From an optimization exercise on the open Yosys and OpenROAD flow, aimed at small area, a short achievable clock period and few clock cycles per item; shortcuts taken in it are not production practice. RTL that was checked went through simulation tests only; none was proved equivalent to the original. The series may have gaps, and a smaller design here may also do less where the tests do not look. No functional check of the RTL was part of runs 2 to 7.

File: config.mk
export PLATFORM = sky130hd
export DESIGN_NAME = ascon128_stream
export DESIGN_NICKNAME = ascon128_stream
export VERILOG_FILES = /design/flow/design.v
export SDC_FILE = /design/flow/constraint.sdc
export NUM_CORES = 8
export LEC_CHECK = 0
export CAP_MARGIN = 20
export CORE_MARGIN = 2
export CORE_UTILIZATION = 40
export SLEW_MARGIN = 20
File: constraint.sdc
create_clock -name core_clock -period 10.0 [get_ports {clk}]
set_input_delay 2.0000 -clock core_clock [delete_from_list [all_inputs] [get_ports {clk}]]
set_output_delay 2.0000 -clock core_clock [all_outputs]
set_load 0.01 [all_outputs]
File: design.v
`timescale 1ns / 1ps
module ASCON_SBOX(input [63:0]Xark0,Xark1,Xark2,Xark3,Xark4,
output [63:0] Xsb0,Xsb1,Xsb2,Xsb3,Xsb4
 );
wire [63:0] Xa0,Xa1,Xa2,Xa3,Xa4,Xb0,Xb1,Xb2,Xb3,Xb4,Xc0,Xc1,Xc2,Xc3,Xc4;
assign Xa0 = Xark0 ^ Xark4;
assign Xa1 = Xark1;
assign Xa2 = Xark2 ^ Xark1;
assign Xa3 = Xark3;
assign Xa4 = Xark4 ^ Xark3;
assign Xb0 = ~Xa0 & Xa1;
assign Xb1 = ~Xa1 & Xa2;
assign Xb2 = ~Xa2 & Xa3;
assign Xb3 = ~Xa3 & Xa4;
assign Xb4 = ~Xa4 & Xa0;
assign Xc0 = Xa0 ^ Xb1;
assign Xc1 = Xa1 ^ Xb2;
assign Xc2 = Xa2 ^ Xb3;
assign Xc3 = Xa3 ^ Xb4;
assign Xc4 = Xa4 ^ Xb0; 
assign Xsb0 = Xc0 ^ Xc4;
assign Xsb1 = Xc1 ^ Xc0;
assign Xsb2 = ~ Xc2;
assign Xsb3 = Xc3 ^ Xc2;
assign Xsb4 = Xc4;
endmodule
`timescale 1ns / 1ps
module ASCON_ROUND_FUNCTION(input [63:0] Xi0,Xi1,Xi2,Xi3,Xi4, input [7:0] Roundconstant, output [63:0] Xo0,Xo1,Xo2,Xo3,Xo4 );
wire [63:0] Xark0,Xark1,Xark2,Xark3,Xark4,Xsb0,Xsb1,Xsb2,Xsb3,Xsb4;
assign Xark0 = Xi0;
assign Xark1 = Xi1;
assign Xark2 = Xi2 ^ {56'b0,Roundconstant};
assign Xark3 = Xi3;
assign Xark4 = Xi4;
ASCON_SBOX  asconsbox1(
Xark0,Xark1,Xark2,Xark3,Xark4,
Xsb0,Xsb1,Xsb2,Xsb3,Xsb4
            );
assign Xo0 = Xsb0 ^  { Xsb0[18:0],Xsb0[63:19] } ^ { Xsb0[27:0],Xsb0[63:28] };
assign Xo1 = Xsb1 ^  { Xsb1[60:0],Xsb1[63:61] } ^ { Xsb1[38:0],Xsb1[63:39] };
assign Xo2 = Xsb2 ^  { Xsb2[ 0:0],Xsb2[63: 1] } ^ { Xsb2[ 5:0],Xsb2[63: 6] };
assign Xo3 = Xsb3 ^  { Xsb3[ 9:0],Xsb3[63:10] } ^ { Xsb3[16:0],Xsb3[63:17] };
assign Xo4 = Xsb4 ^  { Xsb4[ 6:0],Xsb4[63: 7] } ^ { Xsb4[40:0],Xsb4[63:41] };
endmodule
`timescale 1ns / 1ps
module ASCON_ROUND_CONSTANT (
input clk,rst,ce,intial,inc,
input [3:0] constti,
output [7:0] constt
);
reg  [3:0] consttd;
reg [3:0] consttq;
always @(*) begin
case ({intial,inc})
2'b00: consttd = consttq ;
2'b01: consttd = consttq +1;
2'b10: consttd = constti;
2'b11: consttd = constti;
endcase
end
always @(posedge clk , posedge rst) begin
if (rst)
consttq <= 4'b0000;
else if (ce)
consttq <= consttd;
end
assign constt = {~consttq,consttq};
endmodule
`timescale 1ns / 1ps
module ASCON_DATAPATH(
   input clk,rst,ce,intial,inc,
   input [3:0]  constti,
   input[63:0] Xi0,Xi1,Xi2,Xi3,Xi4,
    output [63:0]Xo0,Xo1,Xo2,Xo3,Xo4
    );
    wire [7:0] constt;
    reg [63:0] Xreg0,Xreg1,Xreg2,Xreg3,Xreg4;
    ASCON_ROUND_CONSTANT asconRC1(
        .clk(clk),.rst(rst),.ce(ce),.intial(intial),.inc(inc),
        .constti(constti),
        .constt(constt)
    );
    ASCON_ROUND_FUNCTION asconRF1(
        Xreg0,Xreg1,Xreg2,Xreg3,Xreg4, 
        constt, 
        Xo0,Xo1,Xo2,Xo3,Xo4 
    );
    always @ (posedge clk , posedge rst) begin
    if (rst) begin
    Xreg0 <= 0;
    Xreg1 <= 0;
    Xreg2 <= 0;
    Xreg3 <= 0;
    Xreg4 <= 0; 
    end
    else if (ce) begin
    Xreg0 <= Xi0;
    Xreg1 <= Xi1;
    Xreg2 <= Xi2;
    Xreg3 <= Xi3;
    Xreg4 <= Xi4;
    end
    end
endmodule
`timescale 1ns / 1ps
module ASCONpadding(input [63:0]Ti,input [3:0]Tlen, output reg [63:0]To, output paddone );
always@(*) begin
case (Tlen)
4'd0: begin
To={1'b1,63'b0};
end
4'd1:begin
To={Ti[63:56],1'b1,55'b0};
end
4'd2:begin
To={Ti[63:48],1'b1,47'b0};
end
4'd3:begin
To={Ti[63:40],1'b1,39'b0};
end
4'd4:begin
To={Ti[63:32],1'b1,31'b0};
end
4'd5:begin
To={Ti[63:24],1'b1,23'b0};
end
4'd6:begin
To={Ti[63:16],1'b1,15'b0};
end
4'd7:begin
To={Ti[63:8],1'b1,7'b0};
end
4'd8: begin
To={Ti[63:0]};
end
default:begin
To={Ti[63:0]};
end
endcase
end
assign paddone = !Tlen[3];
endmodule
`timescale 1ns / 1ps
module ASCON_CONTROLER(
input              clk,rst,ce,start,startAD,startT,enc,
input      [127:0] key,nonce,
input        [3:0] PTlen,ADlen,
input       [63:0] ADblock,PTblock,
output     [127:0] T,
output      [63:0] CTblock,
output reg         CTv,
output reg         Tv,
output reg         read,
output             cons,isidle,
output reg        intial,inc,
output reg  [3:0] consti,
output reg [63:0] Xi0,Xi1,Xi2,Xi3,Xi4,
input      [63:0] Xo0,Xo1,Xo2,Xo3,Xo4
);
     reg  [5:0] cstate;
    reg [5:0] nstate;
    reg [63:0]datablock;
    reg [3:0]datalen;
    reg [127:0] keyreg;
    wire [63:0]pado,pado2;
    wire padv,padv2;
    reg lastassoq;
    wire startCT;
    wire startPT;
    parameter idle =              6'b000000,
              intialize1  =       6'b000001,
              intialize2  =       6'b000010,
              intialize3  =       6'b000011,
              intialize4  =       6'b000100,
              intialize5  =       6'b000101,
              intialize6 =        6'b000110,
              intialize7  =       6'b000111,
              intialize8  =       6'b001000,
              intialize9  =       6'b001001,
              intialize10 =       6'b001010,
              intialize11 =       6'b001011,
              intialize12 =       6'b001100, 
              Associateddata1  =  6'b001101,
              Associateddata2  =  6'b001110,
              Associateddata3  =  6'b001111,
              Associateddata4  =  6'b010000,
              Associateddata5  =  6'b010001,
              Associateddata6  =  6'b010010,
              Plaintext1  =       6'b010011,
              Plaintext2  =       6'b010100,
              Plaintext3  =       6'b010101,
              Plaintext4  =       6'b010110,
              Plaintext5  =       6'b010111,
              Plaintext6  =       6'b011000, 
              ciphertext1  =      6'b011001,
              ciphertext2  =      6'b011010,
              ciphertext3  =      6'b011011,
              ciphertext4  =      6'b011100,
              ciphertext5  =      6'b011101,
              ciphertext6  =      6'b011110,
              Finlization1  =     6'b011111, 
              Finlization2  =     6'b100000, 
              Finlization3  =     6'b100001, 
              Finlization4  =     6'b100010, 
              Finlization5  =     6'b100011, 
              Finlization6  =     6'b100100, 
              Finlization7  =     6'b100101, 
              Finlization8  =     6'b100110, 
              Finlization9  =     6'b100111, 
              Finlization10 =     6'b101000,
              Finlization11 =     6'b101001, 
              Finlization12 =     6'b101010, 
              intializereg =      6'b101011;
    always@(*) 
    begin
    case (cstate)
    6'b000000:begin
        intial = 0; inc = 0;
        consti = 4'b0000;
        Xi0 = 64'b0;
        Xi1 = 64'b0;
        Xi2 = 64'b0;
        Xi3 = 64'b0;
        Xi4 = 64'b0;
        CTv = 0;
        Tv = 0;
        read = 0;
        datablock = 64'b0;
        datalen = 0;
        if (start)
            nstate = intializereg;
        else
            nstate = idle;
    end
    6'b101011:begin
        intial = 1; inc = 0;
        consti = 4'b0000;
        Xi0 = 64'h80400c0600000000;
        Xi1 = key[127:64];
        Xi2 = key[63:0];
        Xi3 = nonce[127:64];
        Xi4 = nonce[63:0];
        CTv = 0;
        Tv = 0;
        read = 0;
        if (startAD) begin
            datablock = ADblock;
            datalen = ADlen;
        end
        else begin
            datablock = PTblock;
            datalen = PTlen;
        end
        nstate = intialize1;
    end
    6'b000001:begin
        intial = 0; inc = 1;
        consti = 4'b0000;
        Xi0 = Xo0;
        Xi1 = Xo1;
        Xi2 = Xo2;
        Xi3 = Xo3;
        Xi4 = Xo4;
        CTv = 0;
        Tv = 0;
        read = 0;
        if (startAD) begin
             datablock = ADblock;
             datalen = ADlen;
        end
        else begin
            datablock = PTblock;
            datalen = PTlen;
        end
        nstate = intialize2;
    end
    6'b000010:begin
        intial = 0; inc = 1;
        consti = 4'b0000;
        Xi0 = Xo0;
        Xi1 = Xo1;
        Xi2 = Xo2;
        Xi3 = Xo3;
        Xi4 = Xo4;
        CTv = 0;
        Tv = 0;
        read = 0;
        if (startAD) begin
             datablock = ADblock;
             datalen = ADlen;
        end
        else begin
             datablock = PTblock;
             datalen = PTlen;
        end
        nstate = intialize3;
    end
    6'b000011:begin
        intial = 0; inc = 1;
        consti = 4'b0000;
        Xi0 = Xo0;
        Xi1 = Xo1;
        Xi2 = Xo2;
        Xi3 = Xo3;
        Xi4 = Xo4;
        CTv = 0;
        Tv = 0;
        read = 0;
        if (startAD) begin
             datablock = ADblock;
             datalen = ADlen;
        end
        else begin
             datablock = PTblock;
             datalen = PTlen;
        end
        nstate = intialize4;
    end
    6'b000100:begin
        intial = 0; inc = 1;
        consti = 4'b0000;
        Xi0 = Xo0;
        Xi1 = Xo1;
        Xi2 = Xo2;
        Xi3 = Xo3;
        Xi4 = Xo4;
        CTv = 0;
        Tv = 0;
        read = 0;
        if (startAD) begin
             datablock = ADblock;
             datalen = ADlen;
        end
        else begin
             datablock = PTblock;
             datalen = PTlen;
        end
        nstate = intialize5;
    end
     6'b000101:begin
         intial = 0; inc = 1;
         consti = 4'b0000;
         Xi0 = Xo0;
         Xi1 = Xo1;
         Xi2 = Xo2;
         Xi3 = Xo3;
         Xi4 = Xo4;
         CTv = 0;
         Tv = 0;
         read = 0;
         if (startAD) begin
             datablock = ADblock;
             datalen = ADlen;
         end
         else begin
             datablock = PTblock;
             datalen = PTlen;
         end
         nstate = intialize6;
    end
    6'b000110:begin
        intial = 0; inc = 1;
        consti = 4'b0000;
        Xi0 = Xo0;
        Xi1 = Xo1;
        Xi2 = Xo2;
        Xi3 = Xo3;
        Xi4 = Xo4;
        CTv = 0;
        Tv = 0;
        read = 0;
        if (startAD) begin
             datablock = ADblock;
             datalen = ADlen;
        end
        else begin
             datablock = PTblock;
             datalen = PTlen;
        end
        nstate = intialize7;
    end
    6'b000111:begin
        intial = 0; inc = 1;
        consti = 4'b0000;
        Xi0 = Xo0;
        Xi1 = Xo1;
        Xi2 = Xo2;
        Xi3 = Xo3;
        Xi4 = Xo4;
        CTv = 0;
        Tv = 0;
        read = 0;
        if (startAD) begin
             datablock = ADblock;
             datalen = ADlen;
        end
        else begin
             datablock = PTblock;
             datalen = PTlen;
        end
        nstate = intialize8;
    end
    6'b001000:begin
        intial = 0; inc = 1;
        consti = 4'b0000;
        Xi0 = Xo0;
        Xi1 = Xo1;
        Xi2 = Xo2;
        Xi3 = Xo3;
        Xi4 = Xo4;
        CTv = 0;
        Tv = 0;
        read = 0;
        if (startAD) begin
             datablock = ADblock;
             datalen = ADlen;
        end
        else begin
             datablock = PTblock;
             datalen = PTlen;
        end
        nstate = intialize9;
    end
    6'b001001:begin
        intial = 0; inc = 1;
        consti = 4'b0000;
        Xi0 = Xo0;
        Xi1 = Xo1;
        Xi2 = Xo2;
        Xi3 = Xo3;
        Xi4 = Xo4;
        CTv = 0;
        Tv = 0;
        read = 0;
        if (startAD) begin
             datablock = ADblock;
             datalen = ADlen;
        end
        else begin
             datablock = PTblock;
             datalen = PTlen;
        end
        nstate = intialize10;
    end
    6'b001010:begin
        intial = 0; inc = 1;
        consti = 4'b0000;
        Xi0 = Xo0;
        Xi1 = Xo1;
        Xi2 = Xo2;
        Xi3 = Xo3;
        Xi4 = Xo4;
        CTv = 0;
        Tv = 0;
        read = 0;
        if (startAD) begin
             datablock = ADblock;
             datalen = ADlen;
        end
        else begin
             datablock = PTblock;
             datalen = PTlen;
        end
        nstate = intialize11;
    end
    6'b001011:begin
        intial = 0; inc = 1;
        consti = 4'b0000;
        Xi0 = Xo0;
        Xi1 = Xo1;
        Xi2 = Xo2;
        Xi3 = Xo3;
        Xi4 = Xo4;
        CTv = 0;
        Tv = 0;
        read = 0;
        if (startAD) begin
            datablock = ADblock;
            datalen = ADlen;
        end
        else begin
            datablock = PTblock;
            datalen = PTlen;
        end
        nstate = intialize12;
    end
    6'b001100:begin
        intial = 1; inc = 0;
        Xi3 = Xo3 ^ keyreg [127:64];
        Tv = 0;
        read = 0;
        if (startAD)begin
            CTv = 0;
            nstate = Associateddata1;
            consti = 4'b0110;
            Xi0 = pado ^ Xo0;  
            Xi1 = Xo1;
            Xi2 = Xo2;
            Xi4 = Xo4 ^ keyreg [63:0];
            datablock = ADblock;
            datalen = ADlen;
        end
        else if (startPT && PTlen == 4'd8)begin
            CTv = 1;
            nstate = Plaintext1;
            consti = 4'b0110;
            Xi0 = CTblock;
            Xi1 = Xo1;
            Xi2 = Xo2;
            Xi4 = Xo4 ^ keyreg [63:0]^1;
            datablock = PTblock;
            datalen = PTlen;
        end
        else if (startPT && PTlen != 4'd8)begin
            CTv = 1;
            nstate = Finlization1;
            consti = 4'b0000;
            Xi0 = CTblock;
            Xi1 = Xo1 ^ keyreg [127:64];
            Xi2 = Xo2 ^ keyreg [63:0] ;
            Xi4 = Xo4 ^ keyreg [63:0]^1;
            datablock = PTblock;
            datalen = PTlen;
        end
        else if (startCT && PTlen == 4'd8)begin
            CTv = 1;
            nstate = ciphertext1;
            consti = 4'b0110;
            Xi0 = PTblock;
            Xi1 = Xo1 ;
            Xi2 = Xo2 ;
            Xi4 = Xo4 ^ keyreg [63:0]^1;
            datablock = PTblock;
            datalen = PTlen;
        end
        else if (startCT && PTlen != 4'd8)begin
            CTv = 1;
            nstate = Finlization1;
            consti = 4'b0000;
            Xi0 = pado2 ^ Xo0;
            Xi1 = Xo1 ^ keyreg [127:64] ;
            Xi2 = Xo2 ^ keyreg [63:0] ;
            Xi4 = Xo4 ^ keyreg [63:0]^1;
            datablock = PTblock;
            datalen = PTlen;
        end
        else begin  
            CTv = 0;
            read = 0;
            nstate = Finlization1;
            consti = 4'b0000;
            Xi0 = CTblock;
            Xi1 = Xo1 ^ keyreg [127:64];
            Xi2 = Xo2 ^ keyreg [63:0] ;
            Xi4 = Xo4 ^ keyreg [63:0]^1;
            datablock = PTblock;
            datalen = PTlen;
        end
    end 
    6'b001101:begin
        intial = 0; inc = 1;
        consti = 4'b0110;
        Xi0 = Xo0;
        Xi1 = Xo1;
        Xi2 = Xo2;
        Xi3 = Xo3;
        Xi4 = Xo4;
        CTv = 0;
        Tv = 0;
        datalen = ADlen; 
        datablock = ADblock;
        read=0;
        nstate = Associateddata2;
    end
    6'b001110:begin
        intial = 0; inc = 1;
        consti = 4'b0110;
        Xi0 = Xo0;
        Xi1 = Xo1;
        Xi2 = Xo2;
        Xi3 = Xo3;
        Xi4 = Xo4;
        CTv = 0;
        Tv = 0;
        read = 0; 
        datalen = ADlen; 
        datablock = ADblock; 
        nstate = Associateddata3;
    end
    6'b001111:begin
        intial = 0; inc = 1;
        consti = 4'b0110;
        Xi0 = Xo0;
        Xi1 = Xo1;
        Xi2 = Xo2;
        Xi3 = Xo3;
        Xi4 = Xo4;
        CTv = 0;
        Tv = 0;
        read = startAD;
        datalen = ADlen; 
        datablock = ADblock; 
        nstate = Associateddata4;
    end
    6'b010000:begin
        intial = 0; inc = 1;
        consti = 4'b0110;
        Xi0 = Xo0;
        Xi1 = Xo1;
        Xi2 = Xo2;
        Xi3 = Xo3;
        Xi4 = Xo4;
        CTv = 0;
        Tv = 0;
        read = 0;
        nstate = Associateddata5;
        datalen = ADlen; 
        datablock = ADblock; 
    end
    6'b010001:begin
        intial = 0; inc = 1;
        consti = 4'b0110;
        Xi0 = Xo0;
        Xi1 = Xo1;
        Xi2 = Xo2;
        Xi3 = Xo3;
        Xi4 = Xo4;
        CTv = 0;
        Tv = 0;
        read = 0;
        nstate = Associateddata6;
        datalen = ADlen; 
        datablock = ADblock; 
    end
    6'b010010:begin
        intial = 1; inc = 0;   
        Xi3 = Xo3;
        Tv = 0;
        read = 0;
       if (lastassoq) begin 
            if (startPT && PTlen == 4'd8) begin    
                CTv = 1;
                datablock = PTblock;
                datalen = PTlen;
                nstate = Plaintext1;
                consti = 4'b0110;
                Xi0 = CTblock;
                Xi1 = Xo1;
                Xi2 = Xo2;
                Xi4 = Xo4 ^1;
            end
            else if (startPT && PTlen != 4'd8) begin   
                CTv = 1;
                datablock = PTblock;
                datalen = PTlen;
                nstate = Finlization1;
                consti = 4'b0000;
                Xi0 = CTblock;
                Xi1 = Xo1 ^ keyreg [127:64];
                Xi2 = Xo2 ^ keyreg [63:0] ;
                Xi4 = Xo4 ^1;
            end 
            else if (startCT && PTlen == 4'd8) begin
                CTv = 1;
                datablock = PTblock;
                datalen = PTlen;
                nstate = ciphertext1;
                Xi0 = PTblock;
                Xi1 = Xo1;
                Xi2 = Xo2;
                Xi4 = Xo4 ^ 1;
                consti = 4'b0110;
            end
            else if (startCT && PTlen != 4'd8) begin
                CTv = 1;
                datablock = PTblock;
                datalen = PTlen;
                nstate = Finlization1;
                Xi0 = pado2 ^ Xo0;
                Xi1 = Xo1 ^ keyreg [127:64];
                Xi2 = Xo2 ^ keyreg [63:0] ;
                Xi4 = Xo4 ^ 1;
                consti = 4'b0000;
            end
            else begin  
                 CTv = 0;
                 read = 0;
                datablock = PTblock;
                datalen = PTlen;
                nstate = Finlization1;
                consti = 4'b0000;
                Xi0 = CTblock;
                Xi1 = Xo1 ^ keyreg [127:64];
                Xi2 = Xo2 ^ keyreg [63:0] ;
                Xi4 = Xo4 ^ 1; 
            end
      end
      else begin
            CTv = 0;      
            nstate = Associateddata1;
            consti = 4'b0110;
            Xi0 = pado ^ Xo0;   
            Xi1 = Xo1;          
            Xi2 = Xo2;
            Xi4 = Xo4;
            datalen = ADlen; 
            datablock = ADblock; 
       end
    end
    6'b010011:begin
        intial = 0; inc = 1;
        consti = 4'b0110;
        Xi0 = Xo0;
        Xi1 = Xo1;
        Xi2 = Xo2;
        Xi3 = Xo3;
        Xi4 = Xo4;
        CTv = 0;
        Tv = 0;
        read = 1;
        datalen = PTlen; 
        datablock = PTblock; 
        nstate = Plaintext2;
    end
    6'b010100:begin
        intial = 0; inc = 1;
        consti = 4'b0110;
        Xi0 = Xo0;
        Xi1 = Xo1;
        Xi2 = Xo2;
        Xi3 = Xo3;
        Xi4 = Xo4;
        CTv = 0;
        Tv = 0;
        read = 0;
        datalen = PTlen; 
        datablock = PTblock; 
        nstate = Plaintext3;
    end
    6'b010101:begin
        intial = 0; inc = 1;
        consti = 4'b0110;
        Xi0 = Xo0;
        Xi1 = Xo1;
        Xi2 = Xo2;
        Xi3 = Xo3;
        Xi4 = Xo4;
        CTv = 0;
        Tv = 0;
        read = 0;
        datalen = PTlen; 
        datablock = PTblock;
        nstate = Plaintext4;
    end
    6'b010110:begin
        intial = 0; inc = 1;
        consti = 4'b0110;
        Xi0 = Xo0;
        Xi1 = Xo1;
        Xi2 = Xo2;
        Xi3 = Xo3;
        Xi4 = Xo4;
        CTv = 0;
        Tv = 0;
        read = 0;
        datalen = PTlen; 
        datablock = PTblock;
        nstate = Plaintext5;
    end
    6'b010111:begin
        intial = 0; inc = 1;
        consti = 4'b0110;
        Xi0 = Xo0;
        Xi1 = Xo1;
        Xi2 = Xo2;
        Xi3 = Xo3;
        Xi4 = Xo4;
        CTv = 0;
        Tv = 0;
        read = 0;
        datalen = PTlen; 
        datablock = PTblock;
        nstate = Plaintext6;
    end
    6'b011000:begin
        intial = 1; inc = 0;
        Xi3 = Xo3;
        Xi4 = Xo4;
        Tv = 0;
        read = 0;
        datablock = PTblock;
        datalen = PTlen;
        if (padv) begin
            Xi0 = pado  ^ Xo0;
            nstate = Finlization1;
            CTv =  startPT;
            consti = 4'b0000;
            Xi1 = Xo1 ^ keyreg [127:64];
            Xi2 = Xo2 ^ keyreg [63:0] ;
        end
        else begin 
            if (startPT) begin
                Xi0 = CTblock;
                nstate = Plaintext1;
                CTv = 1; 
                consti = 4'b0110;
                Xi1 = Xo1;
                Xi2 = Xo2;
            end
            else begin   
                Xi0 = pado  ^ Xo0;
                nstate = Finlization1;
                CTv = 0;
                consti = 4'b0000;
                Xi1 = Xo1 ^ keyreg [127:64];
                Xi2 = Xo2 ^ keyreg [63:0] ;
            end
        end
    end          
    6'b011001:begin
        intial = 0; inc = 1;
        consti = 4'b0110;
        Xi0 = Xo0; 
        Xi1 = Xo1;
        Xi2 = Xo2;
        Xi3 = Xo3;
        Xi4 = Xo4;
        CTv = 0;
        Tv = 0;
        read = 1;
        datablock = PTblock;
        datalen = PTlen;
        nstate = ciphertext2;
    end
    6'b011010:begin
        intial = 0; inc = 1;
        consti = 4'b0110;
        Xi0 = Xo0; 
        Xi1 = Xo1;
        Xi2 = Xo2;
        Xi3 = Xo3;
        Xi4 = Xo4;
        CTv = 0;
        Tv = 0;
        read = 0;
        datablock = PTblock;
        datalen = PTlen;
        nstate = ciphertext3;
    end
    6'b011011:begin
        intial = 0; inc = 1;
        consti = 4'b0110;
        Xi0 = Xo0; 
        Xi1 = Xo1;
        Xi2 = Xo2;
        Xi3 = Xo3;
        Xi4 = Xo4;
        CTv = 0;
        Tv = 0;
        read = 0;
        datablock = PTblock;
        datalen = PTlen;
        nstate = ciphertext4; 
    end
    6'b011100:begin
        intial = 0; inc = 1;
        consti = 4'b0110;
        Xi0 = Xo0; 
        Xi1 = Xo1;
        Xi2 = Xo2;
        Xi3 = Xo3;
        Xi4 = Xo4;
        CTv = 0;
        Tv = 0;
        read = 0;
        datablock = PTblock;
        datalen = PTlen;
        nstate = ciphertext5; 
    end
    6'b011101:begin
        intial = 0; inc = 1;
        consti = 4'b0110;
        Xi0 = Xo0; 
        Xi1 = Xo1;
        Xi2 = Xo2;
        Xi3 = Xo3;
        Xi4 = Xo4;
        CTv = 0;
        Tv = 0;
        read = 0;
        datablock = PTblock;
        datalen = PTlen;
        nstate = ciphertext6;
    end
    6'b011110:begin
        intial = 1; inc = 0;
        Xi3 = Xo3;
        Xi4 = Xo4;
        Tv = 0;
        read = 0;
        datablock = PTblock;
        datalen = PTlen;
        if (padv) begin
            Xi0 = pado2 ^ Xo0;
            nstate = Finlization1;
            CTv = startCT;
            consti = 4'b0000;
            Xi1 = Xo1 ^ keyreg [127:64];
            Xi2 = Xo2 ^ keyreg [63:0] ;
            end
        else begin 
            if (startCT) begin
                Xi0 = pado;
                nstate = ciphertext1;
                CTv = 1; 
                consti = 4'b0110;
                Xi1 = Xo1;
                Xi2 = Xo2;
            end
            else begin  
                Xi0 = pado ^ Xo0;
                nstate = Finlization1;
                CTv = 0;
                consti = 4'b0000;
                Xi1 = Xo1 ^ keyreg [127:64];
                Xi2 = Xo2 ^ keyreg [63:0] ;
            end
        end  
    end
    6'b011111:begin
        intial = 0; inc = 1;
        consti = 4'b0000;
        Xi0 = Xo0;
        Xi1 = Xo1;
        Xi2 = Xo2 ;
        Xi3 = Xo3;
        Xi4 = Xo4;
        Tv = 0;
        datablock = PTblock;
        datalen = PTlen;
        if (startPT ||startCT) read = 1;
        else read = 0;
        CTv = 0;
        nstate = Finlization2;
    end 
    6'b100000:begin
        intial = 0; inc = 1;
        consti = 4'b0000;
        Xi0 = Xo0;
        Xi1 = Xo1;
        Xi2 = Xo2;
        Xi3 = Xo3;
        Xi4 = Xo4;
        CTv = 0;
        Tv = 0;
        read = 0;  
        datablock = PTblock;
        datalen = PTlen;
        nstate = Finlization3;
    end 
    6'b100001:begin
        intial = 0; inc = 1;
        consti = 4'b0000;
        Xi0 = Xo0;
        Xi1 = Xo1;
        Xi2 = Xo2;
        Xi3 = Xo3;
        Xi4 = Xo4;
        CTv = 0;
        Tv = 0;
        read = 0;
        datablock = PTblock;
        datalen = PTlen;
        nstate = Finlization4;
    end 
    6'b100010:begin
        intial = 0; inc = 1;
        consti = 4'b0000;
        Xi0 = Xo0;
        Xi1 = Xo1;
        Xi2 = Xo2;
        Xi3 = Xo3;
        Xi4 = Xo4;
        CTv = 0;
        Tv = 0;
        read = 0;
        datablock = PTblock;
        datalen = PTlen;
        nstate = Finlization5;
    end 
    6'b100011:begin
        intial = 0; inc = 1;
        consti = 4'b0000;
        Xi0 = Xo0;
        Xi1 = Xo1;
        Xi2 = Xo2;
        Xi3 = Xo3;
        Xi4 = Xo4;
        CTv = 0;
        Tv = 0;
        read = 0;
        datablock = PTblock;
        datalen = PTlen;
        nstate = Finlization6;
    end 
    6'b100100:begin
        intial = 0; inc = 1;
        consti = 4'b0000;
        Xi0 = Xo0;
        Xi1 = Xo1;
        Xi2 = Xo2;
        Xi3 = Xo3;
        Xi4 = Xo4;
        CTv = 0;
        Tv = 0;
        read = 0;
        datablock = PTblock;
        datalen = PTlen;
        nstate = Finlization7;
    end 
    6'b100101:begin
        intial = 0; inc = 1;
        consti = 4'b0000;
        Xi0 = Xo0;
        Xi1 = Xo1;
        Xi2 = Xo2;
        Xi3 = Xo3;
        Xi4 = Xo4;
        CTv = 0;
        Tv = 0;
        read = 0;
        datablock = PTblock;
        datalen = PTlen;
        nstate = Finlization8;
    end 
    6'b100110:begin
        intial = 0; inc = 1;
        consti = 4'b0000;
        Xi0 = Xo0;
        Xi1 = Xo1;
        Xi2 = Xo2;
        Xi3 = Xo3;
        Xi4 = Xo4;
        CTv = 0;
        Tv = 0;
        read = 0;
        datablock = PTblock;
        datalen = PTlen;
        nstate = Finlization9;
    end 
    6'b100111:begin
        intial = 0; inc = 1;
        consti = 4'b0000;
        Xi0 = Xo0;
        Xi1 = Xo1;
        Xi2 = Xo2;
        Xi3 = Xo3;
        Xi4 = Xo4;
        CTv = 0;
        Tv = 0;
        read = 0;
        datablock = PTblock;
        datalen = PTlen;
        nstate = Finlization10;
    end
    6'b101000:begin
        intial = 0; inc = 1;
        consti = 4'b0000;
        Xi0 = Xo0;
        Xi1 = Xo1;
        Xi2 = Xo2;
        Xi3 = Xo3;
        Xi4 = Xo4;
        CTv = 0;
        Tv = 0;
        read = 0;
        datablock = PTblock;
        datalen = PTlen;
        nstate = Finlization11;
    end
    6'b101001:begin
        intial = 0; inc = 1;
        consti = 4'b0000;
        Xi0 = Xo0;
        Xi1 = Xo1;
        Xi2 = Xo2;
        Xi3 = Xo3;
        Xi4 = Xo4;
        CTv = 0;
        Tv = 0;
        read = 0;
        datablock = PTblock;
        datalen = PTlen;
        nstate = Finlization12;
    end 
    6'b101010:begin
        intial = 1; inc = 0;
        consti = 4'b0000;
        Xi0 = Xo0;
        Xi1 = Xo1;
        Xi2 = Xo2;
        Xi3 = Xo3;
        Xi4 = Xo4;
        CTv = 0;
        Tv = 1;
        read = 0;
        datablock = PTblock;
        datalen = PTlen;
        nstate = idle;
    end 
    default:begin
            intial = 1; inc = 0;
            consti = 4'b0000;
            Xi0 = Xo0;
            Xi1 = Xo1;
            Xi2 = Xo2;
            Xi3 = Xo3;
            Xi4 = Xo4;
            CTv = 0;
            Tv = 1;
            read = 0;
            datablock = PTblock;
            datalen = PTlen;
            nstate = idle;
    end
    endcase
    end
     always @(posedge clk, posedge rst)
    begin
    if (rst)
    cstate <= 6'b000000;
    else if (ce)
    cstate <= nstate;    
    end
    assign cons = (cstate == intialize12) || (cstate == Associateddata6) ||
                  (cstate == Plaintext6) || (cstate == ciphertext6);
    assign isidle = (cstate == idle);
    assign startCT = startT & ~enc;
    assign startPT = startT & enc;
    assign T = {Xo3,Xo4} ^ keyreg;
    assign CTblock = Xo0 ^ pado; 
    ASCONpadding asconpad1 ( datablock,datalen, pado,padv );
    ASCONpadding asconpad2 ( CTblock,datalen, pado2,padv2 );
    always @(posedge clk, posedge rst)
    begin
    if (rst) begin
        lastassoq <=0;
        keyreg <= 0;
    end
    else if (ce) begin
        if (cstate == Associateddata1) lastassoq <= padv;
        if (cstate == intializereg) keyreg <= key;
    end    
    end
endmodule
`timescale 1ns / 1ps
module ASCON_AEAD(
input          clk,rst,ce,start,startAD,startT,enc, 
input  [127:0] key,nonce,
input   [63:0] ADblock,PTblock,
input    [3:0] PTlen,ADlen,
output [127:0] T,
output  [63:0] CTblock,
output         CTv,Tv,read,
output         cons,isidle
);
wire intial,inc;
wire [3:0] consti;
wire [63:0] Xi0,Xi1,Xi2,Xi3,Xi4,Xo0,Xo1,Xo2,Xo3,Xo4;
ASCON_CONTROLER  asconcont1(
 clk,rst,ce,start,startAD,startT,enc,
 key,nonce,
 PTlen,ADlen,
ADblock,PTblock,
 T,
CTblock,
CTv,
Tv,
read,
cons,isidle,
intial,inc,
consti,
 Xi0,Xi1,Xi2,Xi3,Xi4,
Xo0,Xo1,Xo2,Xo3,Xo4
    );
ASCON_DATAPATH ascondatapath1(
 clk,rst,ce,intial,inc,
 consti,
 Xi0,Xi1,Xi2,Xi3,Xi4,
 Xo0,Xo1,Xo2,Xo3,Xo4
        );    
endmodule
`timescale 1ns / 1ps
module ascon128_stream(
input          clk, rst,
input          start, enc,
input  [127:0] key, nonce,
input          in_valid,
output         in_ready,
input   [63:0] in_data,
input    [3:0] in_bytes,
input          in_ad,
output         out_valid,
output  [63:0] out_data,
output         tag_valid,
output [127:0] tag
);
reg        blk_valid, blk_ad;
reg [63:0] blk_data;
reg  [3:0] blk_len;
wire cons, isidle, read;
wire ce = !(cons && !blk_valid);
assign in_ready = !blk_valid;
always @(posedge clk, posedge rst) begin
    if (rst)
        blk_valid <= 1'b0;
    else if (in_valid && in_ready)
        blk_valid <= 1'b1;
    else if (cons && blk_valid)
        blk_valid <= 1'b0;
end
always @(posedge clk) begin
    if (in_valid && in_ready) begin
        blk_data <= in_data;
        blk_len  <= in_bytes;
        blk_ad   <= in_ad;
    end
end
ASCON_AEAD core (
    .clk(clk), .rst(rst), .ce(ce),
    .start(start),
    .startAD(blk_valid & blk_ad),
    .startT(blk_valid & ~blk_ad),
    .enc(enc),
    .key(key), .nonce(nonce),
    .ADblock(blk_data), .PTblock(blk_data),
    .PTlen(blk_len), .ADlen(blk_len),
    .T(tag),
    .CTblock(out_data),
    .CTv(out_valid),
    .Tv(tag_valid),
    .read(read),
    .cons(cons), .isidle(isidle)
);
endmodule
File: run.sh
#!/bin/bash
# synth_recipe.tcl (not shown) runs the flow's synth.tcl, then flattens the netlist and writes it again
# the make line also repeats each setting of config.mk as NAME=value (left out here)
make -C /OpenROAD-flow-scripts/flow DESIGN_CONFIG=/design/flow/config.mk WORK_HOME=/design/flow/orfs CLKGATE_MAP_FILE= SYNTH_SCRIPT=/design/flow/synth_recipe.tcl finish
Run 1, power grid:
Bar = 100 um. Pins as bars on the die edge.
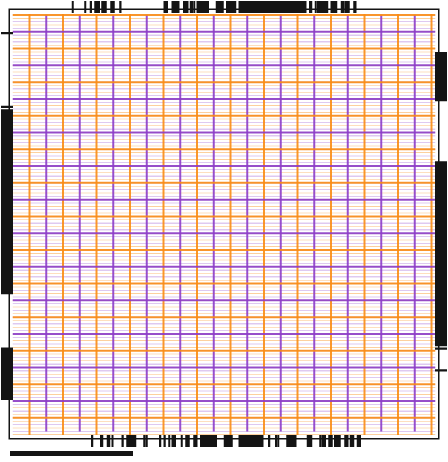
- VDD: purple
- VSS: orange
- met1 rails: 126
- rows: 125
- signal pins: 525
- met5 straps: 25
Die H: 347 um
Die X: 347 um

Run 1, placement by cell class:
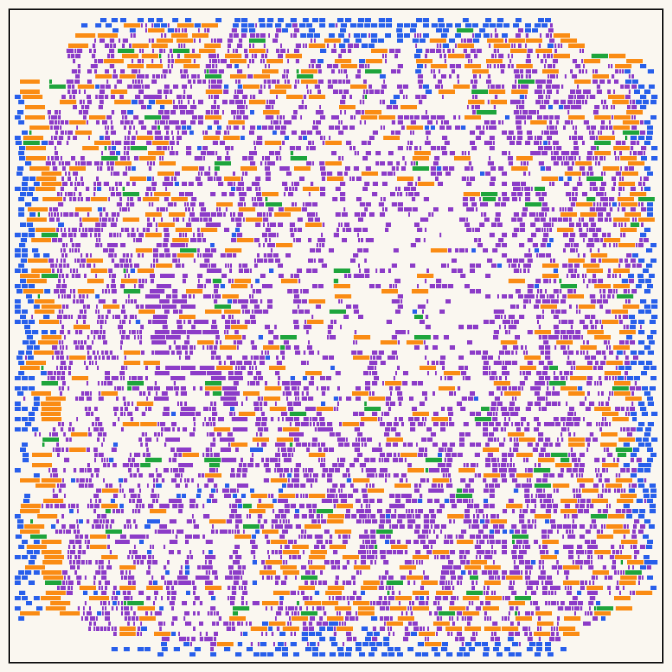
- flip-flops: orange (cells 529; share of their area 25%)
- other buffers and delay cells: blue (cells 671; share of their area 12%)
- all other logic: purple (cells 4766; share of their area 59%)
- clock drivers and dummy loads: green (cells 127; share of their area 4.1%)
FP Rows: 125
Core Util, Final: 0.486
core box area: 116000 um^2
Seq area share: 0.240

Run 1, clock network drawn from the DEF:
Bar = 100 um.
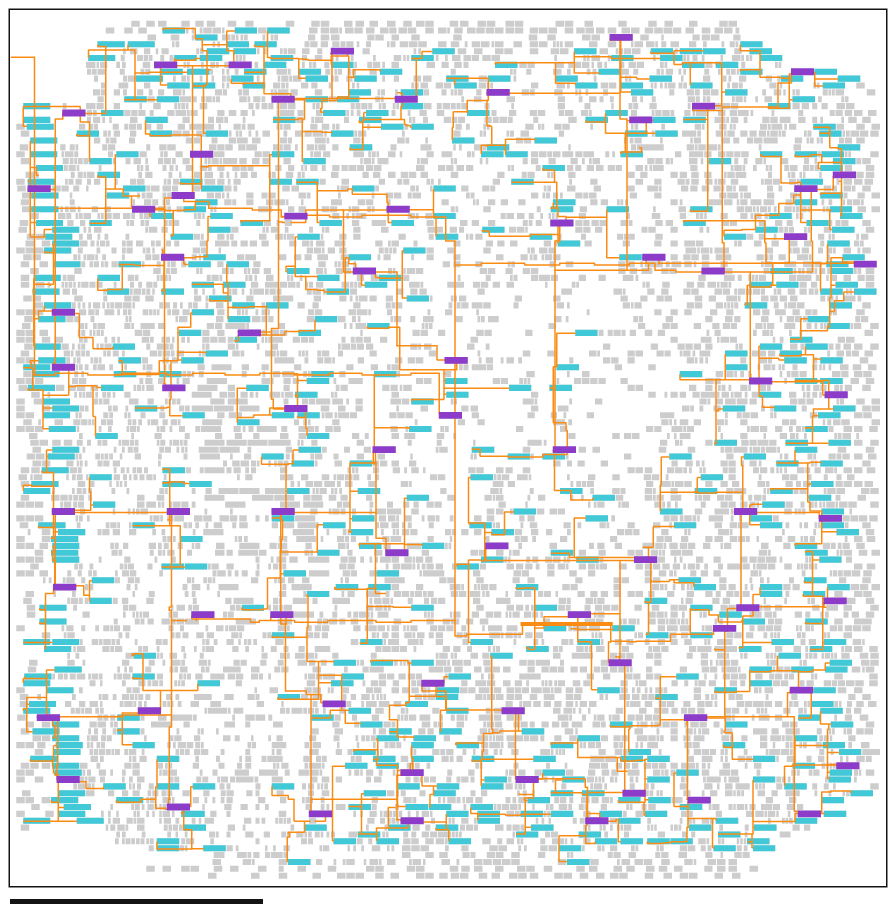
- clock wires: orange (length 10000 um)
- cells driving clock nets: purple (count 71)
- flip-flops: cyan (count 529)
- routed clock nets: 72
- flops lie: widely spread
Final Skew: 0.0287 ns
worst skew pair latency: 0.68 ns

==> impl_metrics.env, run 1 <==
export IMPL_synth_flop_cell="dfrtp_1"
export IMPL_post_drt_wl_per_cell_um=34.4
export IMPL_status="timing/DRC/antenna clean"
export IMPL_min_path_cells=1
export IMPL_placed_area_um2=54200
export IMPL_synthXorXnorAreaFrac=0.265
export IMPL_final_cell_mix="xnor2_1 (906), nand2_1 (696), clkdlybuf4s50_1 (524)"
export IMPL_dr_max_layer_used="met5"
export IMPL_met2_usage=0.628
export IMPL_dr_pass1_iters=6
export IMPL_cp_depth=8
export IMPL_r2r_end="core.ascondatapath1.Xreg2[31]"
export IMPL_synth_most_common_cell="xnor2_1"
export IMPL_period_share=0.656
export IMPL_start_kind="register"
export IMPL_nets=6498
export IMPL_die_area_um2=120000
export IMPL_nNonClkBuffers=671
export IMPL_top_usage_layer="met2"
export IMPL_wl_met3_mm=28.5
export IMPL_crit_type="register to output port"
export IMPL_met1_usage=0.547
export IMPL_synth_edff_count=69
export IMPL_finalSetupTns_ns=0
export IMPL_synth_mux_area_frac=0.00729
export IMPL_final_common_cell="xnor2_1"
export IMPL_hp_start="core.ascondatapath1.Xreg2[4]"
export IMPL_synth_async_reset_ratio=0.870
export IMPL_drt_iter0_markers=6299
export IMPL_postCtsSetupRepairBufs=0
export IMPL_max_flop_register="core.asconcont1.keyreg"
export IMPL_vias_per_cell=6.21
export IMPL_ys_types=103
export IMPL_detailedPlace_worstSlack_ns=4.19
export IMPL_path_max_fanout=5
export IMPL_tightest_slew_ns=1.30
export IMPL_r2r_start="core.asconcont1.cstate[0]"
export IMPL_seqCellArea_um2=13600
export IMPL_cp_endpoint="tag[78]"
export IMPL_holdCritPathClass="register to register"
export IMPL_max_cap_viol_count=0
export IMPL_worst_path_max_delay_cell="xnor2_1"
export IMPL_seq_cells=529
export IMPL_clkbuf_count=99
export IMPL_met3_usage=0.112
export IMPL_fin_crit_ns=6.56
export IMPL_grt_pass1_wl_mm=359
export IMPL_crit_buf_inv=2
export IMPL_syn_area_um2=47000
export IMPL_clkCellAreaFrac=0.0397
export IMPL_syn_inst=5615
export IMPL_cts_tree="yes"
export IMPL_cp_common_cell="xnor2_1"
export IMPL_multi_input_area_share=0.558
export IMPL_pin_count=525
export IMPL_cp_required_ns=8.00
export IMPL_crit_path_cell_trace="inv_1 > ha_1 > xnor2_1 > xnor2_1 > xnor2_1 > xnor2_1 > xnor2_1 > clkdlybuf4s50_1"
export IMPL_area_growth_pct=20.2
export IMPL_gr_total_overflow=0
export IMPL_fmax_mhz=152
export IMPL_fin_area_um2=56500
export IMPL_cts_max_path_buffers=3
export IMPL_ys_seq_elements=529
export IMPL_clockRootBuffer="clkbuf_16"
export IMPL_synth_area_leaders="dfrtp_1 (24%), xnor2_1 (17%), xor2_1 (5.9%)"
export IMPL_stdcell_count=7619
export IMPL_multi_input_area_um2=31500
export IMPL_dominant_cell_class="multi-input gates"
export IMPL_clock_sinks=529
export IMPL_arrival_ns=4.56
export IMPL_synth_top_cells_by_count="xnor2_1 (924), nand2_1 (698), nor2_1 (510)"
export IMPL_drc=0
export IMPL_initial_utilization=0.404
export IMPL_buf_share=0.113
export IMPL_cts_reportedPaths_clkPinSlew_ns=0.06
export IMPL_antenna_found_initial=5
export IMPL_synth_top_area_cell="dfrtp_1"
export IMPL_reg2reg_depth=10
export IMPL_dp_cells=7488
export IMPL_rrSetupSlack_ns=5.01
export IMPL_inv_count=215
export IMPL_ys_seq_area_frac=0.289
export IMPL_crit_family="XOR/XNOR gates"
export IMPL_gp_routability_congestion=1.07
export IMPL_hold_end="core.ascondatapath1.Xreg2[4]"
export IMPL_synth_top_family_by_area="XOR/XNOR gates"
export IMPL_synthSimpleGateAreaFrac=0.143
export IMPL_num_multi_input_gates=4551
export IMPL_antenna_cells=2
export IMPL_vias=47332
export IMPL_rsz0062_at_grt="false"
export IMPL_route_met2_wl_mm=111
export IMPL_final_hold_viol_count=0
export IMPL_grtUsageTotal=0.423
export IMPL_syn_nets=6074
export IMPL_cpPeakStageDelay_ns=0.79
export IMPL_port_buffers=524
export IMPL_setup_viol=0
export IMPL_htree_levels=3
export IMPL_largest_reg_flops=128
export IMPL_max_slew_margin=0.124
export IMPL_syn_avg_cell_area_um2=8.37
export IMPL_grt_max_degree=150
export IMPL_synth_compound_area_frac=0.203
export IMPL_cts_hold_buffers_added=0
export IMPL_yosysTopAreaCellShare=0.245
export IMPL_synthAdderAreaFrac=0.0480
export IMPL_nFillCells=11318
export IMPL_timing_hold_ws_ns=0.519
export IMPL_ant_nets=0
export IMPL_ys_warn_count=5
export IMPL_place_hpwl_mm=202
export IMPL_cp_startpoint="core.ascondatapath1.Xreg3[24]"
export IMPL_slew_viol_final=0
export IMPL_worst_slack_ns=3.44
export IMPL_numCtsBuffers=71
export IMPL_cp_end_kind="output port"
export IMPL_final_layout_size_suffix_gt1_frac=0.0634
export IMPL_routed_wl_mm=262
export IMPL_post_cts_resized=0
export IMPL_grt_pass1_vias=44217
export IMPL_wl_met1_mm=103
export IMPL_nWellTaps=1524
Testbench counts for the RTL of run 1, summed over its fixed seeds: cycles 23,122, bytes 19,747.
Run 1, wiring by layer:
Bar = 100 um.
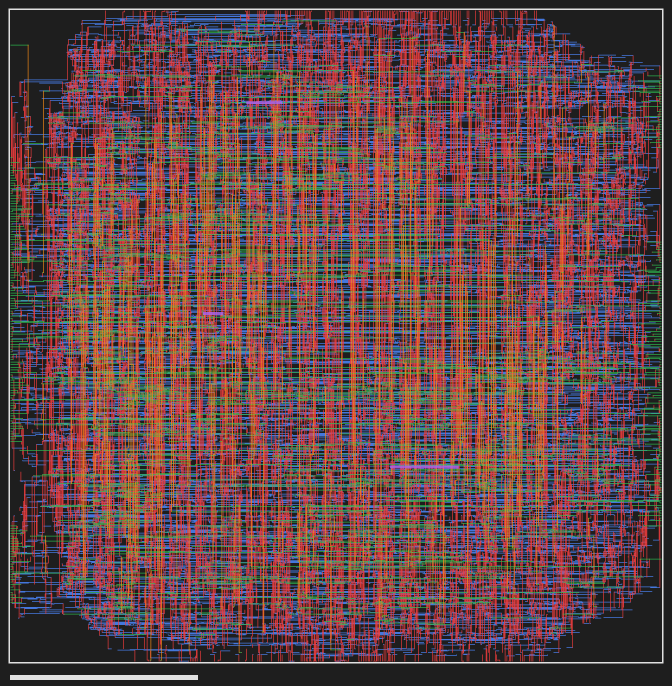

==> run 2: a larger rewrite; changed files in full <==
==> design.v <==
`timescale 1ns / 1ps
module ASCON_SBOX(
input  [63:0] Xark0, Xark1, Xark2, Xark3, Xark4,
output [63:0] Xsb0, Xsb1, Xsb2, Xsb3, Xsb4
);
wire [63:0] a0 = Xark0 ^ Xark4;
wire [63:0] a1 = Xark1;
wire [63:0] a2 = Xark2 ^ Xark1;
wire [63:0] a3 = Xark3;
wire [63:0] a4 = Xark4 ^ Xark3;
wire [63:0] c0 = a0 ^ (~a1 & a2);
wire [63:0] c1 = a1 ^ (~a2 & a3);
wire [63:0] c2 = a2 ^ (~a3 & a4);
wire [63:0] c3 = a3 ^ (~a4 & a0);
wire [63:0] c4 = a4 ^ (~a0 & a1);
assign Xsb0 = c0 ^ c4;
assign Xsb1 = c1 ^ c0;
assign Xsb2 = ~c2;
assign Xsb3 = c3 ^ c2;
assign Xsb4 = c4;
endmodule
`timescale 1ns / 1ps
module ASCON_ROUND_FUNCTION(
input  [63:0] Xi0, Xi1, Xi2, Xi3, Xi4,
input   [3:0] rnd,
output [63:0] Xo0, Xo1, Xo2, Xo3, Xo4
);
wire [63:0] s0, s1, s2, s3, s4;
ASCON_SBOX sbox (
    .Xark0(Xi0), .Xark1(Xi1), .Xark2(Xi2 ^ {56'b0, ~rnd, rnd}), .Xark3(Xi3), .Xark4(Xi4),
    .Xsb0(s0), .Xsb1(s1), .Xsb2(s2), .Xsb3(s3), .Xsb4(s4)
);
assign Xo0 = s0 ^ {s0[18:0], s0[63:19]} ^ {s0[27:0], s0[63:28]};
assign Xo1 = s1 ^ {s1[60:0], s1[63:61]} ^ {s1[38:0], s1[63:39]};
assign Xo2 = s2 ^ {s2[ 0:0], s2[63: 1]} ^ {s2[ 5:0], s2[63: 6]};
assign Xo3 = s3 ^ {s3[ 9:0], s3[63:10]} ^ {s3[16:0], s3[63:17]};
assign Xo4 = s4 ^ {s4[ 6:0], s4[63: 7]} ^ {s4[40:0], s4[63:41]};
endmodule
`timescale 1ns / 1ps
module ascon128_stream #(
    parameter R    = 1,
    parameter OREG = 1
)(
input          clk, rst,
input          start, enc,
input  [127:0] key, nonce,
input          in_valid,
output         in_ready,
input   [63:0] in_data,
input    [3:0] in_bytes,
input          in_ad,
output         out_valid,
output  [63:0] out_data,
output         tag_valid,
output [127:0] tag
);
localparam [3:0] LAST = 12 - R;
reg  [63:0] S0, S1, S2, S3, S4;
reg  [63:0] O;
reg        rnd_q, init_q, fin_q, wait_q, fix_q, tag_q, txt_q, ov_q, rdy_q;
reg  [3:0] cnt;
wire [63:0] x0 [0:R];
wire [63:0] x1 [0:R];
wire [63:0] x2 [0:R];
wire [63:0] x3 [0:R];
wire [63:0] x4 [0:R];
assign x0[0] = S0;
assign x1[0] = S1;
assign x2[0] = S2;
assign x3[0] = S3;
assign x4[0] = S4;
genvar g;
generate
for (g = 0; g < R; g = g + 1) begin : rounds
    ASCON_ROUND_FUNCTION rf (
        .Xi0(x0[g]), .Xi1(x1[g]), .Xi2(x2[g]), .Xi3(x3[g]), .Xi4(x4[g]),
        .rnd(cnt + g[3:0]),
        .Xo0(x0[g+1]), .Xo1(x1[g+1]), .Xo2(x2[g+1]), .Xo3(x3[g+1]), .Xo4(x4[g+1])
    );
end
endgenerate
wire idle     = !(rnd_q | wait_q | fix_q | tag_q);
wire load     = idle & start;
wire last_rnd = rnd_q & (cnt == LAST);
wire can_use  = (OREG != 0) ? rdy_q : ((last_rnd & !fin_q) | wait_q);
wire absorb      = can_use & in_valid;
wire blk_last = !in_bytes[3];
wire absorb_ad   = absorb & in_ad;
wire absorb_txt  = absorb & !in_ad;
wire absorb_fin  = absorb_txt & blk_last;
wire dec_fix  = (OREG == 0) && absorb_txt && !enc;
reg [63:0] m, pad;
integer i;
always @(*) begin
    for (i = 0; i < 8; i = i + 1) begin
        m[63-8*i -: 8]   = (i < in_bytes) ? 8'hff : 8'h00;
        pad[63-8*i -: 8] = (i == in_bytes) ? 8'h80 : 8'h00;
    end
end
wire hold = wait_q | fix_q;
wire [63:0] b0 = hold ? S0 : x0[R];
wire [63:0] b1 = hold ? S1 : x1[R];
wire [63:0] b2 = hold ? S2 : x2[R];
wire [63:0] b3 = hold ? S3 : x3[R];
wire [63:0] b4 = hold ? S4 : x4[R];
wire key_fin = last_rnd & (init_q | fin_q);
wire [63:0] kin_hi = key[127:64] & {64{absorb_fin}};
wire [63:0] kin_lo = key[63:0]   & {64{absorb_fin}};
wire [63:0] kst_hi = key[127:64] & {64{key_fin}};
wire [63:0] kst_lo = key[63:0]   & {64{key_fin}};
wire [63:0] dm   = in_data & m;
wire [63:0] keep = (OREG != 0) ? ~(m & {64{absorb_txt & !enc}}) : ~(m & {64{fix_q}});
wire [63:0] inj0 = (absorb ? (dm ^ pad) : 64'b0) ^ (fix_q ? dm : 64'b0);
always @(posedge clk) begin
    if (load) begin
        S0 <= 64'h80400c0600000000;
        S1 <= key[127:64];
        S2 <= key[63:0];
        S3 <= nonce[127:64];
        S4 <= nonce[63:0];
    end else begin
        S0 <= (b0 & keep) ^ inj0;
        S1 <= b1 ^ kin_hi;
        S2 <= b2 ^ kin_lo;
        S3 <= b3 ^ kst_hi;
        S4 <= b4 ^ kst_lo ^ {63'b0, absorb_txt & !txt_q};
    end
    O <= b0 ^ in_data;
end
reg        rnd_d, init_d, fin_d, wait_d, fix_d, tag_d, txt_d;
reg  [3:0] cnt_d;
always @(*) begin
    rnd_d  = rnd_q;
    init_d = init_q;
    fin_d  = fin_q;
    wait_d = wait_q;
    fix_d  = 1'b0;
    tag_d  = 1'b0;
    txt_d  = txt_q | absorb_txt;
    cnt_d  = cnt + R[3:0];
    if (load) begin
        rnd_d  = 1'b1;
        init_d = 1'b1;
        fin_d  = 1'b0;
        txt_d  = 1'b0;
        cnt_d  = 4'd0;
    end
    if (last_rnd) begin
        init_d = 1'b0;
        if (fin_q) begin
            rnd_d = 1'b0;
            tag_d = 1'b1;
        end else if (!in_valid) begin
            rnd_d  = 1'b0;
            wait_d = 1'b1;
        end
    end
    if (absorb) begin
        wait_d = 1'b0;
        if (dec_fix) begin
            rnd_d = 1'b0;
            fix_d = 1'b1;
        end else begin
            rnd_d = 1'b1;
            fin_d = absorb_fin;
            cnt_d = absorb_fin ? 4'd0 : 4'd6;
        end
    end
    if (fix_q) begin
        rnd_d = 1'b1;
        fin_d = blk_last;
        cnt_d = blk_last ? 4'd0 : 4'd6;
    end
end
wire rdy_d = (OREG != 0) ? (wait_d | (rnd_d & !fin_d & (cnt_d == LAST))) : absorb;
always @(posedge clk, posedge rst) begin
    if (rst) begin
        rnd_q  <= 1'b0;
        init_q <= 1'b0;
        fin_q  <= 1'b0;
        wait_q <= 1'b0;
        fix_q  <= 1'b0;
        tag_q  <= 1'b0;
        txt_q  <= 1'b0;
        ov_q   <= 1'b0;
        rdy_q  <= 1'b0;
        cnt    <= 4'd0;
    end else begin
        rnd_q  <= rnd_d;
        init_q <= init_d;
        fin_q  <= fin_d;
        wait_q <= wait_d;
        fix_q  <= fix_d;
        tag_q  <= tag_d;
        txt_q  <= txt_d;
        ov_q   <= absorb_txt;
        rdy_q  <= rdy_d;
        cnt    <= cnt_d;
    end
end
assign in_ready  = rdy_q;
assign out_valid = ov_q;
assign out_data  = (OREG != 0) ? O : S0;
assign tag_valid = tag_q;
assign tag       = {S3, S4};
endmodule
Run 2, wiring by layer:
Bar = 100 um.
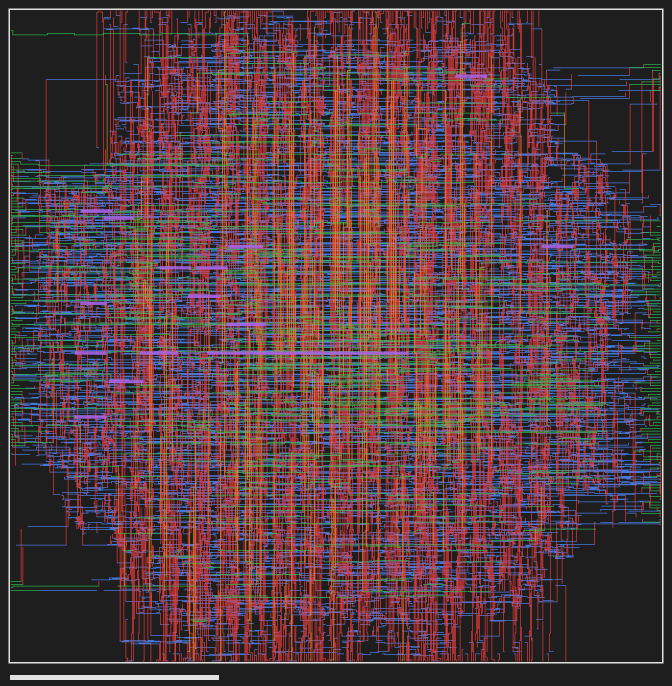
- met1: blue (wire length 67.6 mm)
- met5: purple (wire length 293 um)
- met3: green (wire length 16500 um)
- met2: red (wire length 75.4 mm)
- met4: orange (wire length 11300 um)
GR Util All Layers: 0.339
Vias: 33476
drt total wl: 171 mm
Avg WL per Cell: 28.1 um

Run 2, power grid:
Bar = 100 um. Pins as bars on the die edge.
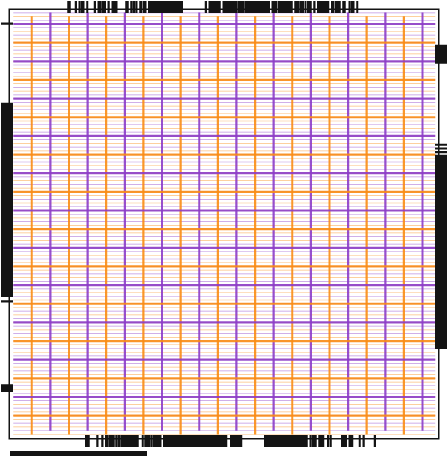
- VSS: orange
- VDD: purple
- signal pins: 525
- met1 rails: 114
- met4 straps: 22
- rows: 113
core box area: 94600 um^2
Die X: 312 um
Die H: 312 um

==> impl_metrics.env, run 2 <==
export IMPL_numCtsBuffers=54
export IMPL_r2r_end="S0[28]"
export IMPL_dr_pass1_iters=6
export IMPL_dp_cells=5986
export IMPL_clkbuf_count=71
export IMPL_gr_total_overflow=0
export IMPL_cts_tree="yes"
export IMPL_finalSetupTns_ns=0
export IMPL_nFillCells=9011
export IMPL_grt_pass1_wl_mm=235
export IMPL_synth_mux_area_frac=0.0787
export IMPL_arrival_ns=5.26
export IMPL_r2r_start="wait_q"
export IMPL_synth_async_reset_ratio=0.0303
export IMPL_antenna_cells=11
export IMPL_post_cts_resized=0
export IMPL_crit_buf_inv=3
export IMPL_final_cell_mix="xnor2_1 (1075), nand2_1 (567), clkdlybuf4s50_1 (524)"
export IMPL_synthXorXnorAreaFrac=0.408
export IMPL_ys_types=63
export IMPL_crit_path_cell_trace="clkdlybuf4s50_1 > nor3_2 > buf_4 > buf_4 > nand2_1 > mux2i_1 > a211oi_1 > a21o_1"
export IMPL_cp_endpoint="S1[16]"
export IMPL_final_util=0.492
export IMPL_cp_required_ns=10.55
export IMPL_die_area_um2=97400
export IMPL_seq_area_frac=0.172
export IMPL_holdCritPathClass="register to register"
export IMPL_rsz0062_at_grt="false"
export IMPL_cp_common_cell="buf_4"
export IMPL_gp_routability_congestion=1.06
export IMPL_skew_ns=0.0280
export IMPL_yosysTopAreaCellShare=0.250
export IMPL_timing_hold_ws_ns=0.495
export IMPL_fin_crit_ns=4.71
export IMPL_setup_viol=0
export IMPL_met2_usage=0.529
export IMPL_buf_share=0.123
export IMPL_crit_type="input port to register"
export IMPL_ant_nets=0
export IMPL_synth_most_common_cell="xnor2_1"
export IMPL_synthSimpleGateAreaFrac=0.0846
export IMPL_synth_area_leaders="xnor2_1 (25%), dfxtp_1 (20%), mux2i_1 (7.5%)"
export IMPL_num_multi_input_gates=3540
export IMPL_rrSetupSlack_ns=6.61
export IMPL_dr_max_layer_used="met5"
export IMPL_cp_end_kind="register"
export IMPL_htree_levels=2
export IMPL_final_hold_viol_count=0
export IMPL_drc=0
export IMPL_multi_input_area_um2=28600
export IMPL_ys_seq_area_frac=0.210
export IMPL_route_met2_wl_mm=75.4
export IMPL_cts_hold_buffers_added=0
export IMPL_inv_count=205
export IMPL_clockRootBuffer="clkbuf_16"
export IMPL_detailedPlace_worstSlack_ns=4.79
export IMPL_final_common_cell="xnor2_1"
export IMPL_insertion_delay_ns=0.67
export IMPL_port_buffers=524
export IMPL_worst_slack_ns=5.29
export IMPL_postCtsSetupRepairBufs=0
export IMPL_max_slew_margin=0.0995
export IMPL_hp_start="init_q"
export IMPL_period_share=0.471
export IMPL_syn_avg_cell_area_um2=8.78
export IMPL_status="timing/DRC/antenna clean"
export IMPL_cts_max_path_buffers=3
export IMPL_seqCellArea_um2=7990
export IMPL_syn_inst=4326
export IMPL_wl_met3_mm=16.5
export IMPL_placed_area_um2=44600
export IMPL_synth_edff_count=0
export IMPL_cpPeakStageDelay_ns=0.92
export IMPL_nNonClkBuffers=580
export IMPL_cp_depth=8
export IMPL_slew_viol_final=0
export IMPL_hold_end="init_q"
export IMPL_top_usage_layer="met2"
export IMPL_synth_top_family_by_area="XOR/XNOR gates"
export IMPL_antenna_found_initial=25
export IMPL_start_kind="input port"
export IMPL_clock_sinks=396
export IMPL_cts_reportedPaths_clkPinSlew_ns=0.06
export IMPL_area_growth_pct=22.6
export IMPL_max_cap_viol_count=0
export IMPL_synth_flop_cell="dfxtp_1"
export IMPL_dominant_cell_class="multi-input gates"
export IMPL_tightest_slew_ns=1.35
export IMPL_crit_family="buffers and inverters"
export IMPL_reg2reg_depth=5
export IMPL_synthAdderAreaFrac=0.0594
export IMPL_grt_pass1_vias=30970
export IMPL_fmax_mhz=212
export IMPL_nets=5236
export IMPL_synth_top_cells_by_count="xnor2_1 (1082), nand2_1 (567), dfxtp_1 (384)"
export IMPL_syn_nets=4785
export IMPL_clkCellAreaFrac=0.0409
export IMPL_nWellTaps=1265
export IMPL_grt_max_degree=206
export IMPL_seq_cells=396
export IMPL_multi_input_area_share=0.614
export IMPL_path_max_fanout=59
export IMPL_vias_per_cell=5.49
export IMPL_synth_top_area_cell="xnor2_1"
export IMPL_min_path_cells=1
export IMPL_worst_path_max_delay_cell="clkdlybuf4s50_1"
export IMPL_final_layout_size_suffix_gt1_frac=0.0485
export IMPL_syn_area_um2=38000
export IMPL_synth_compound_area_frac=0.119
export IMPL_wl_met1_mm=67.6
export IMPL_met3_usage=0.0875
export IMPL_ys_seq_elements=396
export IMPL_drt_iter0_markers=3400
export IMPL_ys_warn_count=1
export IMPL_cp_startpoint="in_bytes[3]"
export IMPL_met1_usage=0.423
export IMPL_initial_utilization=0.402
export IMPL_place_hpwl_mm=139
Run 2, full-chip view from the flow's report step:
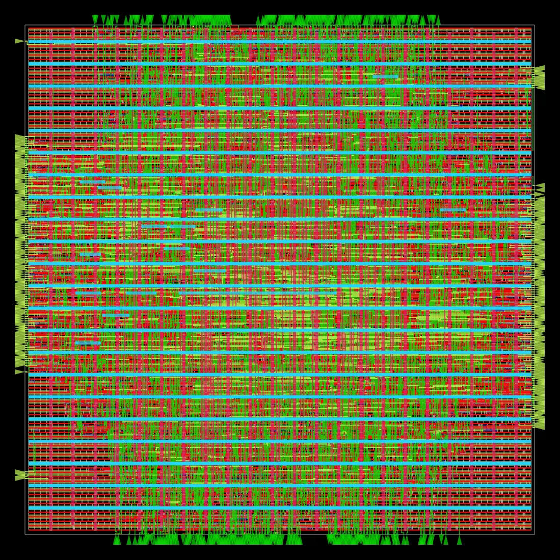
Finished Layout Cells: 6097
Final Instance Area: 46600 um^2
FP Rows: 113
top-level I/O count: 525

Run 2, clock network drawn from the DEF:
Bar = 100 um.
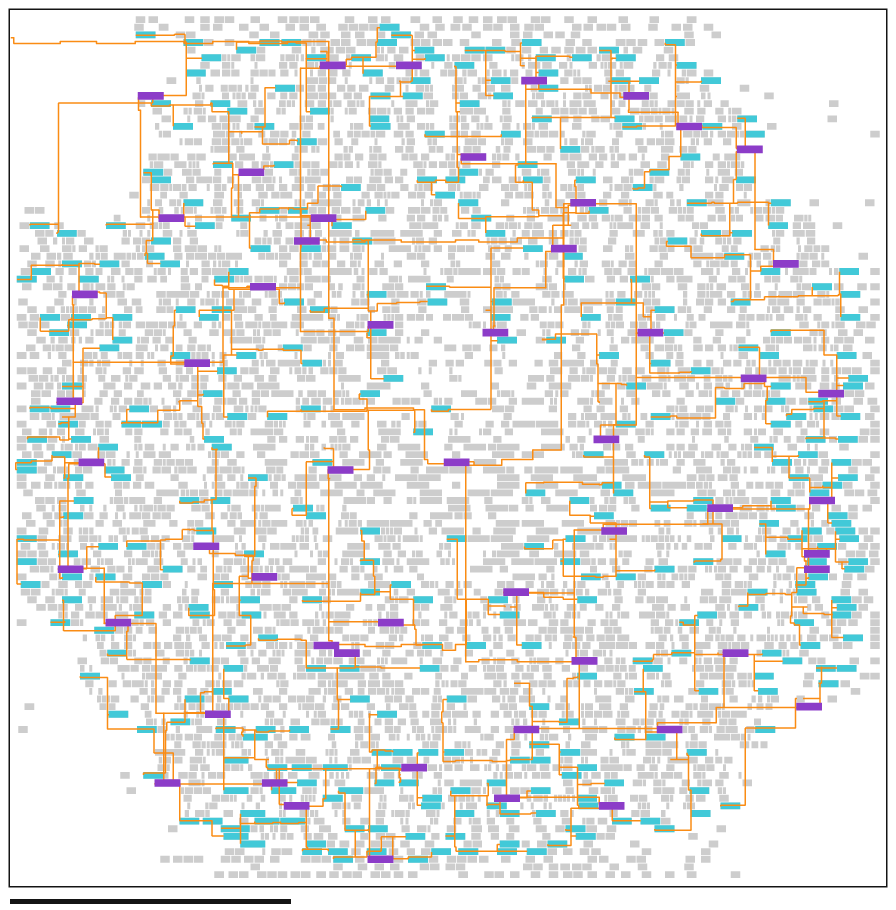

==> run 3: changes to the inputs <==
--- a/design.v
+++ b/design.v
@@ -39,7 +39,7 @@
 `timescale 1ns / 1ps
 module ascon128_stream #(
     parameter R    = 1,
-    parameter OREG = 1
+    parameter OREG = 0
 )(
 input          clk, rst,
 input          start, enc,
Run 3, clock network drawn from the DEF:
Bar = 100 um.
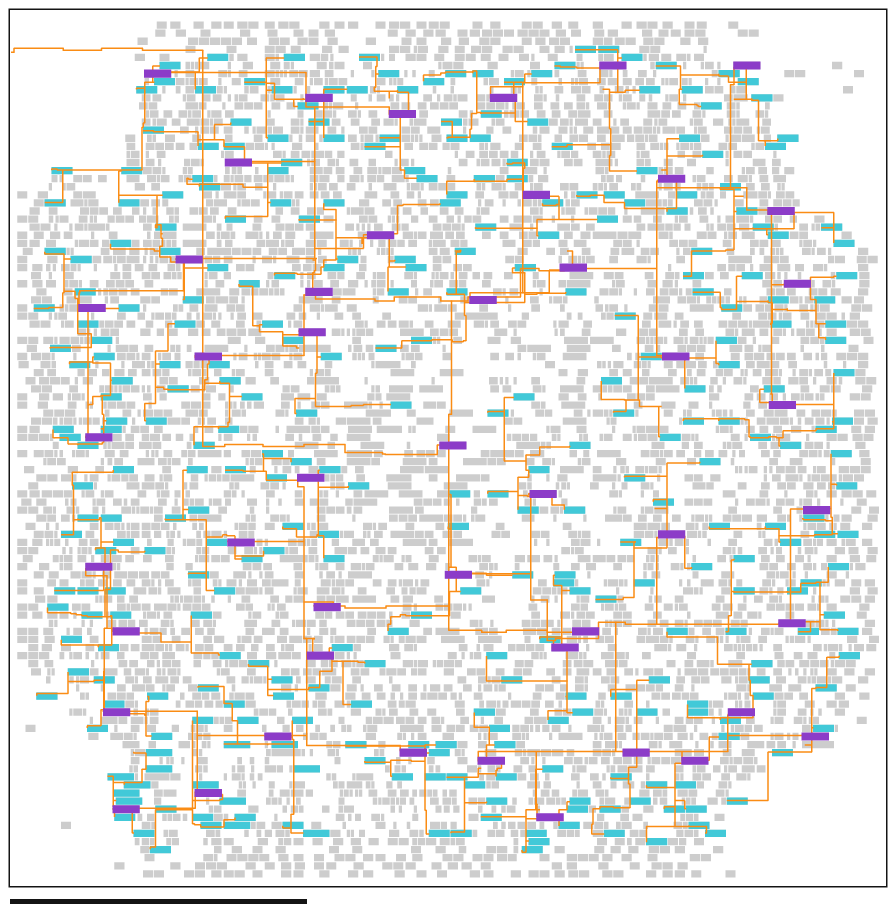
- flip-flops: cyan (count 333)
- clock wires: orange (length 6630 um)
- cells driving clock nets: purple (count 47)
- routed clock nets: 48
worst skew pair latency: 0.62 ns
Final Skew: 0.0348 ns

Run 3, wiring by layer:
Bar = 100 um.
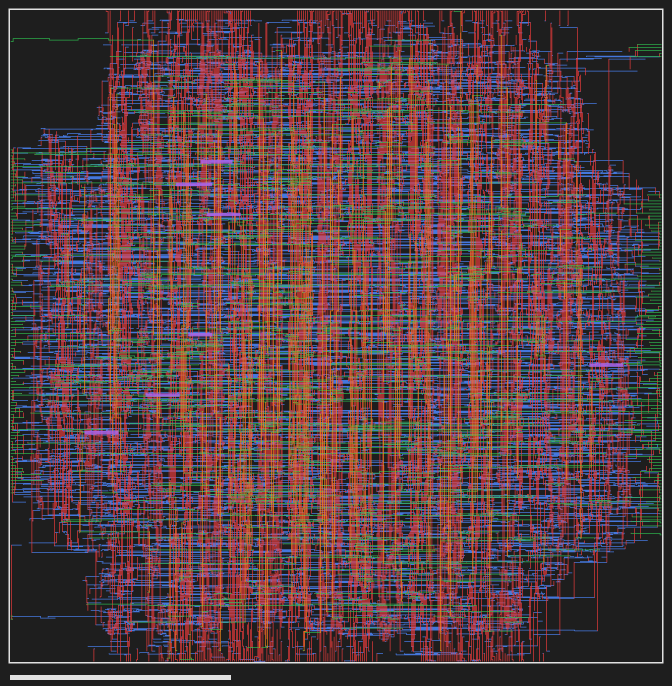
- met3: green (wire length 17200 um)
- met4: orange (wire length 13200 um)
- met1: blue (wire length 67.4 mm)
- met2: red (wire length 72.6 mm)
- met5: purple (wire length 92.0 um)
Avg WL per Cell: 29.7 um
Vias: 32224

Run 3, power grid:
Bar = 100 um. Pins as bars on the die edge.
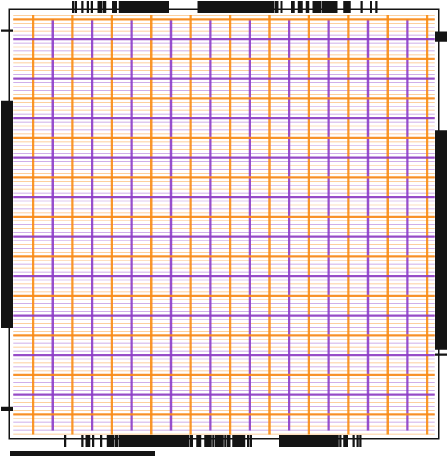
- VDD: purple
- VSS: orange
- signal pins: 525
- met4 straps: 21
- met5 straps: 21
- met1 rails: 107
core box area: 83700 um^2
Die H: 295 um
Die X: 295 um

==> impl_metrics.env, run 3 <==
export IMPL_fin_area_um2=42100
export IMPL_cp_depth=10
export IMPL_cp_endpoint="S1[40]"
export IMPL_grt_pass1_wl_mm=231
export IMPL_cp_end_kind="register"
export IMPL_path_max_fanout=58
export IMPL_reg2reg_depth=8
export IMPL_seqCellArea_um2=6730
export IMPL_rrSetupSlack_ns=5.94
export IMPL_fp_row_count=106
export IMPL_dr_max_layer_used="met5"
export IMPL_htree_levels=2
export IMPL_gr_total_overflow=0
export IMPL_synthXorXnorAreaFrac=0.408
export IMPL_fmax_mhz=191
export IMPL_synth_edff_count=0
export IMPL_arrival_ns=5.75
export IMPL_place_hpwl_mm=139
export IMPL_antenna_found_initial=13
export IMPL_crit_buf_inv=3
export IMPL_hold_end="txt_q"
export IMPL_seq_area_frac=0.160
export IMPL_nNonClkBuffers=610
export IMPL_finalSetupTns_ns=0
export IMPL_clkbuf_count=74
export IMPL_drc=0
export IMPL_synth_mux_area_frac=0.0558
export IMPL_dr_pass1_iters=6
export IMPL_synth_async_reset_ratio=0.0390
export IMPL_cts_reportedPaths_clkPinSlew_ns=0.06
export IMPL_clockRootBuffer="clkbuf_16"
export IMPL_ys_warn_count=1
export IMPL_min_path_cells=2
export IMPL_cpPeakStageDelay_ns=0.84
export IMPL_max_slew_margin=0.124
export IMPL_crit_family="buffers and inverters"
export IMPL_status="timing/DRC/antenna clean"
export IMPL_syn_inst=4077
export IMPL_r2r_end="S0[18]"
export IMPL_postCtsSetupRepairBufs=0
export IMPL_crit_type="input port to register"
export IMPL_routed_wl_mm=171
export IMPL_gp_routability_congestion=1.07
export IMPL_initial_utilization=0.404
export IMPL_stdcell_count=5747
export IMPL_syn_area_um2=33800
export IMPL_grt_max_degree=90
export IMPL_die_area_um2=86900
export IMPL_final_layout_size_suffix_gt1_frac=0.0423
export IMPL_synth_compound_area_frac=0.114
export IMPL_ys_types=60
export IMPL_worst_path_max_delay_cell="or2_4"
export IMPL_dp_cells=5656
export IMPL_final_cell_mix="xnor2_1 (1050), nand2_1 (667), clkdlybuf4s50_1 (524)"
export IMPL_final_hold_viol_count=0
export IMPL_detailedPlace_worstSlack_ns=4.24
export IMPL_setup_viol=0
export IMPL_placed_area_um2=40500
export IMPL_slew_viol_final=0
export IMPL_fin_crit_ns=5.23
export IMPL_clkCellAreaFrac=0.0368
export IMPL_hp_start="txt_q"
export IMPL_seq_cells=333
export IMPL_port_buffers=524
export IMPL_cts_tree="yes"
export IMPL_top_usage_layer="met2"
export IMPL_rsz0062_at_grt="false"
export IMPL_cts_max_path_buffers=3
export IMPL_post_cts_resized=0
export IMPL_yosysTopAreaCellShare=0.274
export IMPL_holdCritPathClass="register to register"
export IMPL_period_share=0.523
export IMPL_vias_per_cell=5.61
export IMPL_dominant_cell_class="multi-input gates"
export IMPL_synth_top_cells_by_count="xnor2_1 (1056), nand2_1 (669), dfxtp_1 (320)"
Run 3, placement by cell class:
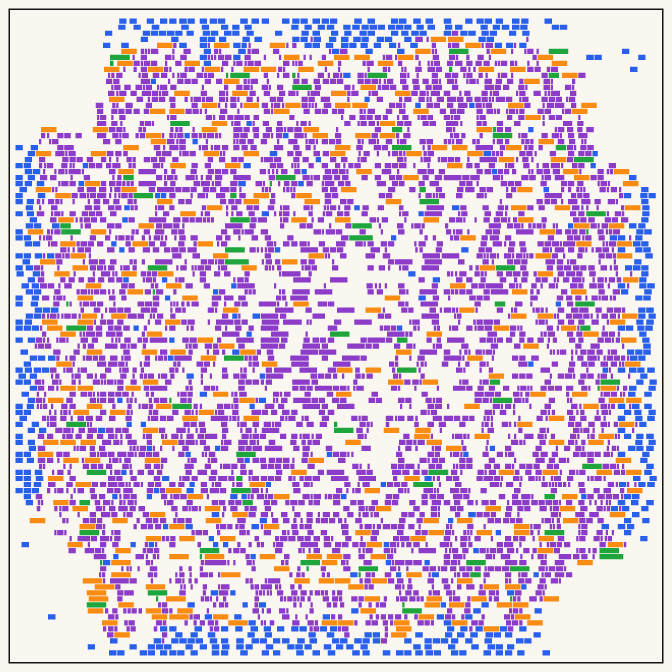

==> run 4: changes to the inputs <==
--- a/design.v
+++ b/design.v
@@ -38,8 +38,8 @@
 endmodule
 `timescale 1ns / 1ps
 module ascon128_stream #(
-    parameter R    = 1,
-    parameter OREG = 0
+    parameter R    = 2,
+    parameter OREG = 1
 )(
 input          clk, rst,
 input          start, enc,
Run 4, placement by cell class:
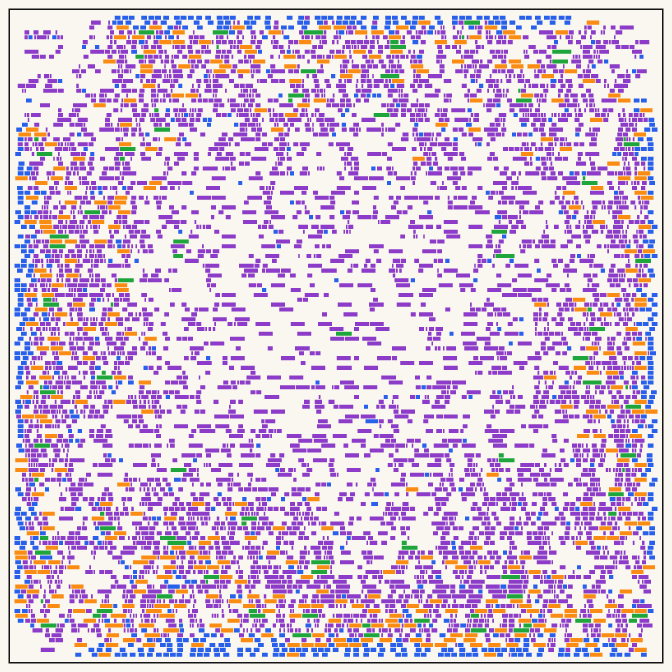
- all other logic: purple (cells 5033; share of their area 72%)
- clock drivers and dummy loads: green (cells 95; share of their area 3.1%)
- other buffers and delay cells: blue (cells 761; share of their area 12%)
- flip-flops: orange (cells 396; share of their area 13%)
Final Instance Area: 63500 um^2
Seq area share: 0.126
Core Util, Final: 0.491

Run 4, full-chip view from the flow's report step:
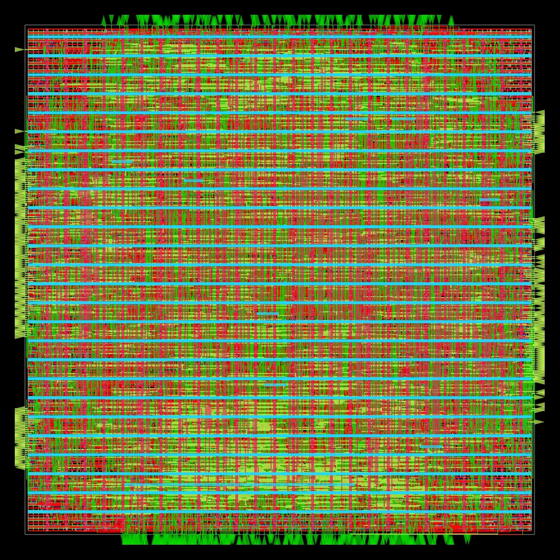
FP Rows: 132
Finished Layout Cells: 8050

Run 4, power grid:
Bar = 100 um. Pins as bars on the die edge.
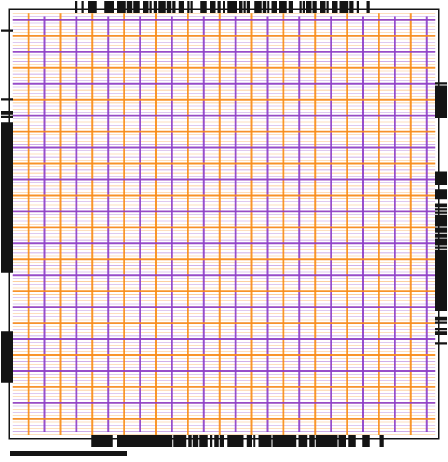
- VSS: orange
- VDD: purple
- met4 straps: 26
- met5 straps: 26
- signal pins: 525
Die H: 365 um
core box area: 129000 um^2
Die X: 365 um

==> impl_metrics.env, run 4 <==
export IMPL_max_slew_margin=0.112
export IMPL_antenna_found_initial=32
export IMPL_synth_edff_count=0
export IMPL_synthAdderAreaFrac=0.0726
export IMPL_routed_wl_mm=330
export IMPL_fin_crit_ns=6.01
export IMPL_insertion_delay_ns=0.69
export IMPL_synthXorXnorAreaFrac=0.511
export IMPL_synthSimpleGateAreaFrac=0.0807
export IMPL_synth_top_cells_by_count="xnor2_1 (1393), nand2_1 (536), xor2_1 (492)"
export IMPL_grt_max_degree=131
export IMPL_ys_types=60
export IMPL_dr_pass1_iters=9
export IMPL_period_share=0.601
export IMPL_wl_met1_mm=125
export IMPL_ys_seq_elements=396
export IMPL_path_max_fanout=5
export IMPL_placed_area_um2=61500
export IMPL_vias_per_cell=6.06
export IMPL_gp_routability_congestion=1.14
export IMPL_htree_levels=2
export IMPL_syn_area_um2=52100
export IMPL_dp_cells=7931
export IMPL_nWellTaps=1742
export IMPL_dr_max_layer_used="met5"
export IMPL_grt_pass1_vias=44890
export IMPL_start_kind="register"
export IMPL_nFillCells=12031
export IMPL_timing_hold_ws_ns=0.479
export IMPL_slew_viol_final=0
export IMPL_syn_avg_cell_area_um2=9.29
export IMPL_drt_iter0_markers=6808
export IMPL_syn_inst=5601
export IMPL_initial_utilization=0.403
export IMPL_crit_family="XOR/XNOR gates"
export IMPL_clock_sinks=396
export IMPL_seq_cells=396
export IMPL_cp_endpoint="S3[54]"
export IMPL_cp_startpoint="cnt[3]"
export IMPL_setup_viol=0
export IMPL_post_drt_wl_per_cell_um=41.0
export IMPL_cp_depth=12
export IMPL_synth_async_reset_ratio=0.0303
export IMPL_route_met2_wl_mm=132
export IMPL_final_layout_size_suffix_gt1_frac=0.103
export IMPL_synth_flop_cell="dfxtp_1"
export IMPL_synth_compound_area_frac=0.100
export IMPL_synth_top_family_by_area="XOR/XNOR gates"
export IMPL_multi_input_area_um2=43300
export IMPL_gr_total_overflow=0
export IMPL_ys_warn_count=1
export IMPL_r2r_start="cnt[3]"
export IMPL_syn_nets=6190
export IMPL_reg2reg_depth=12
export IMPL_seqCellArea_um2=7990
export IMPL_pin_count=525
export IMPL_finalSetupTns_ns=0
export IMPL_ant_nets=0
export IMPL_grt_pass1_wl_mm=421
export IMPL_met3_usage=0.152
export IMPL_dominant_cell_class="multi-input gates"
export IMPL_rrSetupSlack_ns=3.99
export IMPL_rsz0062_at_grt="false"
export IMPL_drc=0
export IMPL_ys_seq_area_frac=0.153
export IMPL_synth_top_area_cell="xnor2_1"
export IMPL_met1_usage=0.601
export IMPL_crit_path_cell_trace="xnor2_1 > ha_1 > xnor2_1 > xnor2_1 > xnor3_1 > inv_1 > ha_1 > xnor2_1 > xnor2_1 > xor2_1 > xnor2_1 > a221oi_1"
export IMPL_holdCritPathClass="register to register"
export IMPL_r2r_end="S3[54]"
export IMPL_multi_input_area_share=0.682
export IMPL_die_area_um2=133000
export IMPL_crit_buf_inv=1
export IMPL_nets=6832
export IMPL_detailedPlace_worstSlack_ns=4.04
export IMPL_skew_ns=0.0310
export IMPL_status="timing/DRC/antenna clean"
export IMPL_worst_slack_ns=3.99
export IMPL_top_usage_layer="met2"
export IMPL_cpPeakStageDelay_ns=0.95
export IMPL_clkCellAreaFrac=0.0296
export IMPL_worst_path_max_delay_cell="xnor2_1"
export IMPL_synth_most_common_cell="xnor2_1"
export IMPL_final_common_cell="xnor2_1"
export IMPL_cts_tree="yes"
export IMPL_synth_area_leaders="xnor2_1 (23%), dfxtp_1 (15%), xnor3_1 (14%)"
export IMPL_crit_type="register to register"
export IMPL_inv_count=267
export IMPL_fmax_mhz=166
export IMPL_hp_start="S1[48]"
export IMPL_cts_max_path_buffers=3
export IMPL_area_growth_pct=22.1
export IMPL_nNonClkBuffers=761
export IMPL_met2_usage=0.683
export IMPL_arrival_ns=6.58
export IMPL_place_hpwl_mm=281
export IMPL_grtUsageTotal=0.483
export IMPL_max_cap_viol_count=0
export IMPL_final_cell_mix="xnor2_1 (1291), nand2_1 (534), clkdlybuf4s50_1 (524)"
export IMPL_postCtsSetupRepairBufs=0
export IMPL_post_cts_resized=0
export IMPL_min_path_cells=1
export IMPL_numCtsBuffers=51
export IMPL_cts_reportedPaths_clkPinSlew_ns=0.08
export IMPL_cp_common_cell="xnor2_1"
export IMPL_port_buffers=524
export IMPL_final_hold_viol_count=0
export IMPL_vias=48811
export IMPL_clkbuf_count=66
export IMPL_cts_hold_buffers_added=0
export IMPL_buf_share=0.111
export IMPL_yosysTopAreaCellShare=0.234
export IMPL_synth_mux_area_frac=0.0502
export IMPL_hold_end="S1[48]"
export IMPL_tightest_slew_ns=1.32
export IMPL_cp_end_kind="register"
export IMPL_clockRootBuffer="clkbuf_16"
export IMPL_wl_met3_mm=40.1
export IMPL_num_multi_input_gates=4766
export IMPL_cp_required_ns=10.57
export IMPL_antenna_cells=23
Run 4, clock network drawn from the DEF:
Bar = 100 um.
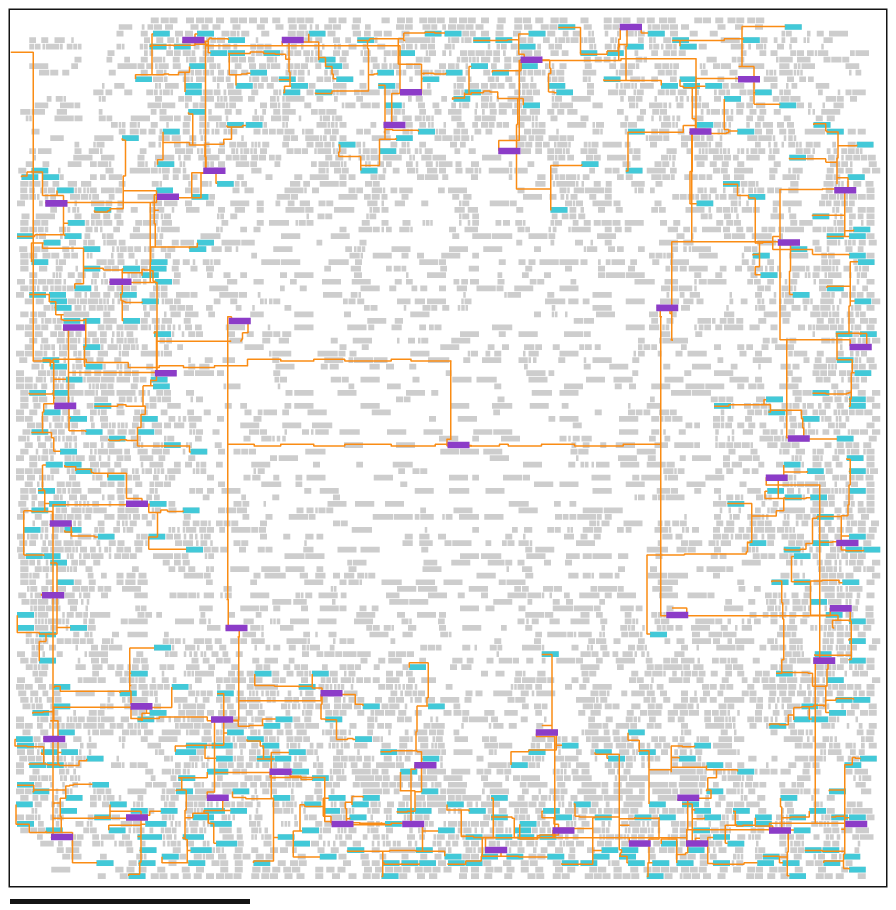

==> run 5: changes to the inputs <==
--- a/design.v
+++ b/design.v
@@ -38,7 +38,7 @@
 endmodule
 `timescale 1ns / 1ps
 module ascon128_stream #(
-    parameter R    = 2,
+    parameter R    = 3,
     parameter OREG = 1
 )(
 input          clk, rst,
Run 5, clock network drawn from the DEF:
Bar = 100 um.
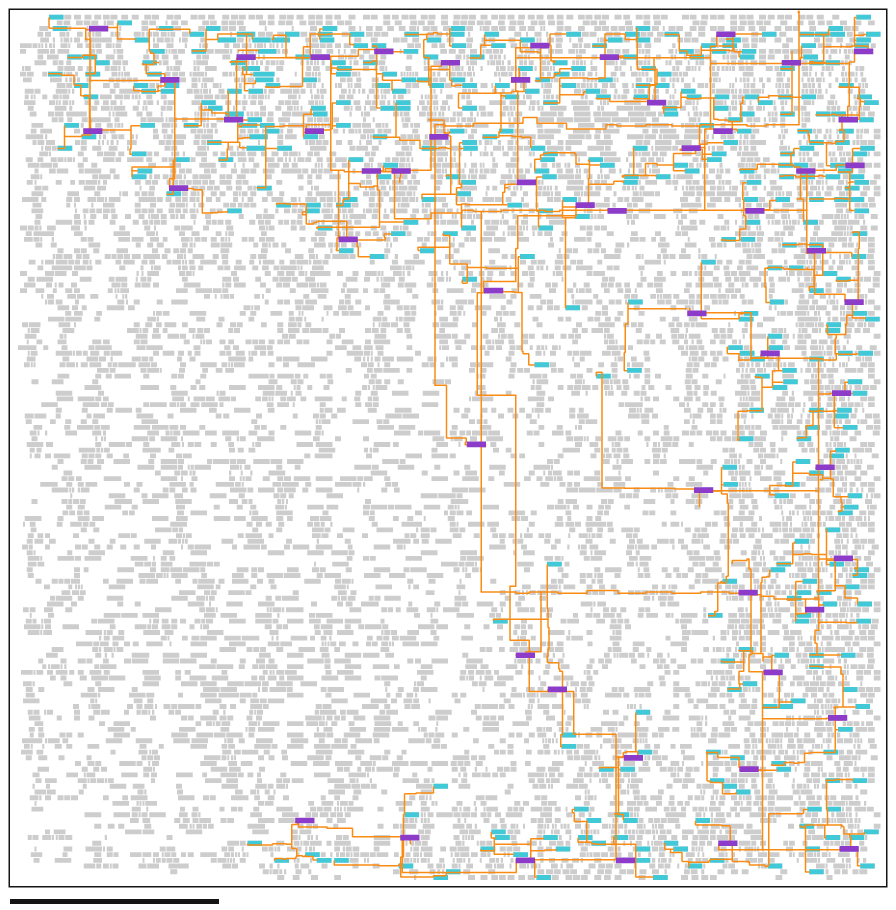
- cells driving clock nets: purple (count 54)
- flip-flops: cyan (count 396)
- clock wires: orange (length 8560 um)
- flops lie: widely spread
Final Skew: 0.0402 ns
worst skew pair latency: 0.74 ns

Run 5, wiring by layer:
Bar = 100 um.
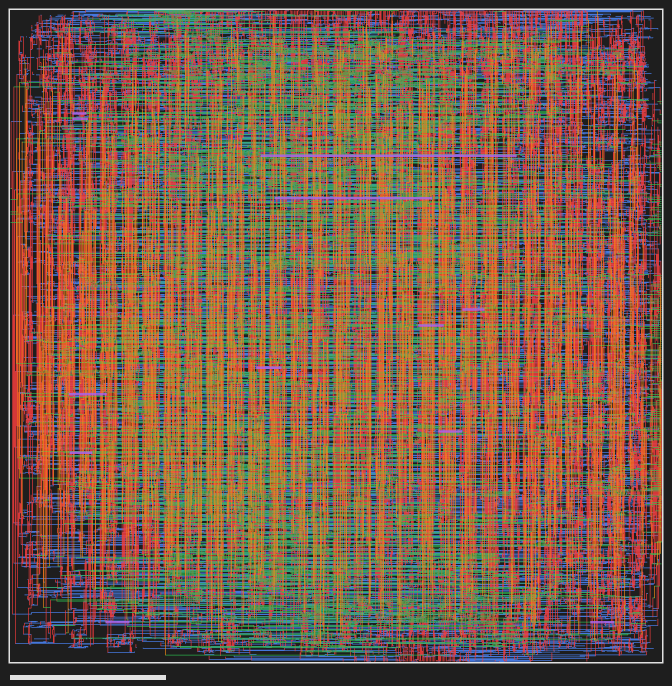
- met4: orange (wire length 65.5 mm)
- met1: blue (wire length 179 mm)
- met3: green (wire length 84.7 mm)
- met2: red (wire length 191 mm)
- met5: purple (wire length 397 um)
GR Util All Layers: 0.576
drt total wl: 521 mm
Avg WL per Cell: 50.2 um

==> impl_metrics.env, run 5 <==
export IMPL_post_cts_resized=0
export IMPL_synthAdderAreaFrac=0.0916
export IMPL_start_kind="register"
export IMPL_clkbuf_count=74
export IMPL_final_cell_mix="xnor2_1 (1725), xor2_1 (773), nand2_1 (704)"
export IMPL_max_slew_margin=-0.0249
export IMPL_ant_nets=0
export IMPL_clkCellAreaFrac=0.0236
export IMPL_core_area_um2=171000
export IMPL_final_util=0.483
export IMPL_period_share=0.876
export IMPL_synth_compound_area_frac=0.0707
export IMPL_numCtsBuffers=54
export IMPL_slew_viol_final=5
export IMPL_synthXorXnorAreaFrac=0.577
export IMPL_cts_tree="yes"
export IMPL_met3_usage=0.333
export IMPL_setup_viol=0
export IMPL_drc=0
export IMPL_route_met2_wl_mm=191
export IMPL_nNonClkBuffers=898
export IMPL_worst_slack_ns=1.24
export IMPL_seq_cells=396
export IMPL_port_buffers=524
export IMPL_nFillCells=16116
export IMPL_final_layout_size_suffix_gt1_frac=0.129
export IMPL_nWellTaps=2233
export IMPL_syn_avg_cell_area_um2=9.46
export IMPL_arrival_ns=9.29
export IMPL_hp_start="init_q"
export IMPL_cp_common_cell="xnor2_1"
export IMPL_ys_seq_area_frac=0.116
export IMPL_multi_input_area_share=0.726
export IMPL_fin_crit_ns=8.76
export IMPL_grt_pass1_wl_mm=641
export IMPL_vias_per_cell=6.37
export IMPL_postCtsSetupRepairBufs=0
export IMPL_vias=66071
export IMPL_dr_pass1_iters=11
export IMPL_area_growth_pct=20.4
export IMPL_multi_input_area_um2=60000
export IMPL_ys_warn_count=1
export IMPL_die_area_um2=175000
export IMPL_cp_required_ns=10.53
export IMPL_r2r_start="cnt[2]"
export IMPL_reg2reg_depth=15
export IMPL_clockRootBuffer="clkbuf_16"
export IMPL_met1_usage=0.638
export IMPL_syn_nets=7972
export IMPL_cts_max_path_buffers=3
export IMPL_synth_mux_area_frac=0.0376
export IMPL_path_max_fanout=7
export IMPL_top_usage_layer="met2"
export IMPL_crit_path_cell_trace="xor2_1 > ha_1 > xnor2_1 > xor2_1 > xnor3_1 > inv_1 > ha_1 > xnor2_1 > xnor3_1 > xor2_1 > xnor3_2 > xnor2_1 > xnor2_1 > a21oi_1 > a221oi_1"
export IMPL_hold_end="init_q"
export IMPL_synth_most_common_cell="xnor2_1"
export IMPL_grt_pass1_vias=59878
export IMPL_rrSetupSlack_ns=1.24
export IMPL_yosysTopAreaCellShare=0.240
export IMPL_r2r_end="S1[18]"
export IMPL_cp_startpoint="cnt[2]"
export IMPL_cpPeakStageDelay_ns=1.07
export IMPL_synthSimpleGateAreaFrac=0.0731
export IMPL_met2_usage=0.744
export IMPL_cp_endpoint="S1[18]"
export IMPL_placed_area_um2=80200
export IMPL_worst_path_max_delay_cell="xnor2_1"
export IMPL_initial_utilization=0.401
export IMPL_gr_total_overflow=0
export IMPL_max_cap_viol_count=1
export IMPL_dp_cells=10208
export IMPL_antenna_cells=57
export IMPL_syn_inst=7253
export IMPL_rsz0062_at_grt="false"
export IMPL_tightest_slew_ns=1.53
export IMPL_synth_edff_count=0
export IMPL_nets=8757
export IMPL_synth_top_area_cell="xnor2_1"
export IMPL_synth_async_reset_ratio=0.0303
export IMPL_buf_share=0.0985
export IMPL_cts_reportedPaths_clkPinSlew_ns=0.07
export IMPL_clock_sinks=396
export IMPL_cts_hold_buffers_added=0
export IMPL_synth_flop_cell="dfxtp_1"
export IMPL_htree_levels=2
export IMPL_dr_max_layer_used="met5"
export IMPL_place_hpwl_mm=454
export IMPL_gp_routability_congestion=1.28
export IMPL_finalSetupTns_ns=0
export IMPL_timing_hold_ws_ns=0.499
export IMPL_wl_met1_mm=179
export IMPL_synth_top_family_by_area="XOR/XNOR gates"
export IMPL_ys_seq_elements=396
export IMPL_wl_met3_mm=84.7
export IMPL_pin_count=525
export IMPL_syn_area_um2=68600
export IMPL_crit_family="XOR/XNOR gates"
export IMPL_synth_area_leaders="xnor2_1 (24%), xnor3_1 (15%), dfxtp_1 (11%)"
export IMPL_seq_area_frac=0.0967
export IMPL_status="finished with violations"
export IMPL_so_faults="capacitance limit, slew limit"
export IMPL_synth_top_cells_by_count="xnor2_1 (1882), xor2_1 (802), nand2_1 (705)"
export IMPL_drt_iter0_markers=11433
export IMPL_grt_max_degree=99
export IMPL_crit_buf_inv=1
export IMPL_holdCritPathClass="register to register"
export IMPL_fp_row_count=152
export IMPL_inv_count=427
export IMPL_dominant_cell_class="multi-input gates"
export IMPL_num_multi_input_gates=6261
export IMPL_final_common_cell="xnor2_1"
export IMPL_antenna_found_initial=54
export IMPL_detailedPlace_worstSlack_ns=1.89
export IMPL_seqCellArea_um2=7990
export IMPL_cp_end_kind="register"
export IMPL_fmax_mhz=114
export IMPL_cp_depth=15
export IMPL_crit_type="register to register"
export IMPL_min_path_cells=1
export IMPL_ys_types=82
export IMPL_final_hold_viol_count=0
Run 5, full-chip view from the flow's report step:
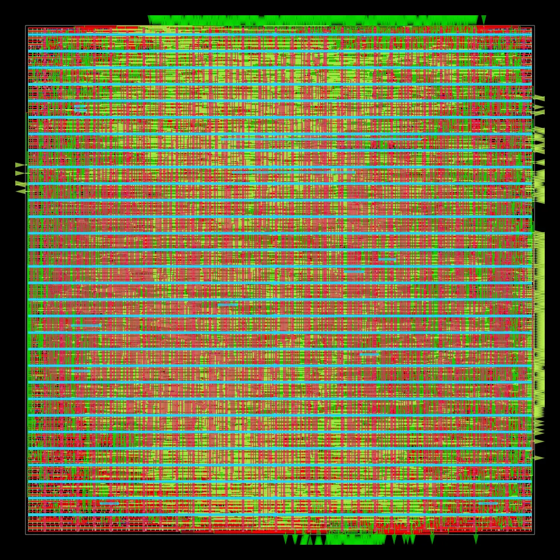
Final Instance Area: 82600 um^2
Finished Layout Cells: 10374
Die X: 418 um

Run 5, placement by cell class:
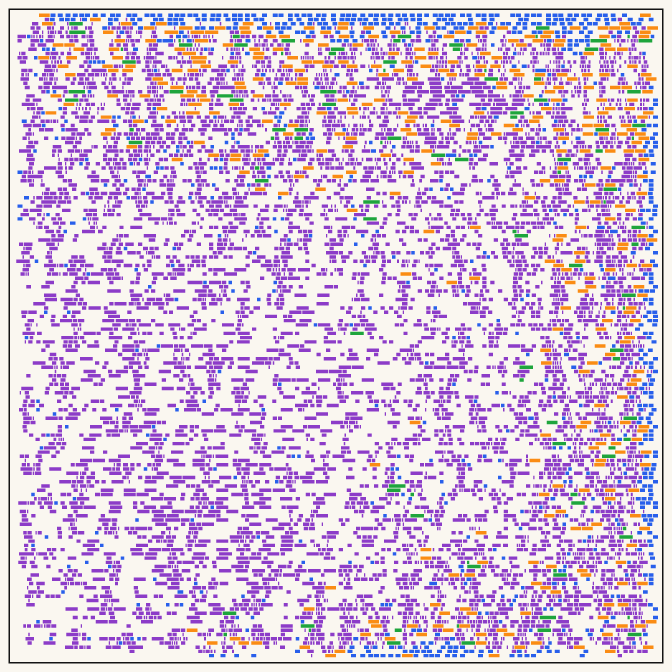

## Run 6: files that changed since run 5, shown whole
==> design.v <==
`timescale 1ns / 1ps
module ASCON_SBOX(
input  [63:0] Xark0, Xark1, Xark2, Xark3, Xark4,
output [63:0] Xsb0, Xsb1, Xsb2, Xsb3, Xsb4
);
wire [63:0] a0 = Xark0 ^ Xark4;
wire [63:0] a1 = Xark1;
wire [63:0] a2 = Xark2 ^ Xark1;
wire [63:0] a3 = Xark3;
wire [63:0] a4 = Xark4 ^ Xark3;
wire [63:0] c0 = a0 ^ (~a1 & a2);
wire [63:0] c1 = a1 ^ (~a2 & a3);
wire [63:0] c2 = a2 ^ (~a3 & a4);
wire [63:0] c3 = a3 ^ (~a4 & a0);
wire [63:0] c4 = a4 ^ (~a0 & a1);
assign Xsb0 = c0 ^ c4;
assign Xsb1 = c1 ^ c0;
assign Xsb2 = ~c2;
assign Xsb3 = c3 ^ c2;
assign Xsb4 = c4;
endmodule
`timescale 1ns / 1ps
module ASCON_ROUND_FUNCTION(
input  [63:0] Xi0, Xi1, Xi2, Xi3, Xi4,
input   [3:0] rnd,
output [63:0] Xo0, Xo1, Xo2, Xo3, Xo4
);
wire [63:0] s0, s1, s2, s3, s4;
ASCON_SBOX sbox (
    .Xark0(Xi0), .Xark1(Xi1), .Xark2(Xi2 ^ {56'b0, ~rnd, rnd}), .Xark3(Xi3), .Xark4(Xi4),
    .Xsb0(s0), .Xsb1(s1), .Xsb2(s2), .Xsb3(s3), .Xsb4(s4)
);
assign Xo0 = s0 ^ {s0[18:0], s0[63:19]} ^ {s0[27:0], s0[63:28]};
assign Xo1 = s1 ^ {s1[60:0], s1[63:61]} ^ {s1[38:0], s1[63:39]};
assign Xo2 = s2 ^ {s2[ 0:0], s2[63: 1]} ^ {s2[ 5:0], s2[63: 6]};
assign Xo3 = s3 ^ {s3[ 9:0], s3[63:10]} ^ {s3[16:0], s3[63:17]};
assign Xo4 = s4 ^ {s4[ 6:0], s4[63: 7]} ^ {s4[40:0], s4[63:41]};
endmodule
`timescale 1ns / 1ps
module ascon128_stream #(
    parameter R = 1
)(
input          clk, rst,
input          start, enc,
input  [127:0] key, nonce,
input          in_valid,
output         in_ready,
input   [63:0] in_data,
input    [3:0] in_bytes,
input          in_ad,
output         out_valid,
output  [63:0] out_data,
output         tag_valid,
output [127:0] tag
);
localparam [3:0] LAST = 12 - R;
reg  [63:0] S0, S1, S2, S3, S4;
reg  [63:0] O;
reg        idle_q, rnd_q, init_q, fin_q, wait_q, tag_q, txt_q, enc_q;
reg  [3:0] cnt;
reg        rdy_q;      
reg        take_q;     
reg        ov_q;
reg        pend_q, ad_q, last_q;
reg  [7:0] m_q, pad_q;
wire [63:0] x0 [0:R];
wire [63:0] x1 [0:R];
wire [63:0] x2 [0:R];
wire [63:0] x3 [0:R];
wire [63:0] x4 [0:R];
assign x0[0] = S0;
assign x1[0] = S1;
assign x2[0] = S2;
assign x3[0] = S3;
assign x4[0] = S4;
genvar g;
generate
for (g = 0; g < R; g = g + 1) begin : rounds
    ASCON_ROUND_FUNCTION rf (
        .Xi0(x0[g]), .Xi1(x1[g]), .Xi2(x2[g]), .Xi3(x3[g]), .Xi4(x4[g]),
        .rnd(cnt + g[3:0]),
        .Xo0(x0[g+1]), .Xo1(x1[g+1]), .Xo2(x2[g+1]), .Xo3(x3[g+1]), .Xo4(x4[g+1])
    );
end
endgenerate
wire last_rnd = rnd_q & (cnt == LAST);
wire absorb   = take_q;
wire a_txt    = absorb & !ad_q;
wire a_fin    = a_txt & last_q;
wire a_dec    = a_txt & !enc_q;
wire key_st   = last_rnd & (init_q | fin_q);
wire [63:0] m, pad;
genvar b;
generate
for (b = 0; b < 8; b = b + 1) begin : bytes
    assign m[63-8*b -: 8]   = {8{m_q[b]}};
    assign pad[63-8*b -: 8] = {pad_q[b], 7'b0};
end
endgenerate
wire [63:0] b0 = wait_q ? S0 : x0[R];
wire [63:0] b1 = wait_q ? S1 : x1[R];
wire [63:0] b2 = wait_q ? S2 : x2[R];
wire [63:0] b3 = wait_q ? S3 : x3[R];
wire [63:0] b4 = wait_q ? S4 : x4[R];
wire [63:0] keep = ~(m & {64{a_dec}});
wire [63:0] inj0 = ((in_data & m) ^ pad) & {64{absorb}};
always @(posedge clk) begin
    if (idle_q) begin
        S0 <= 64'h80400c0600000000;
        S1 <= key[127:64];
        S2 <= key[63:0];
        S3 <= nonce[127:64];
        S4 <= nonce[63:0];
    end else begin
        S0 <= (b0 & keep) ^ inj0;
        S1 <= b1 ^ (key[127:64] & {64{a_fin}});
        S2 <= b2 ^ (key[63:0]   & {64{a_fin}});
        S3 <= b3 ^ (key[127:64] & {64{key_st}});
        S4 <= b4 ^ (key[63:0]   & {64{key_st}}) ^ {63'b0, a_txt & !txt_q};
    end
    O <= b0 ^ in_data;
end
reg        idle_d, rnd_d, init_d, fin_d, wait_d, tag_d, txt_d, enc_d;
reg  [3:0] cnt_d;
always @(*) begin
    idle_d = idle_q;
    rnd_d  = rnd_q;
    init_d = init_q;
    fin_d  = fin_q;
    wait_d = wait_q;
    tag_d  = 1'b0;
    txt_d  = txt_q | a_txt;
    enc_d  = enc_q;
    cnt_d  = cnt + R[3:0];
    if (idle_q && start) begin
        idle_d = 1'b0;
        rnd_d  = 1'b1;
        init_d = 1'b1;
        fin_d  = 1'b0;
        txt_d  = 1'b0;
        enc_d  = enc;
        cnt_d  = 4'd0;
    end
    if (tag_q)
        idle_d = 1'b1;
    if (last_rnd) begin
        init_d = 1'b0;
        if (fin_q) begin
            rnd_d = 1'b0;
            tag_d = 1'b1;
        end else if (!absorb) begin
            rnd_d  = 1'b0;
            wait_d = 1'b1;
        end
    end
    if (absorb) begin
        wait_d = 1'b0;
        rnd_d  = 1'b1;
        fin_d  = a_fin;
        cnt_d  = a_fin ? 4'd0 : 4'd6;
    end
end
wire rdy_d  = wait_d | (rnd_d & !fin_d & (cnt_d == LAST));
wire pend_d = in_valid & !(in_valid & take_q);
always @(posedge clk, posedge rst) begin
    if (rst) begin
        idle_q <= 1'b1;
        rnd_q  <= 1'b0;
        init_q <= 1'b0;
        fin_q  <= 1'b0;
        wait_q <= 1'b0;
        tag_q  <= 1'b0;
        txt_q  <= 1'b0;
        enc_q  <= 1'b0;
        cnt    <= 4'd0;
        rdy_q  <= 1'b0;
        take_q <= 1'b0;
        ov_q   <= 1'b0;
        pend_q <= 1'b0;
    end else begin
        idle_q <= idle_d;
        rnd_q  <= rnd_d;
        init_q <= init_d;
        fin_q  <= fin_d;
        wait_q <= wait_d;
        tag_q  <= tag_d;
        txt_q  <= txt_d;
        enc_q  <= enc_d;
        cnt    <= cnt_d;
        rdy_q  <= rdy_d;
        take_q <= rdy_d & pend_d;
        ov_q   <= a_txt;
        pend_q <= pend_d;
    end
end
integer i;
always @(posedge clk) begin
    ad_q   <= in_ad;
    last_q <= !in_bytes[3];
    for (i = 0; i < 8; i = i + 1) begin
        m_q[i]   <= (i < in_bytes);
        pad_q[i] <= (i == in_bytes);
    end
end
assign in_ready  = take_q;
assign out_valid = ov_q;
assign out_data  = O;
assign tag_valid = tag_q;
assign tag       = {S3, S4};
endmodule
Run 6, placement by cell class:
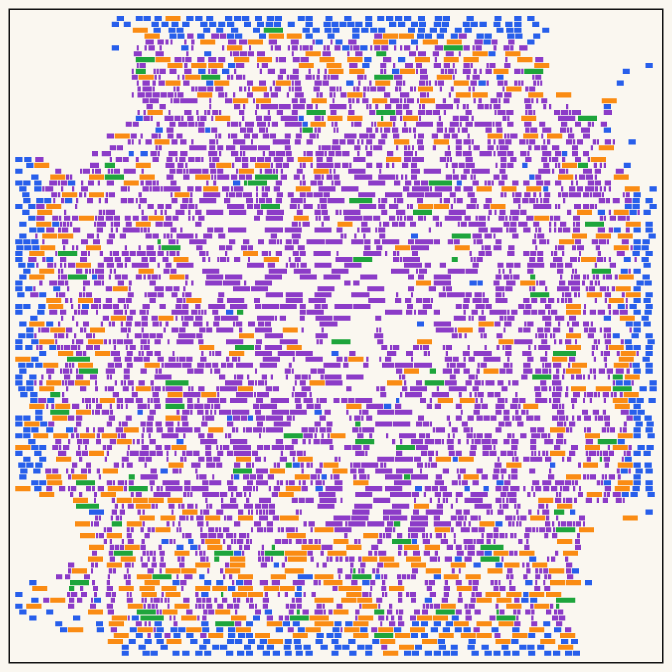
- other buffers and delay cells: blue (cells 555; share of their area 13%)
- clock drivers and dummy loads: green (cells 92; share of their area 4.4%)
- all other logic: purple (cells 3331; share of their area 63%)
- flip-flops: orange (cells 416; share of their area 20%)
Final Instance Area: 43700 um^2
Seq area share: 0.192
FP Rows: 109
Core Util, Final: 0.496

Run 6, wiring by layer:
Bar = 100 um.
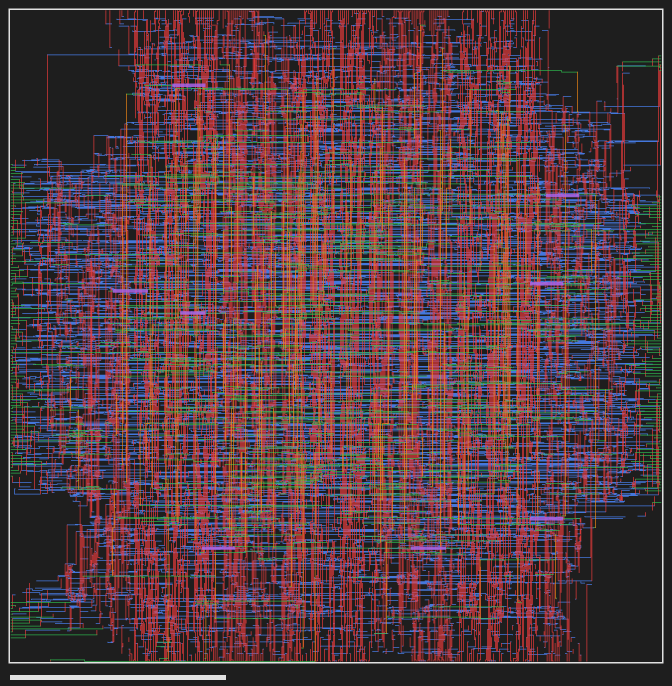
Avg WL per Cell: 28.6 um
GR Util All Layers: 0.341
drt total wl: 159 mm
Vias: 30213

Run 6, power grid:
Bar = 100 um. Pins as bars on the die edge.
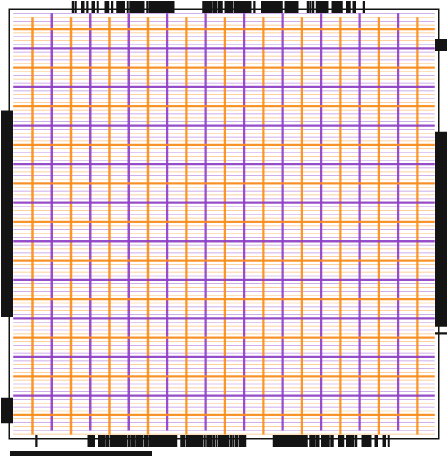
- VSS: orange
- VDD: purple
- met1 rails: 110
- met4 straps: 21
- signal pins: 525
- rows: 109
Die H: 302 um
core box area: 88100 um^2
Die X: 302 um

==> impl_metrics.env, run 6 <==
export IMPL_timing_hold_ws_ns=0.507
export IMPL_final_hold_viol_count=0
export IMPL_tightest_slew_ns=1.25
export IMPL_clkCellAreaFrac=0.0422
export IMPL_crit_family="buffers and inverters"
export IMPL_cts_max_path_buffers=3
export IMPL_r2r_end="S3[35]"
export IMPL_cts_tree="yes"
export IMPL_syn_inst=3911
export IMPL_arrival_ns=1.91
export IMPL_fmax_mhz=256
export IMPL_dr_pass1_iters=5
export IMPL_clockRootBuffer="clkbuf_16"
export IMPL_synth_most_common_cell="xnor2_1"
export IMPL_top_usage_layer="met2"
export IMPL_max_cap_viol_count=0
export IMPL_synth_mux_area_frac=0.0629
export IMPL_nets=4815
export IMPL_detailedPlace_worstSlack_ns=6.19
export IMPL_synth_edff_count=0
export IMPL_synth_top_family_by_area="XOR/XNOR gates"
export IMPL_ant_nets=0
export IMPL_nWellTaps=1165
export IMPL_status="timing/DRC/antenna clean"
export IMPL_post_cts_resized=0
export IMPL_vias_per_cell=5.43
export IMPL_met3_usage=0.0579
export IMPL_pin_count=525
export IMPL_ys_seq_area_frac=0.237
export IMPL_synth_compound_area_frac=0.0879
export IMPL_num_multi_input_gates=3128
export IMPL_slew_viol_final=0
export IMPL_clkbuf_count=67
export IMPL_numCtsBuffers=52
export IMPL_max_slew_margin=0.159
export IMPL_cp_endpoint="tag[127]"
export IMPL_synth_top_area_cell="dfxtp_1"
export IMPL_met1_usage=0.447
export IMPL_dr_max_layer_used="met5"
export IMPL_ys_seq_elements=416
export IMPL_drc=0
export IMPL_multi_input_area_share=0.588
export IMPL_wl_met3_mm=13.8
export IMPL_dominant_cell_class="multi-input gates"
export IMPL_nNonClkBuffers=555
export IMPL_cp_end_kind="output port"
export IMPL_hold_end="txt_q"
export IMPL_port_buffers=524
export IMPL_synthSimpleGateAreaFrac=0.110
export IMPL_syn_area_um2=35500
export IMPL_r2r_start="cnt[0]"
export IMPL_cts_reportedPaths_clkPinSlew_ns=0.07
export IMPL_yosysTopAreaCellShare=0.227
export IMPL_synthXorXnorAreaFrac=0.399
export IMPL_grt_max_degree=129
export IMPL_synth_flop_cell="dfxtp_1"
export IMPL_ys_types=50
export IMPL_gp_routability_congestion=1.06
export IMPL_syn_avg_cell_area_um2=9.07
export IMPL_synth_top_cells_by_count="xnor2_1 (765), nand2_1 (659), dfxtp_1 (402)"
export IMPL_cp_required_ns=8.00
export IMPL_final_cell_mix="xnor2_1 (764), nand2_1 (658), clkdlybuf4s50_1 (524)"
export IMPL_area_growth_pct=23.2
export IMPL_skew_ns=0.0283
export IMPL_grt_pass1_vias=28889
export IMPL_rrSetupSlack_ns=6.19
export IMPL_final_layout_size_suffix_gt1_frac=0.0539
export IMPL_crit_type="register to output port"
export IMPL_cp_startpoint="S3[63]"
export IMPL_wl_met1_mm=64.5
export IMPL_synth_async_reset_ratio=0.0337
Run 6, full-chip view from the flow's report step:
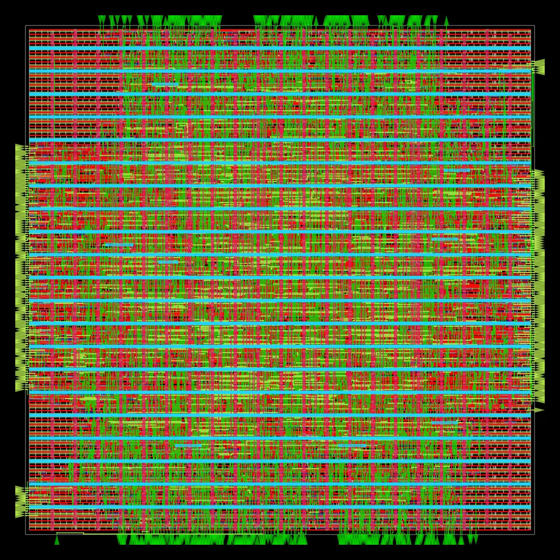

==> run 7: changes to the inputs <==
--- a/design.v
+++ b/design.v
@@ -38,7 +38,7 @@
 endmodule
 `timescale 1ns / 1ps
 module ascon128_stream #(
-    parameter R = 1
+    parameter R = 2
 )(
 input          clk, rst,
 input          start, enc,
Run 7, full-chip view from the flow's report step:
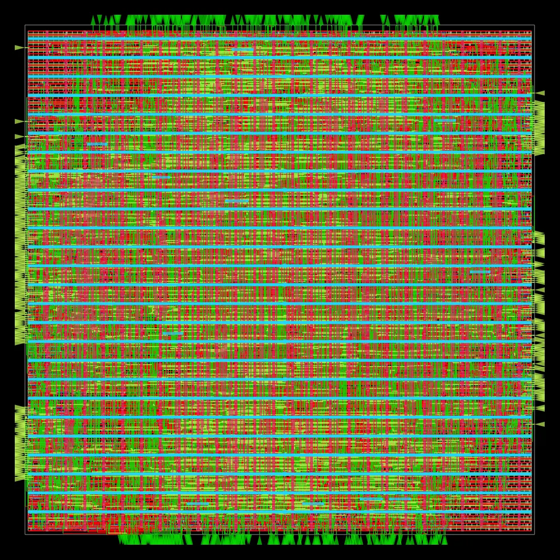
Core Util, Final: 0.490
Finished Layout Cells: 7924

Run 7, clock network drawn from the DEF:
Bar = 100 um.
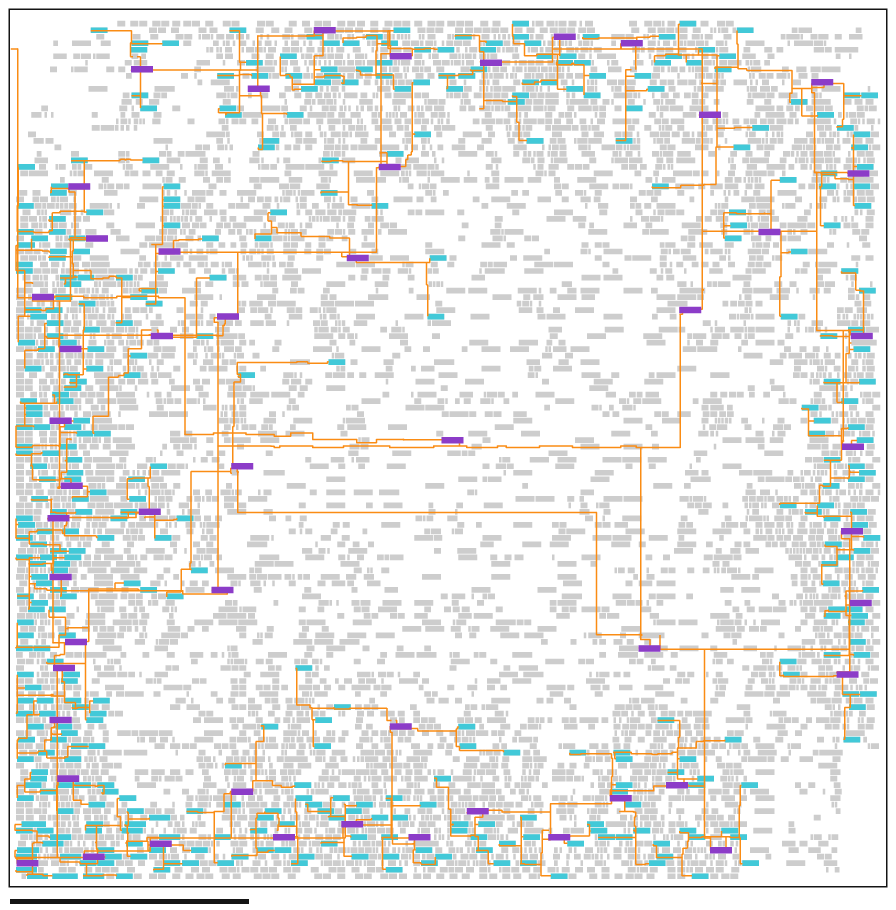
- cells driving clock nets: purple (count 52)
- flip-flops: cyan (count 416)
- clock wires: orange (length 7920 um)
- flops lie: widely spread
worst skew pair latency: 0.73 ns
Final Skew: 0.0619 ns

Run 7, power grid:
Bar = 100 um. Pins as bars on the die edge.
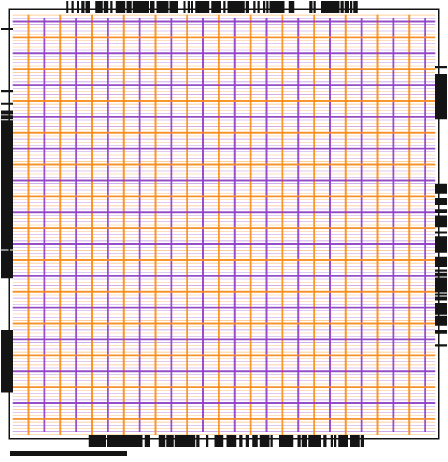
- VSS: orange
- VDD: purple
- rows: 132
- signal pins: 525
- met4 straps: 26
- met1 rails: 133
Die H: 366 um
core box area: 130000 um^2
Die X: 366 um

==> impl_metrics.env, run 7 <==
export IMPL_setup_viol=0
export IMPL_tightest_slew_ns=1.37
export IMPL_max_slew_margin=0.0801
export IMPL_min_path_cells=1
export IMPL_arrival_ns=6.69
export IMPL_hold_end="idle_q"
export IMPL_clkCellAreaFrac=0.0289
export IMPL_grt_pass1_wl_mm=420
export IMPL_synth_top_family_by_area="XOR/XNOR gates"
export IMPL_nNonClkBuffers=722
export IMPL_finalSetupTns_ns=0
export IMPL_vias=46825
export IMPL_met2_usage=0.690
export IMPL_dr_max_layer_used="met5"
export IMPL_reg2reg_depth=13
export IMPL_synthSimpleGateAreaFrac=0.0913
export IMPL_cp_endpoint="S3[0]"
export IMPL_synth_area_leaders="xnor2_1 (21%), xnor3_1 (18%), dfxtp_1 (15%)"
export IMPL_fin_crit_ns=6.13
export IMPL_period_share=0.613
export IMPL_place_hpwl_mm=281
export IMPL_cp_startpoint="S0[39]"
export IMPL_seqCellArea_um2=8410
export IMPL_cts_reportedPaths_clkPinSlew_ns=0.06
export IMPL_detailedPlace_worstSlack_ns=4.21
export IMPL_pin_count=525
export IMPL_top_usage_layer="met2"
export IMPL_placed_area_um2=61700
export IMPL_synth_mux_area_frac=0.0749
export IMPL_cp_end_kind="register"
export IMPL_worst_path_max_delay_cell="dfxtp_1"
export IMPL_start_kind="register"
export IMPL_numCtsBuffers=52
export IMPL_buf_share=0.106
export IMPL_synth_top_cells_by_count="xnor2_1 (1247), nand2_1 (699), xnor3_1 (408)"
export IMPL_synthAdderAreaFrac=0.0758
export IMPL_dr_pass1_iters=6
export IMPL_final_cell_mix="xnor2_1 (1138), nand2_1 (699), clkdlybuf4s50_1 (524)"
export IMPL_synthXorXnorAreaFrac=0.496
export IMPL_holdCritPathClass="register to register"
export IMPL_met1_usage=0.583
export IMPL_nFillCells=12032
export IMPL_seq_cells=416
export IMPL_wl_met3_mm=34.9
export IMPL_final_hold_viol_count=0
export IMPL_synth_async_reset_ratio=0.0337
export IMPL_dominant_cell_class="multi-input gates"
export IMPL_port_buffers=524
export IMPL_multi_input_area_share=0.681
export IMPL_rrSetupSlack_ns=3.87
export IMPL_synth_edff_count=0
export IMPL_final_common_cell="xnor2_1"
export IMPL_inv_count=291
export IMPL_syn_avg_cell_area_um2=9.49
export IMPL_antenna_found_initial=35
export IMPL_rsz0062_at_grt="false"
export IMPL_wl_met1_mm=125
export IMPL_post_cts_resized=0
export IMPL_grt_max_degree=135
export IMPL_ys_types=65
export IMPL_met3_usage=0.132
export IMPL_cpPeakStageDelay_ns=0.90
export IMPL_cts_max_path_buffers=3
export IMPL_syn_inst=5530
export IMPL_vias_per_cell=5.91
export IMPL_crit_path_cell_trace="xnor2_2 > xnor2_1 > xnor2_2 > xnor3_1 > ha_1 > xnor2_1 > xor2_1 > buf_4 > xor2_1 > xnor2_1 > o21ai_0 > xor2_1 > o21ai_0"
export IMPL_die_area_um2=134000
export IMPL_grtUsageTotal=0.473
export IMPL_worst_slack_ns=3.87
export IMPL_seq_area_frac=0.132
export IMPL_synth_top_area_cell="xnor2_1"
export IMPL_multi_input_area_um2=43300
export IMPL_path_max_fanout=4
export IMPL_initial_utilization=0.404
export IMPL_ys_warn_count=1
export IMPL_final_layout_size_suffix_gt1_frac=0.106
export IMPL_syn_area_um2=52500
export IMPL_htree_levels=2
export IMPL_clkbuf_count=65
export IMPL_num_multi_input_gates=4648
export IMPL_status="timing/DRC/antenna clean"
export IMPL_grt_pass1_vias=44274
export IMPL_slew_viol_final=0
export IMPL_clock_sinks=416
export IMPL_yosysTopAreaCellShare=0.208
export IMPL_crit_buf_inv=1
export IMPL_nWellTaps=1742
export IMPL_post_drt_wl_per_cell_um=41.2
export IMPL_cts_hold_buffers_added=0
export IMPL_fp_row_count=132
export IMPL_cp_required_ns=10.55
export IMPL_drc=0
export IMPL_postCtsSetupRepairBufs=0
export IMPL_ys_seq_elements=416
export IMPL_cts_tree="yes"
export IMPL_gp_routability_congestion=1.19
export IMPL_synth_most_common_cell="xnor2_1"
export IMPL_synth_compound_area_frac=0.0681
export IMPL_r2r_start="S0[39]"
export IMPL_ys_seq_area_frac=0.160
export IMPL_max_cap_viol_count=0
export IMPL_crit_family="XOR/XNOR gates"
export IMPL_antenna_cells=8
export IMPL_timing_hold_ws_ns=0.488
export IMPL_routed_wl_mm=326
export IMPL_gr_total_overflow=0
export IMPL_area_growth_pct=21.3
export IMPL_fmax_mhz=163
export IMPL_hp_start="tag_q"
export IMPL_fin_area_um2=63600
export IMPL_nets=6720
export IMPL_cp_depth=13
export IMPL_clockRootBuffer="clkbuf_16"
export IMPL_route_met2_wl_mm=134
export IMPL_synth_flop_cell="dfxtp_1"
export IMPL_ant_nets=0
export IMPL_syn_nets=6119
export IMPL_r2r_end="S3[0]"
export IMPL_drt_iter0_markers=6508
export IMPL_crit_type="register to register"
export IMPL_dp_cells=7816

port drivers added, routing unchanged:
The results above use ideal ports. As a check the final layouts listed here were re-extracted and re-timed, cells and wires unchanged.
Step 1 (the two cells are an assumption about what drives the block):
set clk [get_ports {clk}]
set_driving_cell -lib_cell sky130_fd_sc_hd__clkbuf_16 $clk
set_driving_cell -lib_cell sky130_fd_sc_hd__buf_2 [delete_from_list [all_inputs] $clk]
Step 2, shift: input delay + t, output delay - t, t = (earliest + latest rising clock arrival at the registers) / 2. This alone moves slack from input paths to output paths.
a / b / c = ideal / step 1 / step 2; a / b = the first two.
run | shift t [ns] | setup slack, ns | worst setup path at the end
run 1 | 0.746 | 3.440 / 3.361 / 4.107 | register to output
run 2 | 0.731 | 5.287 / 5.332 / 4.601 | input to register
run 3 | 0.680 | 4.774 / 4.805 / 4.125 | input to register
run 4 | 0.762 | 3.990 / 3.990 / 3.888 | input to register
run 5 | 0.824 | 1.236 / 1.236 / 1.236 | register to register
run 6 | 0.696 | 6.092 / 6.027 / 6.195 | register to register
run 7 | 0.782 | 3.866 / 3.866 / 3.866 | register to register
The setup slack of run 2, which loses most, moves by +0.045 ns with the drivers and by -0.686 ns with both steps.
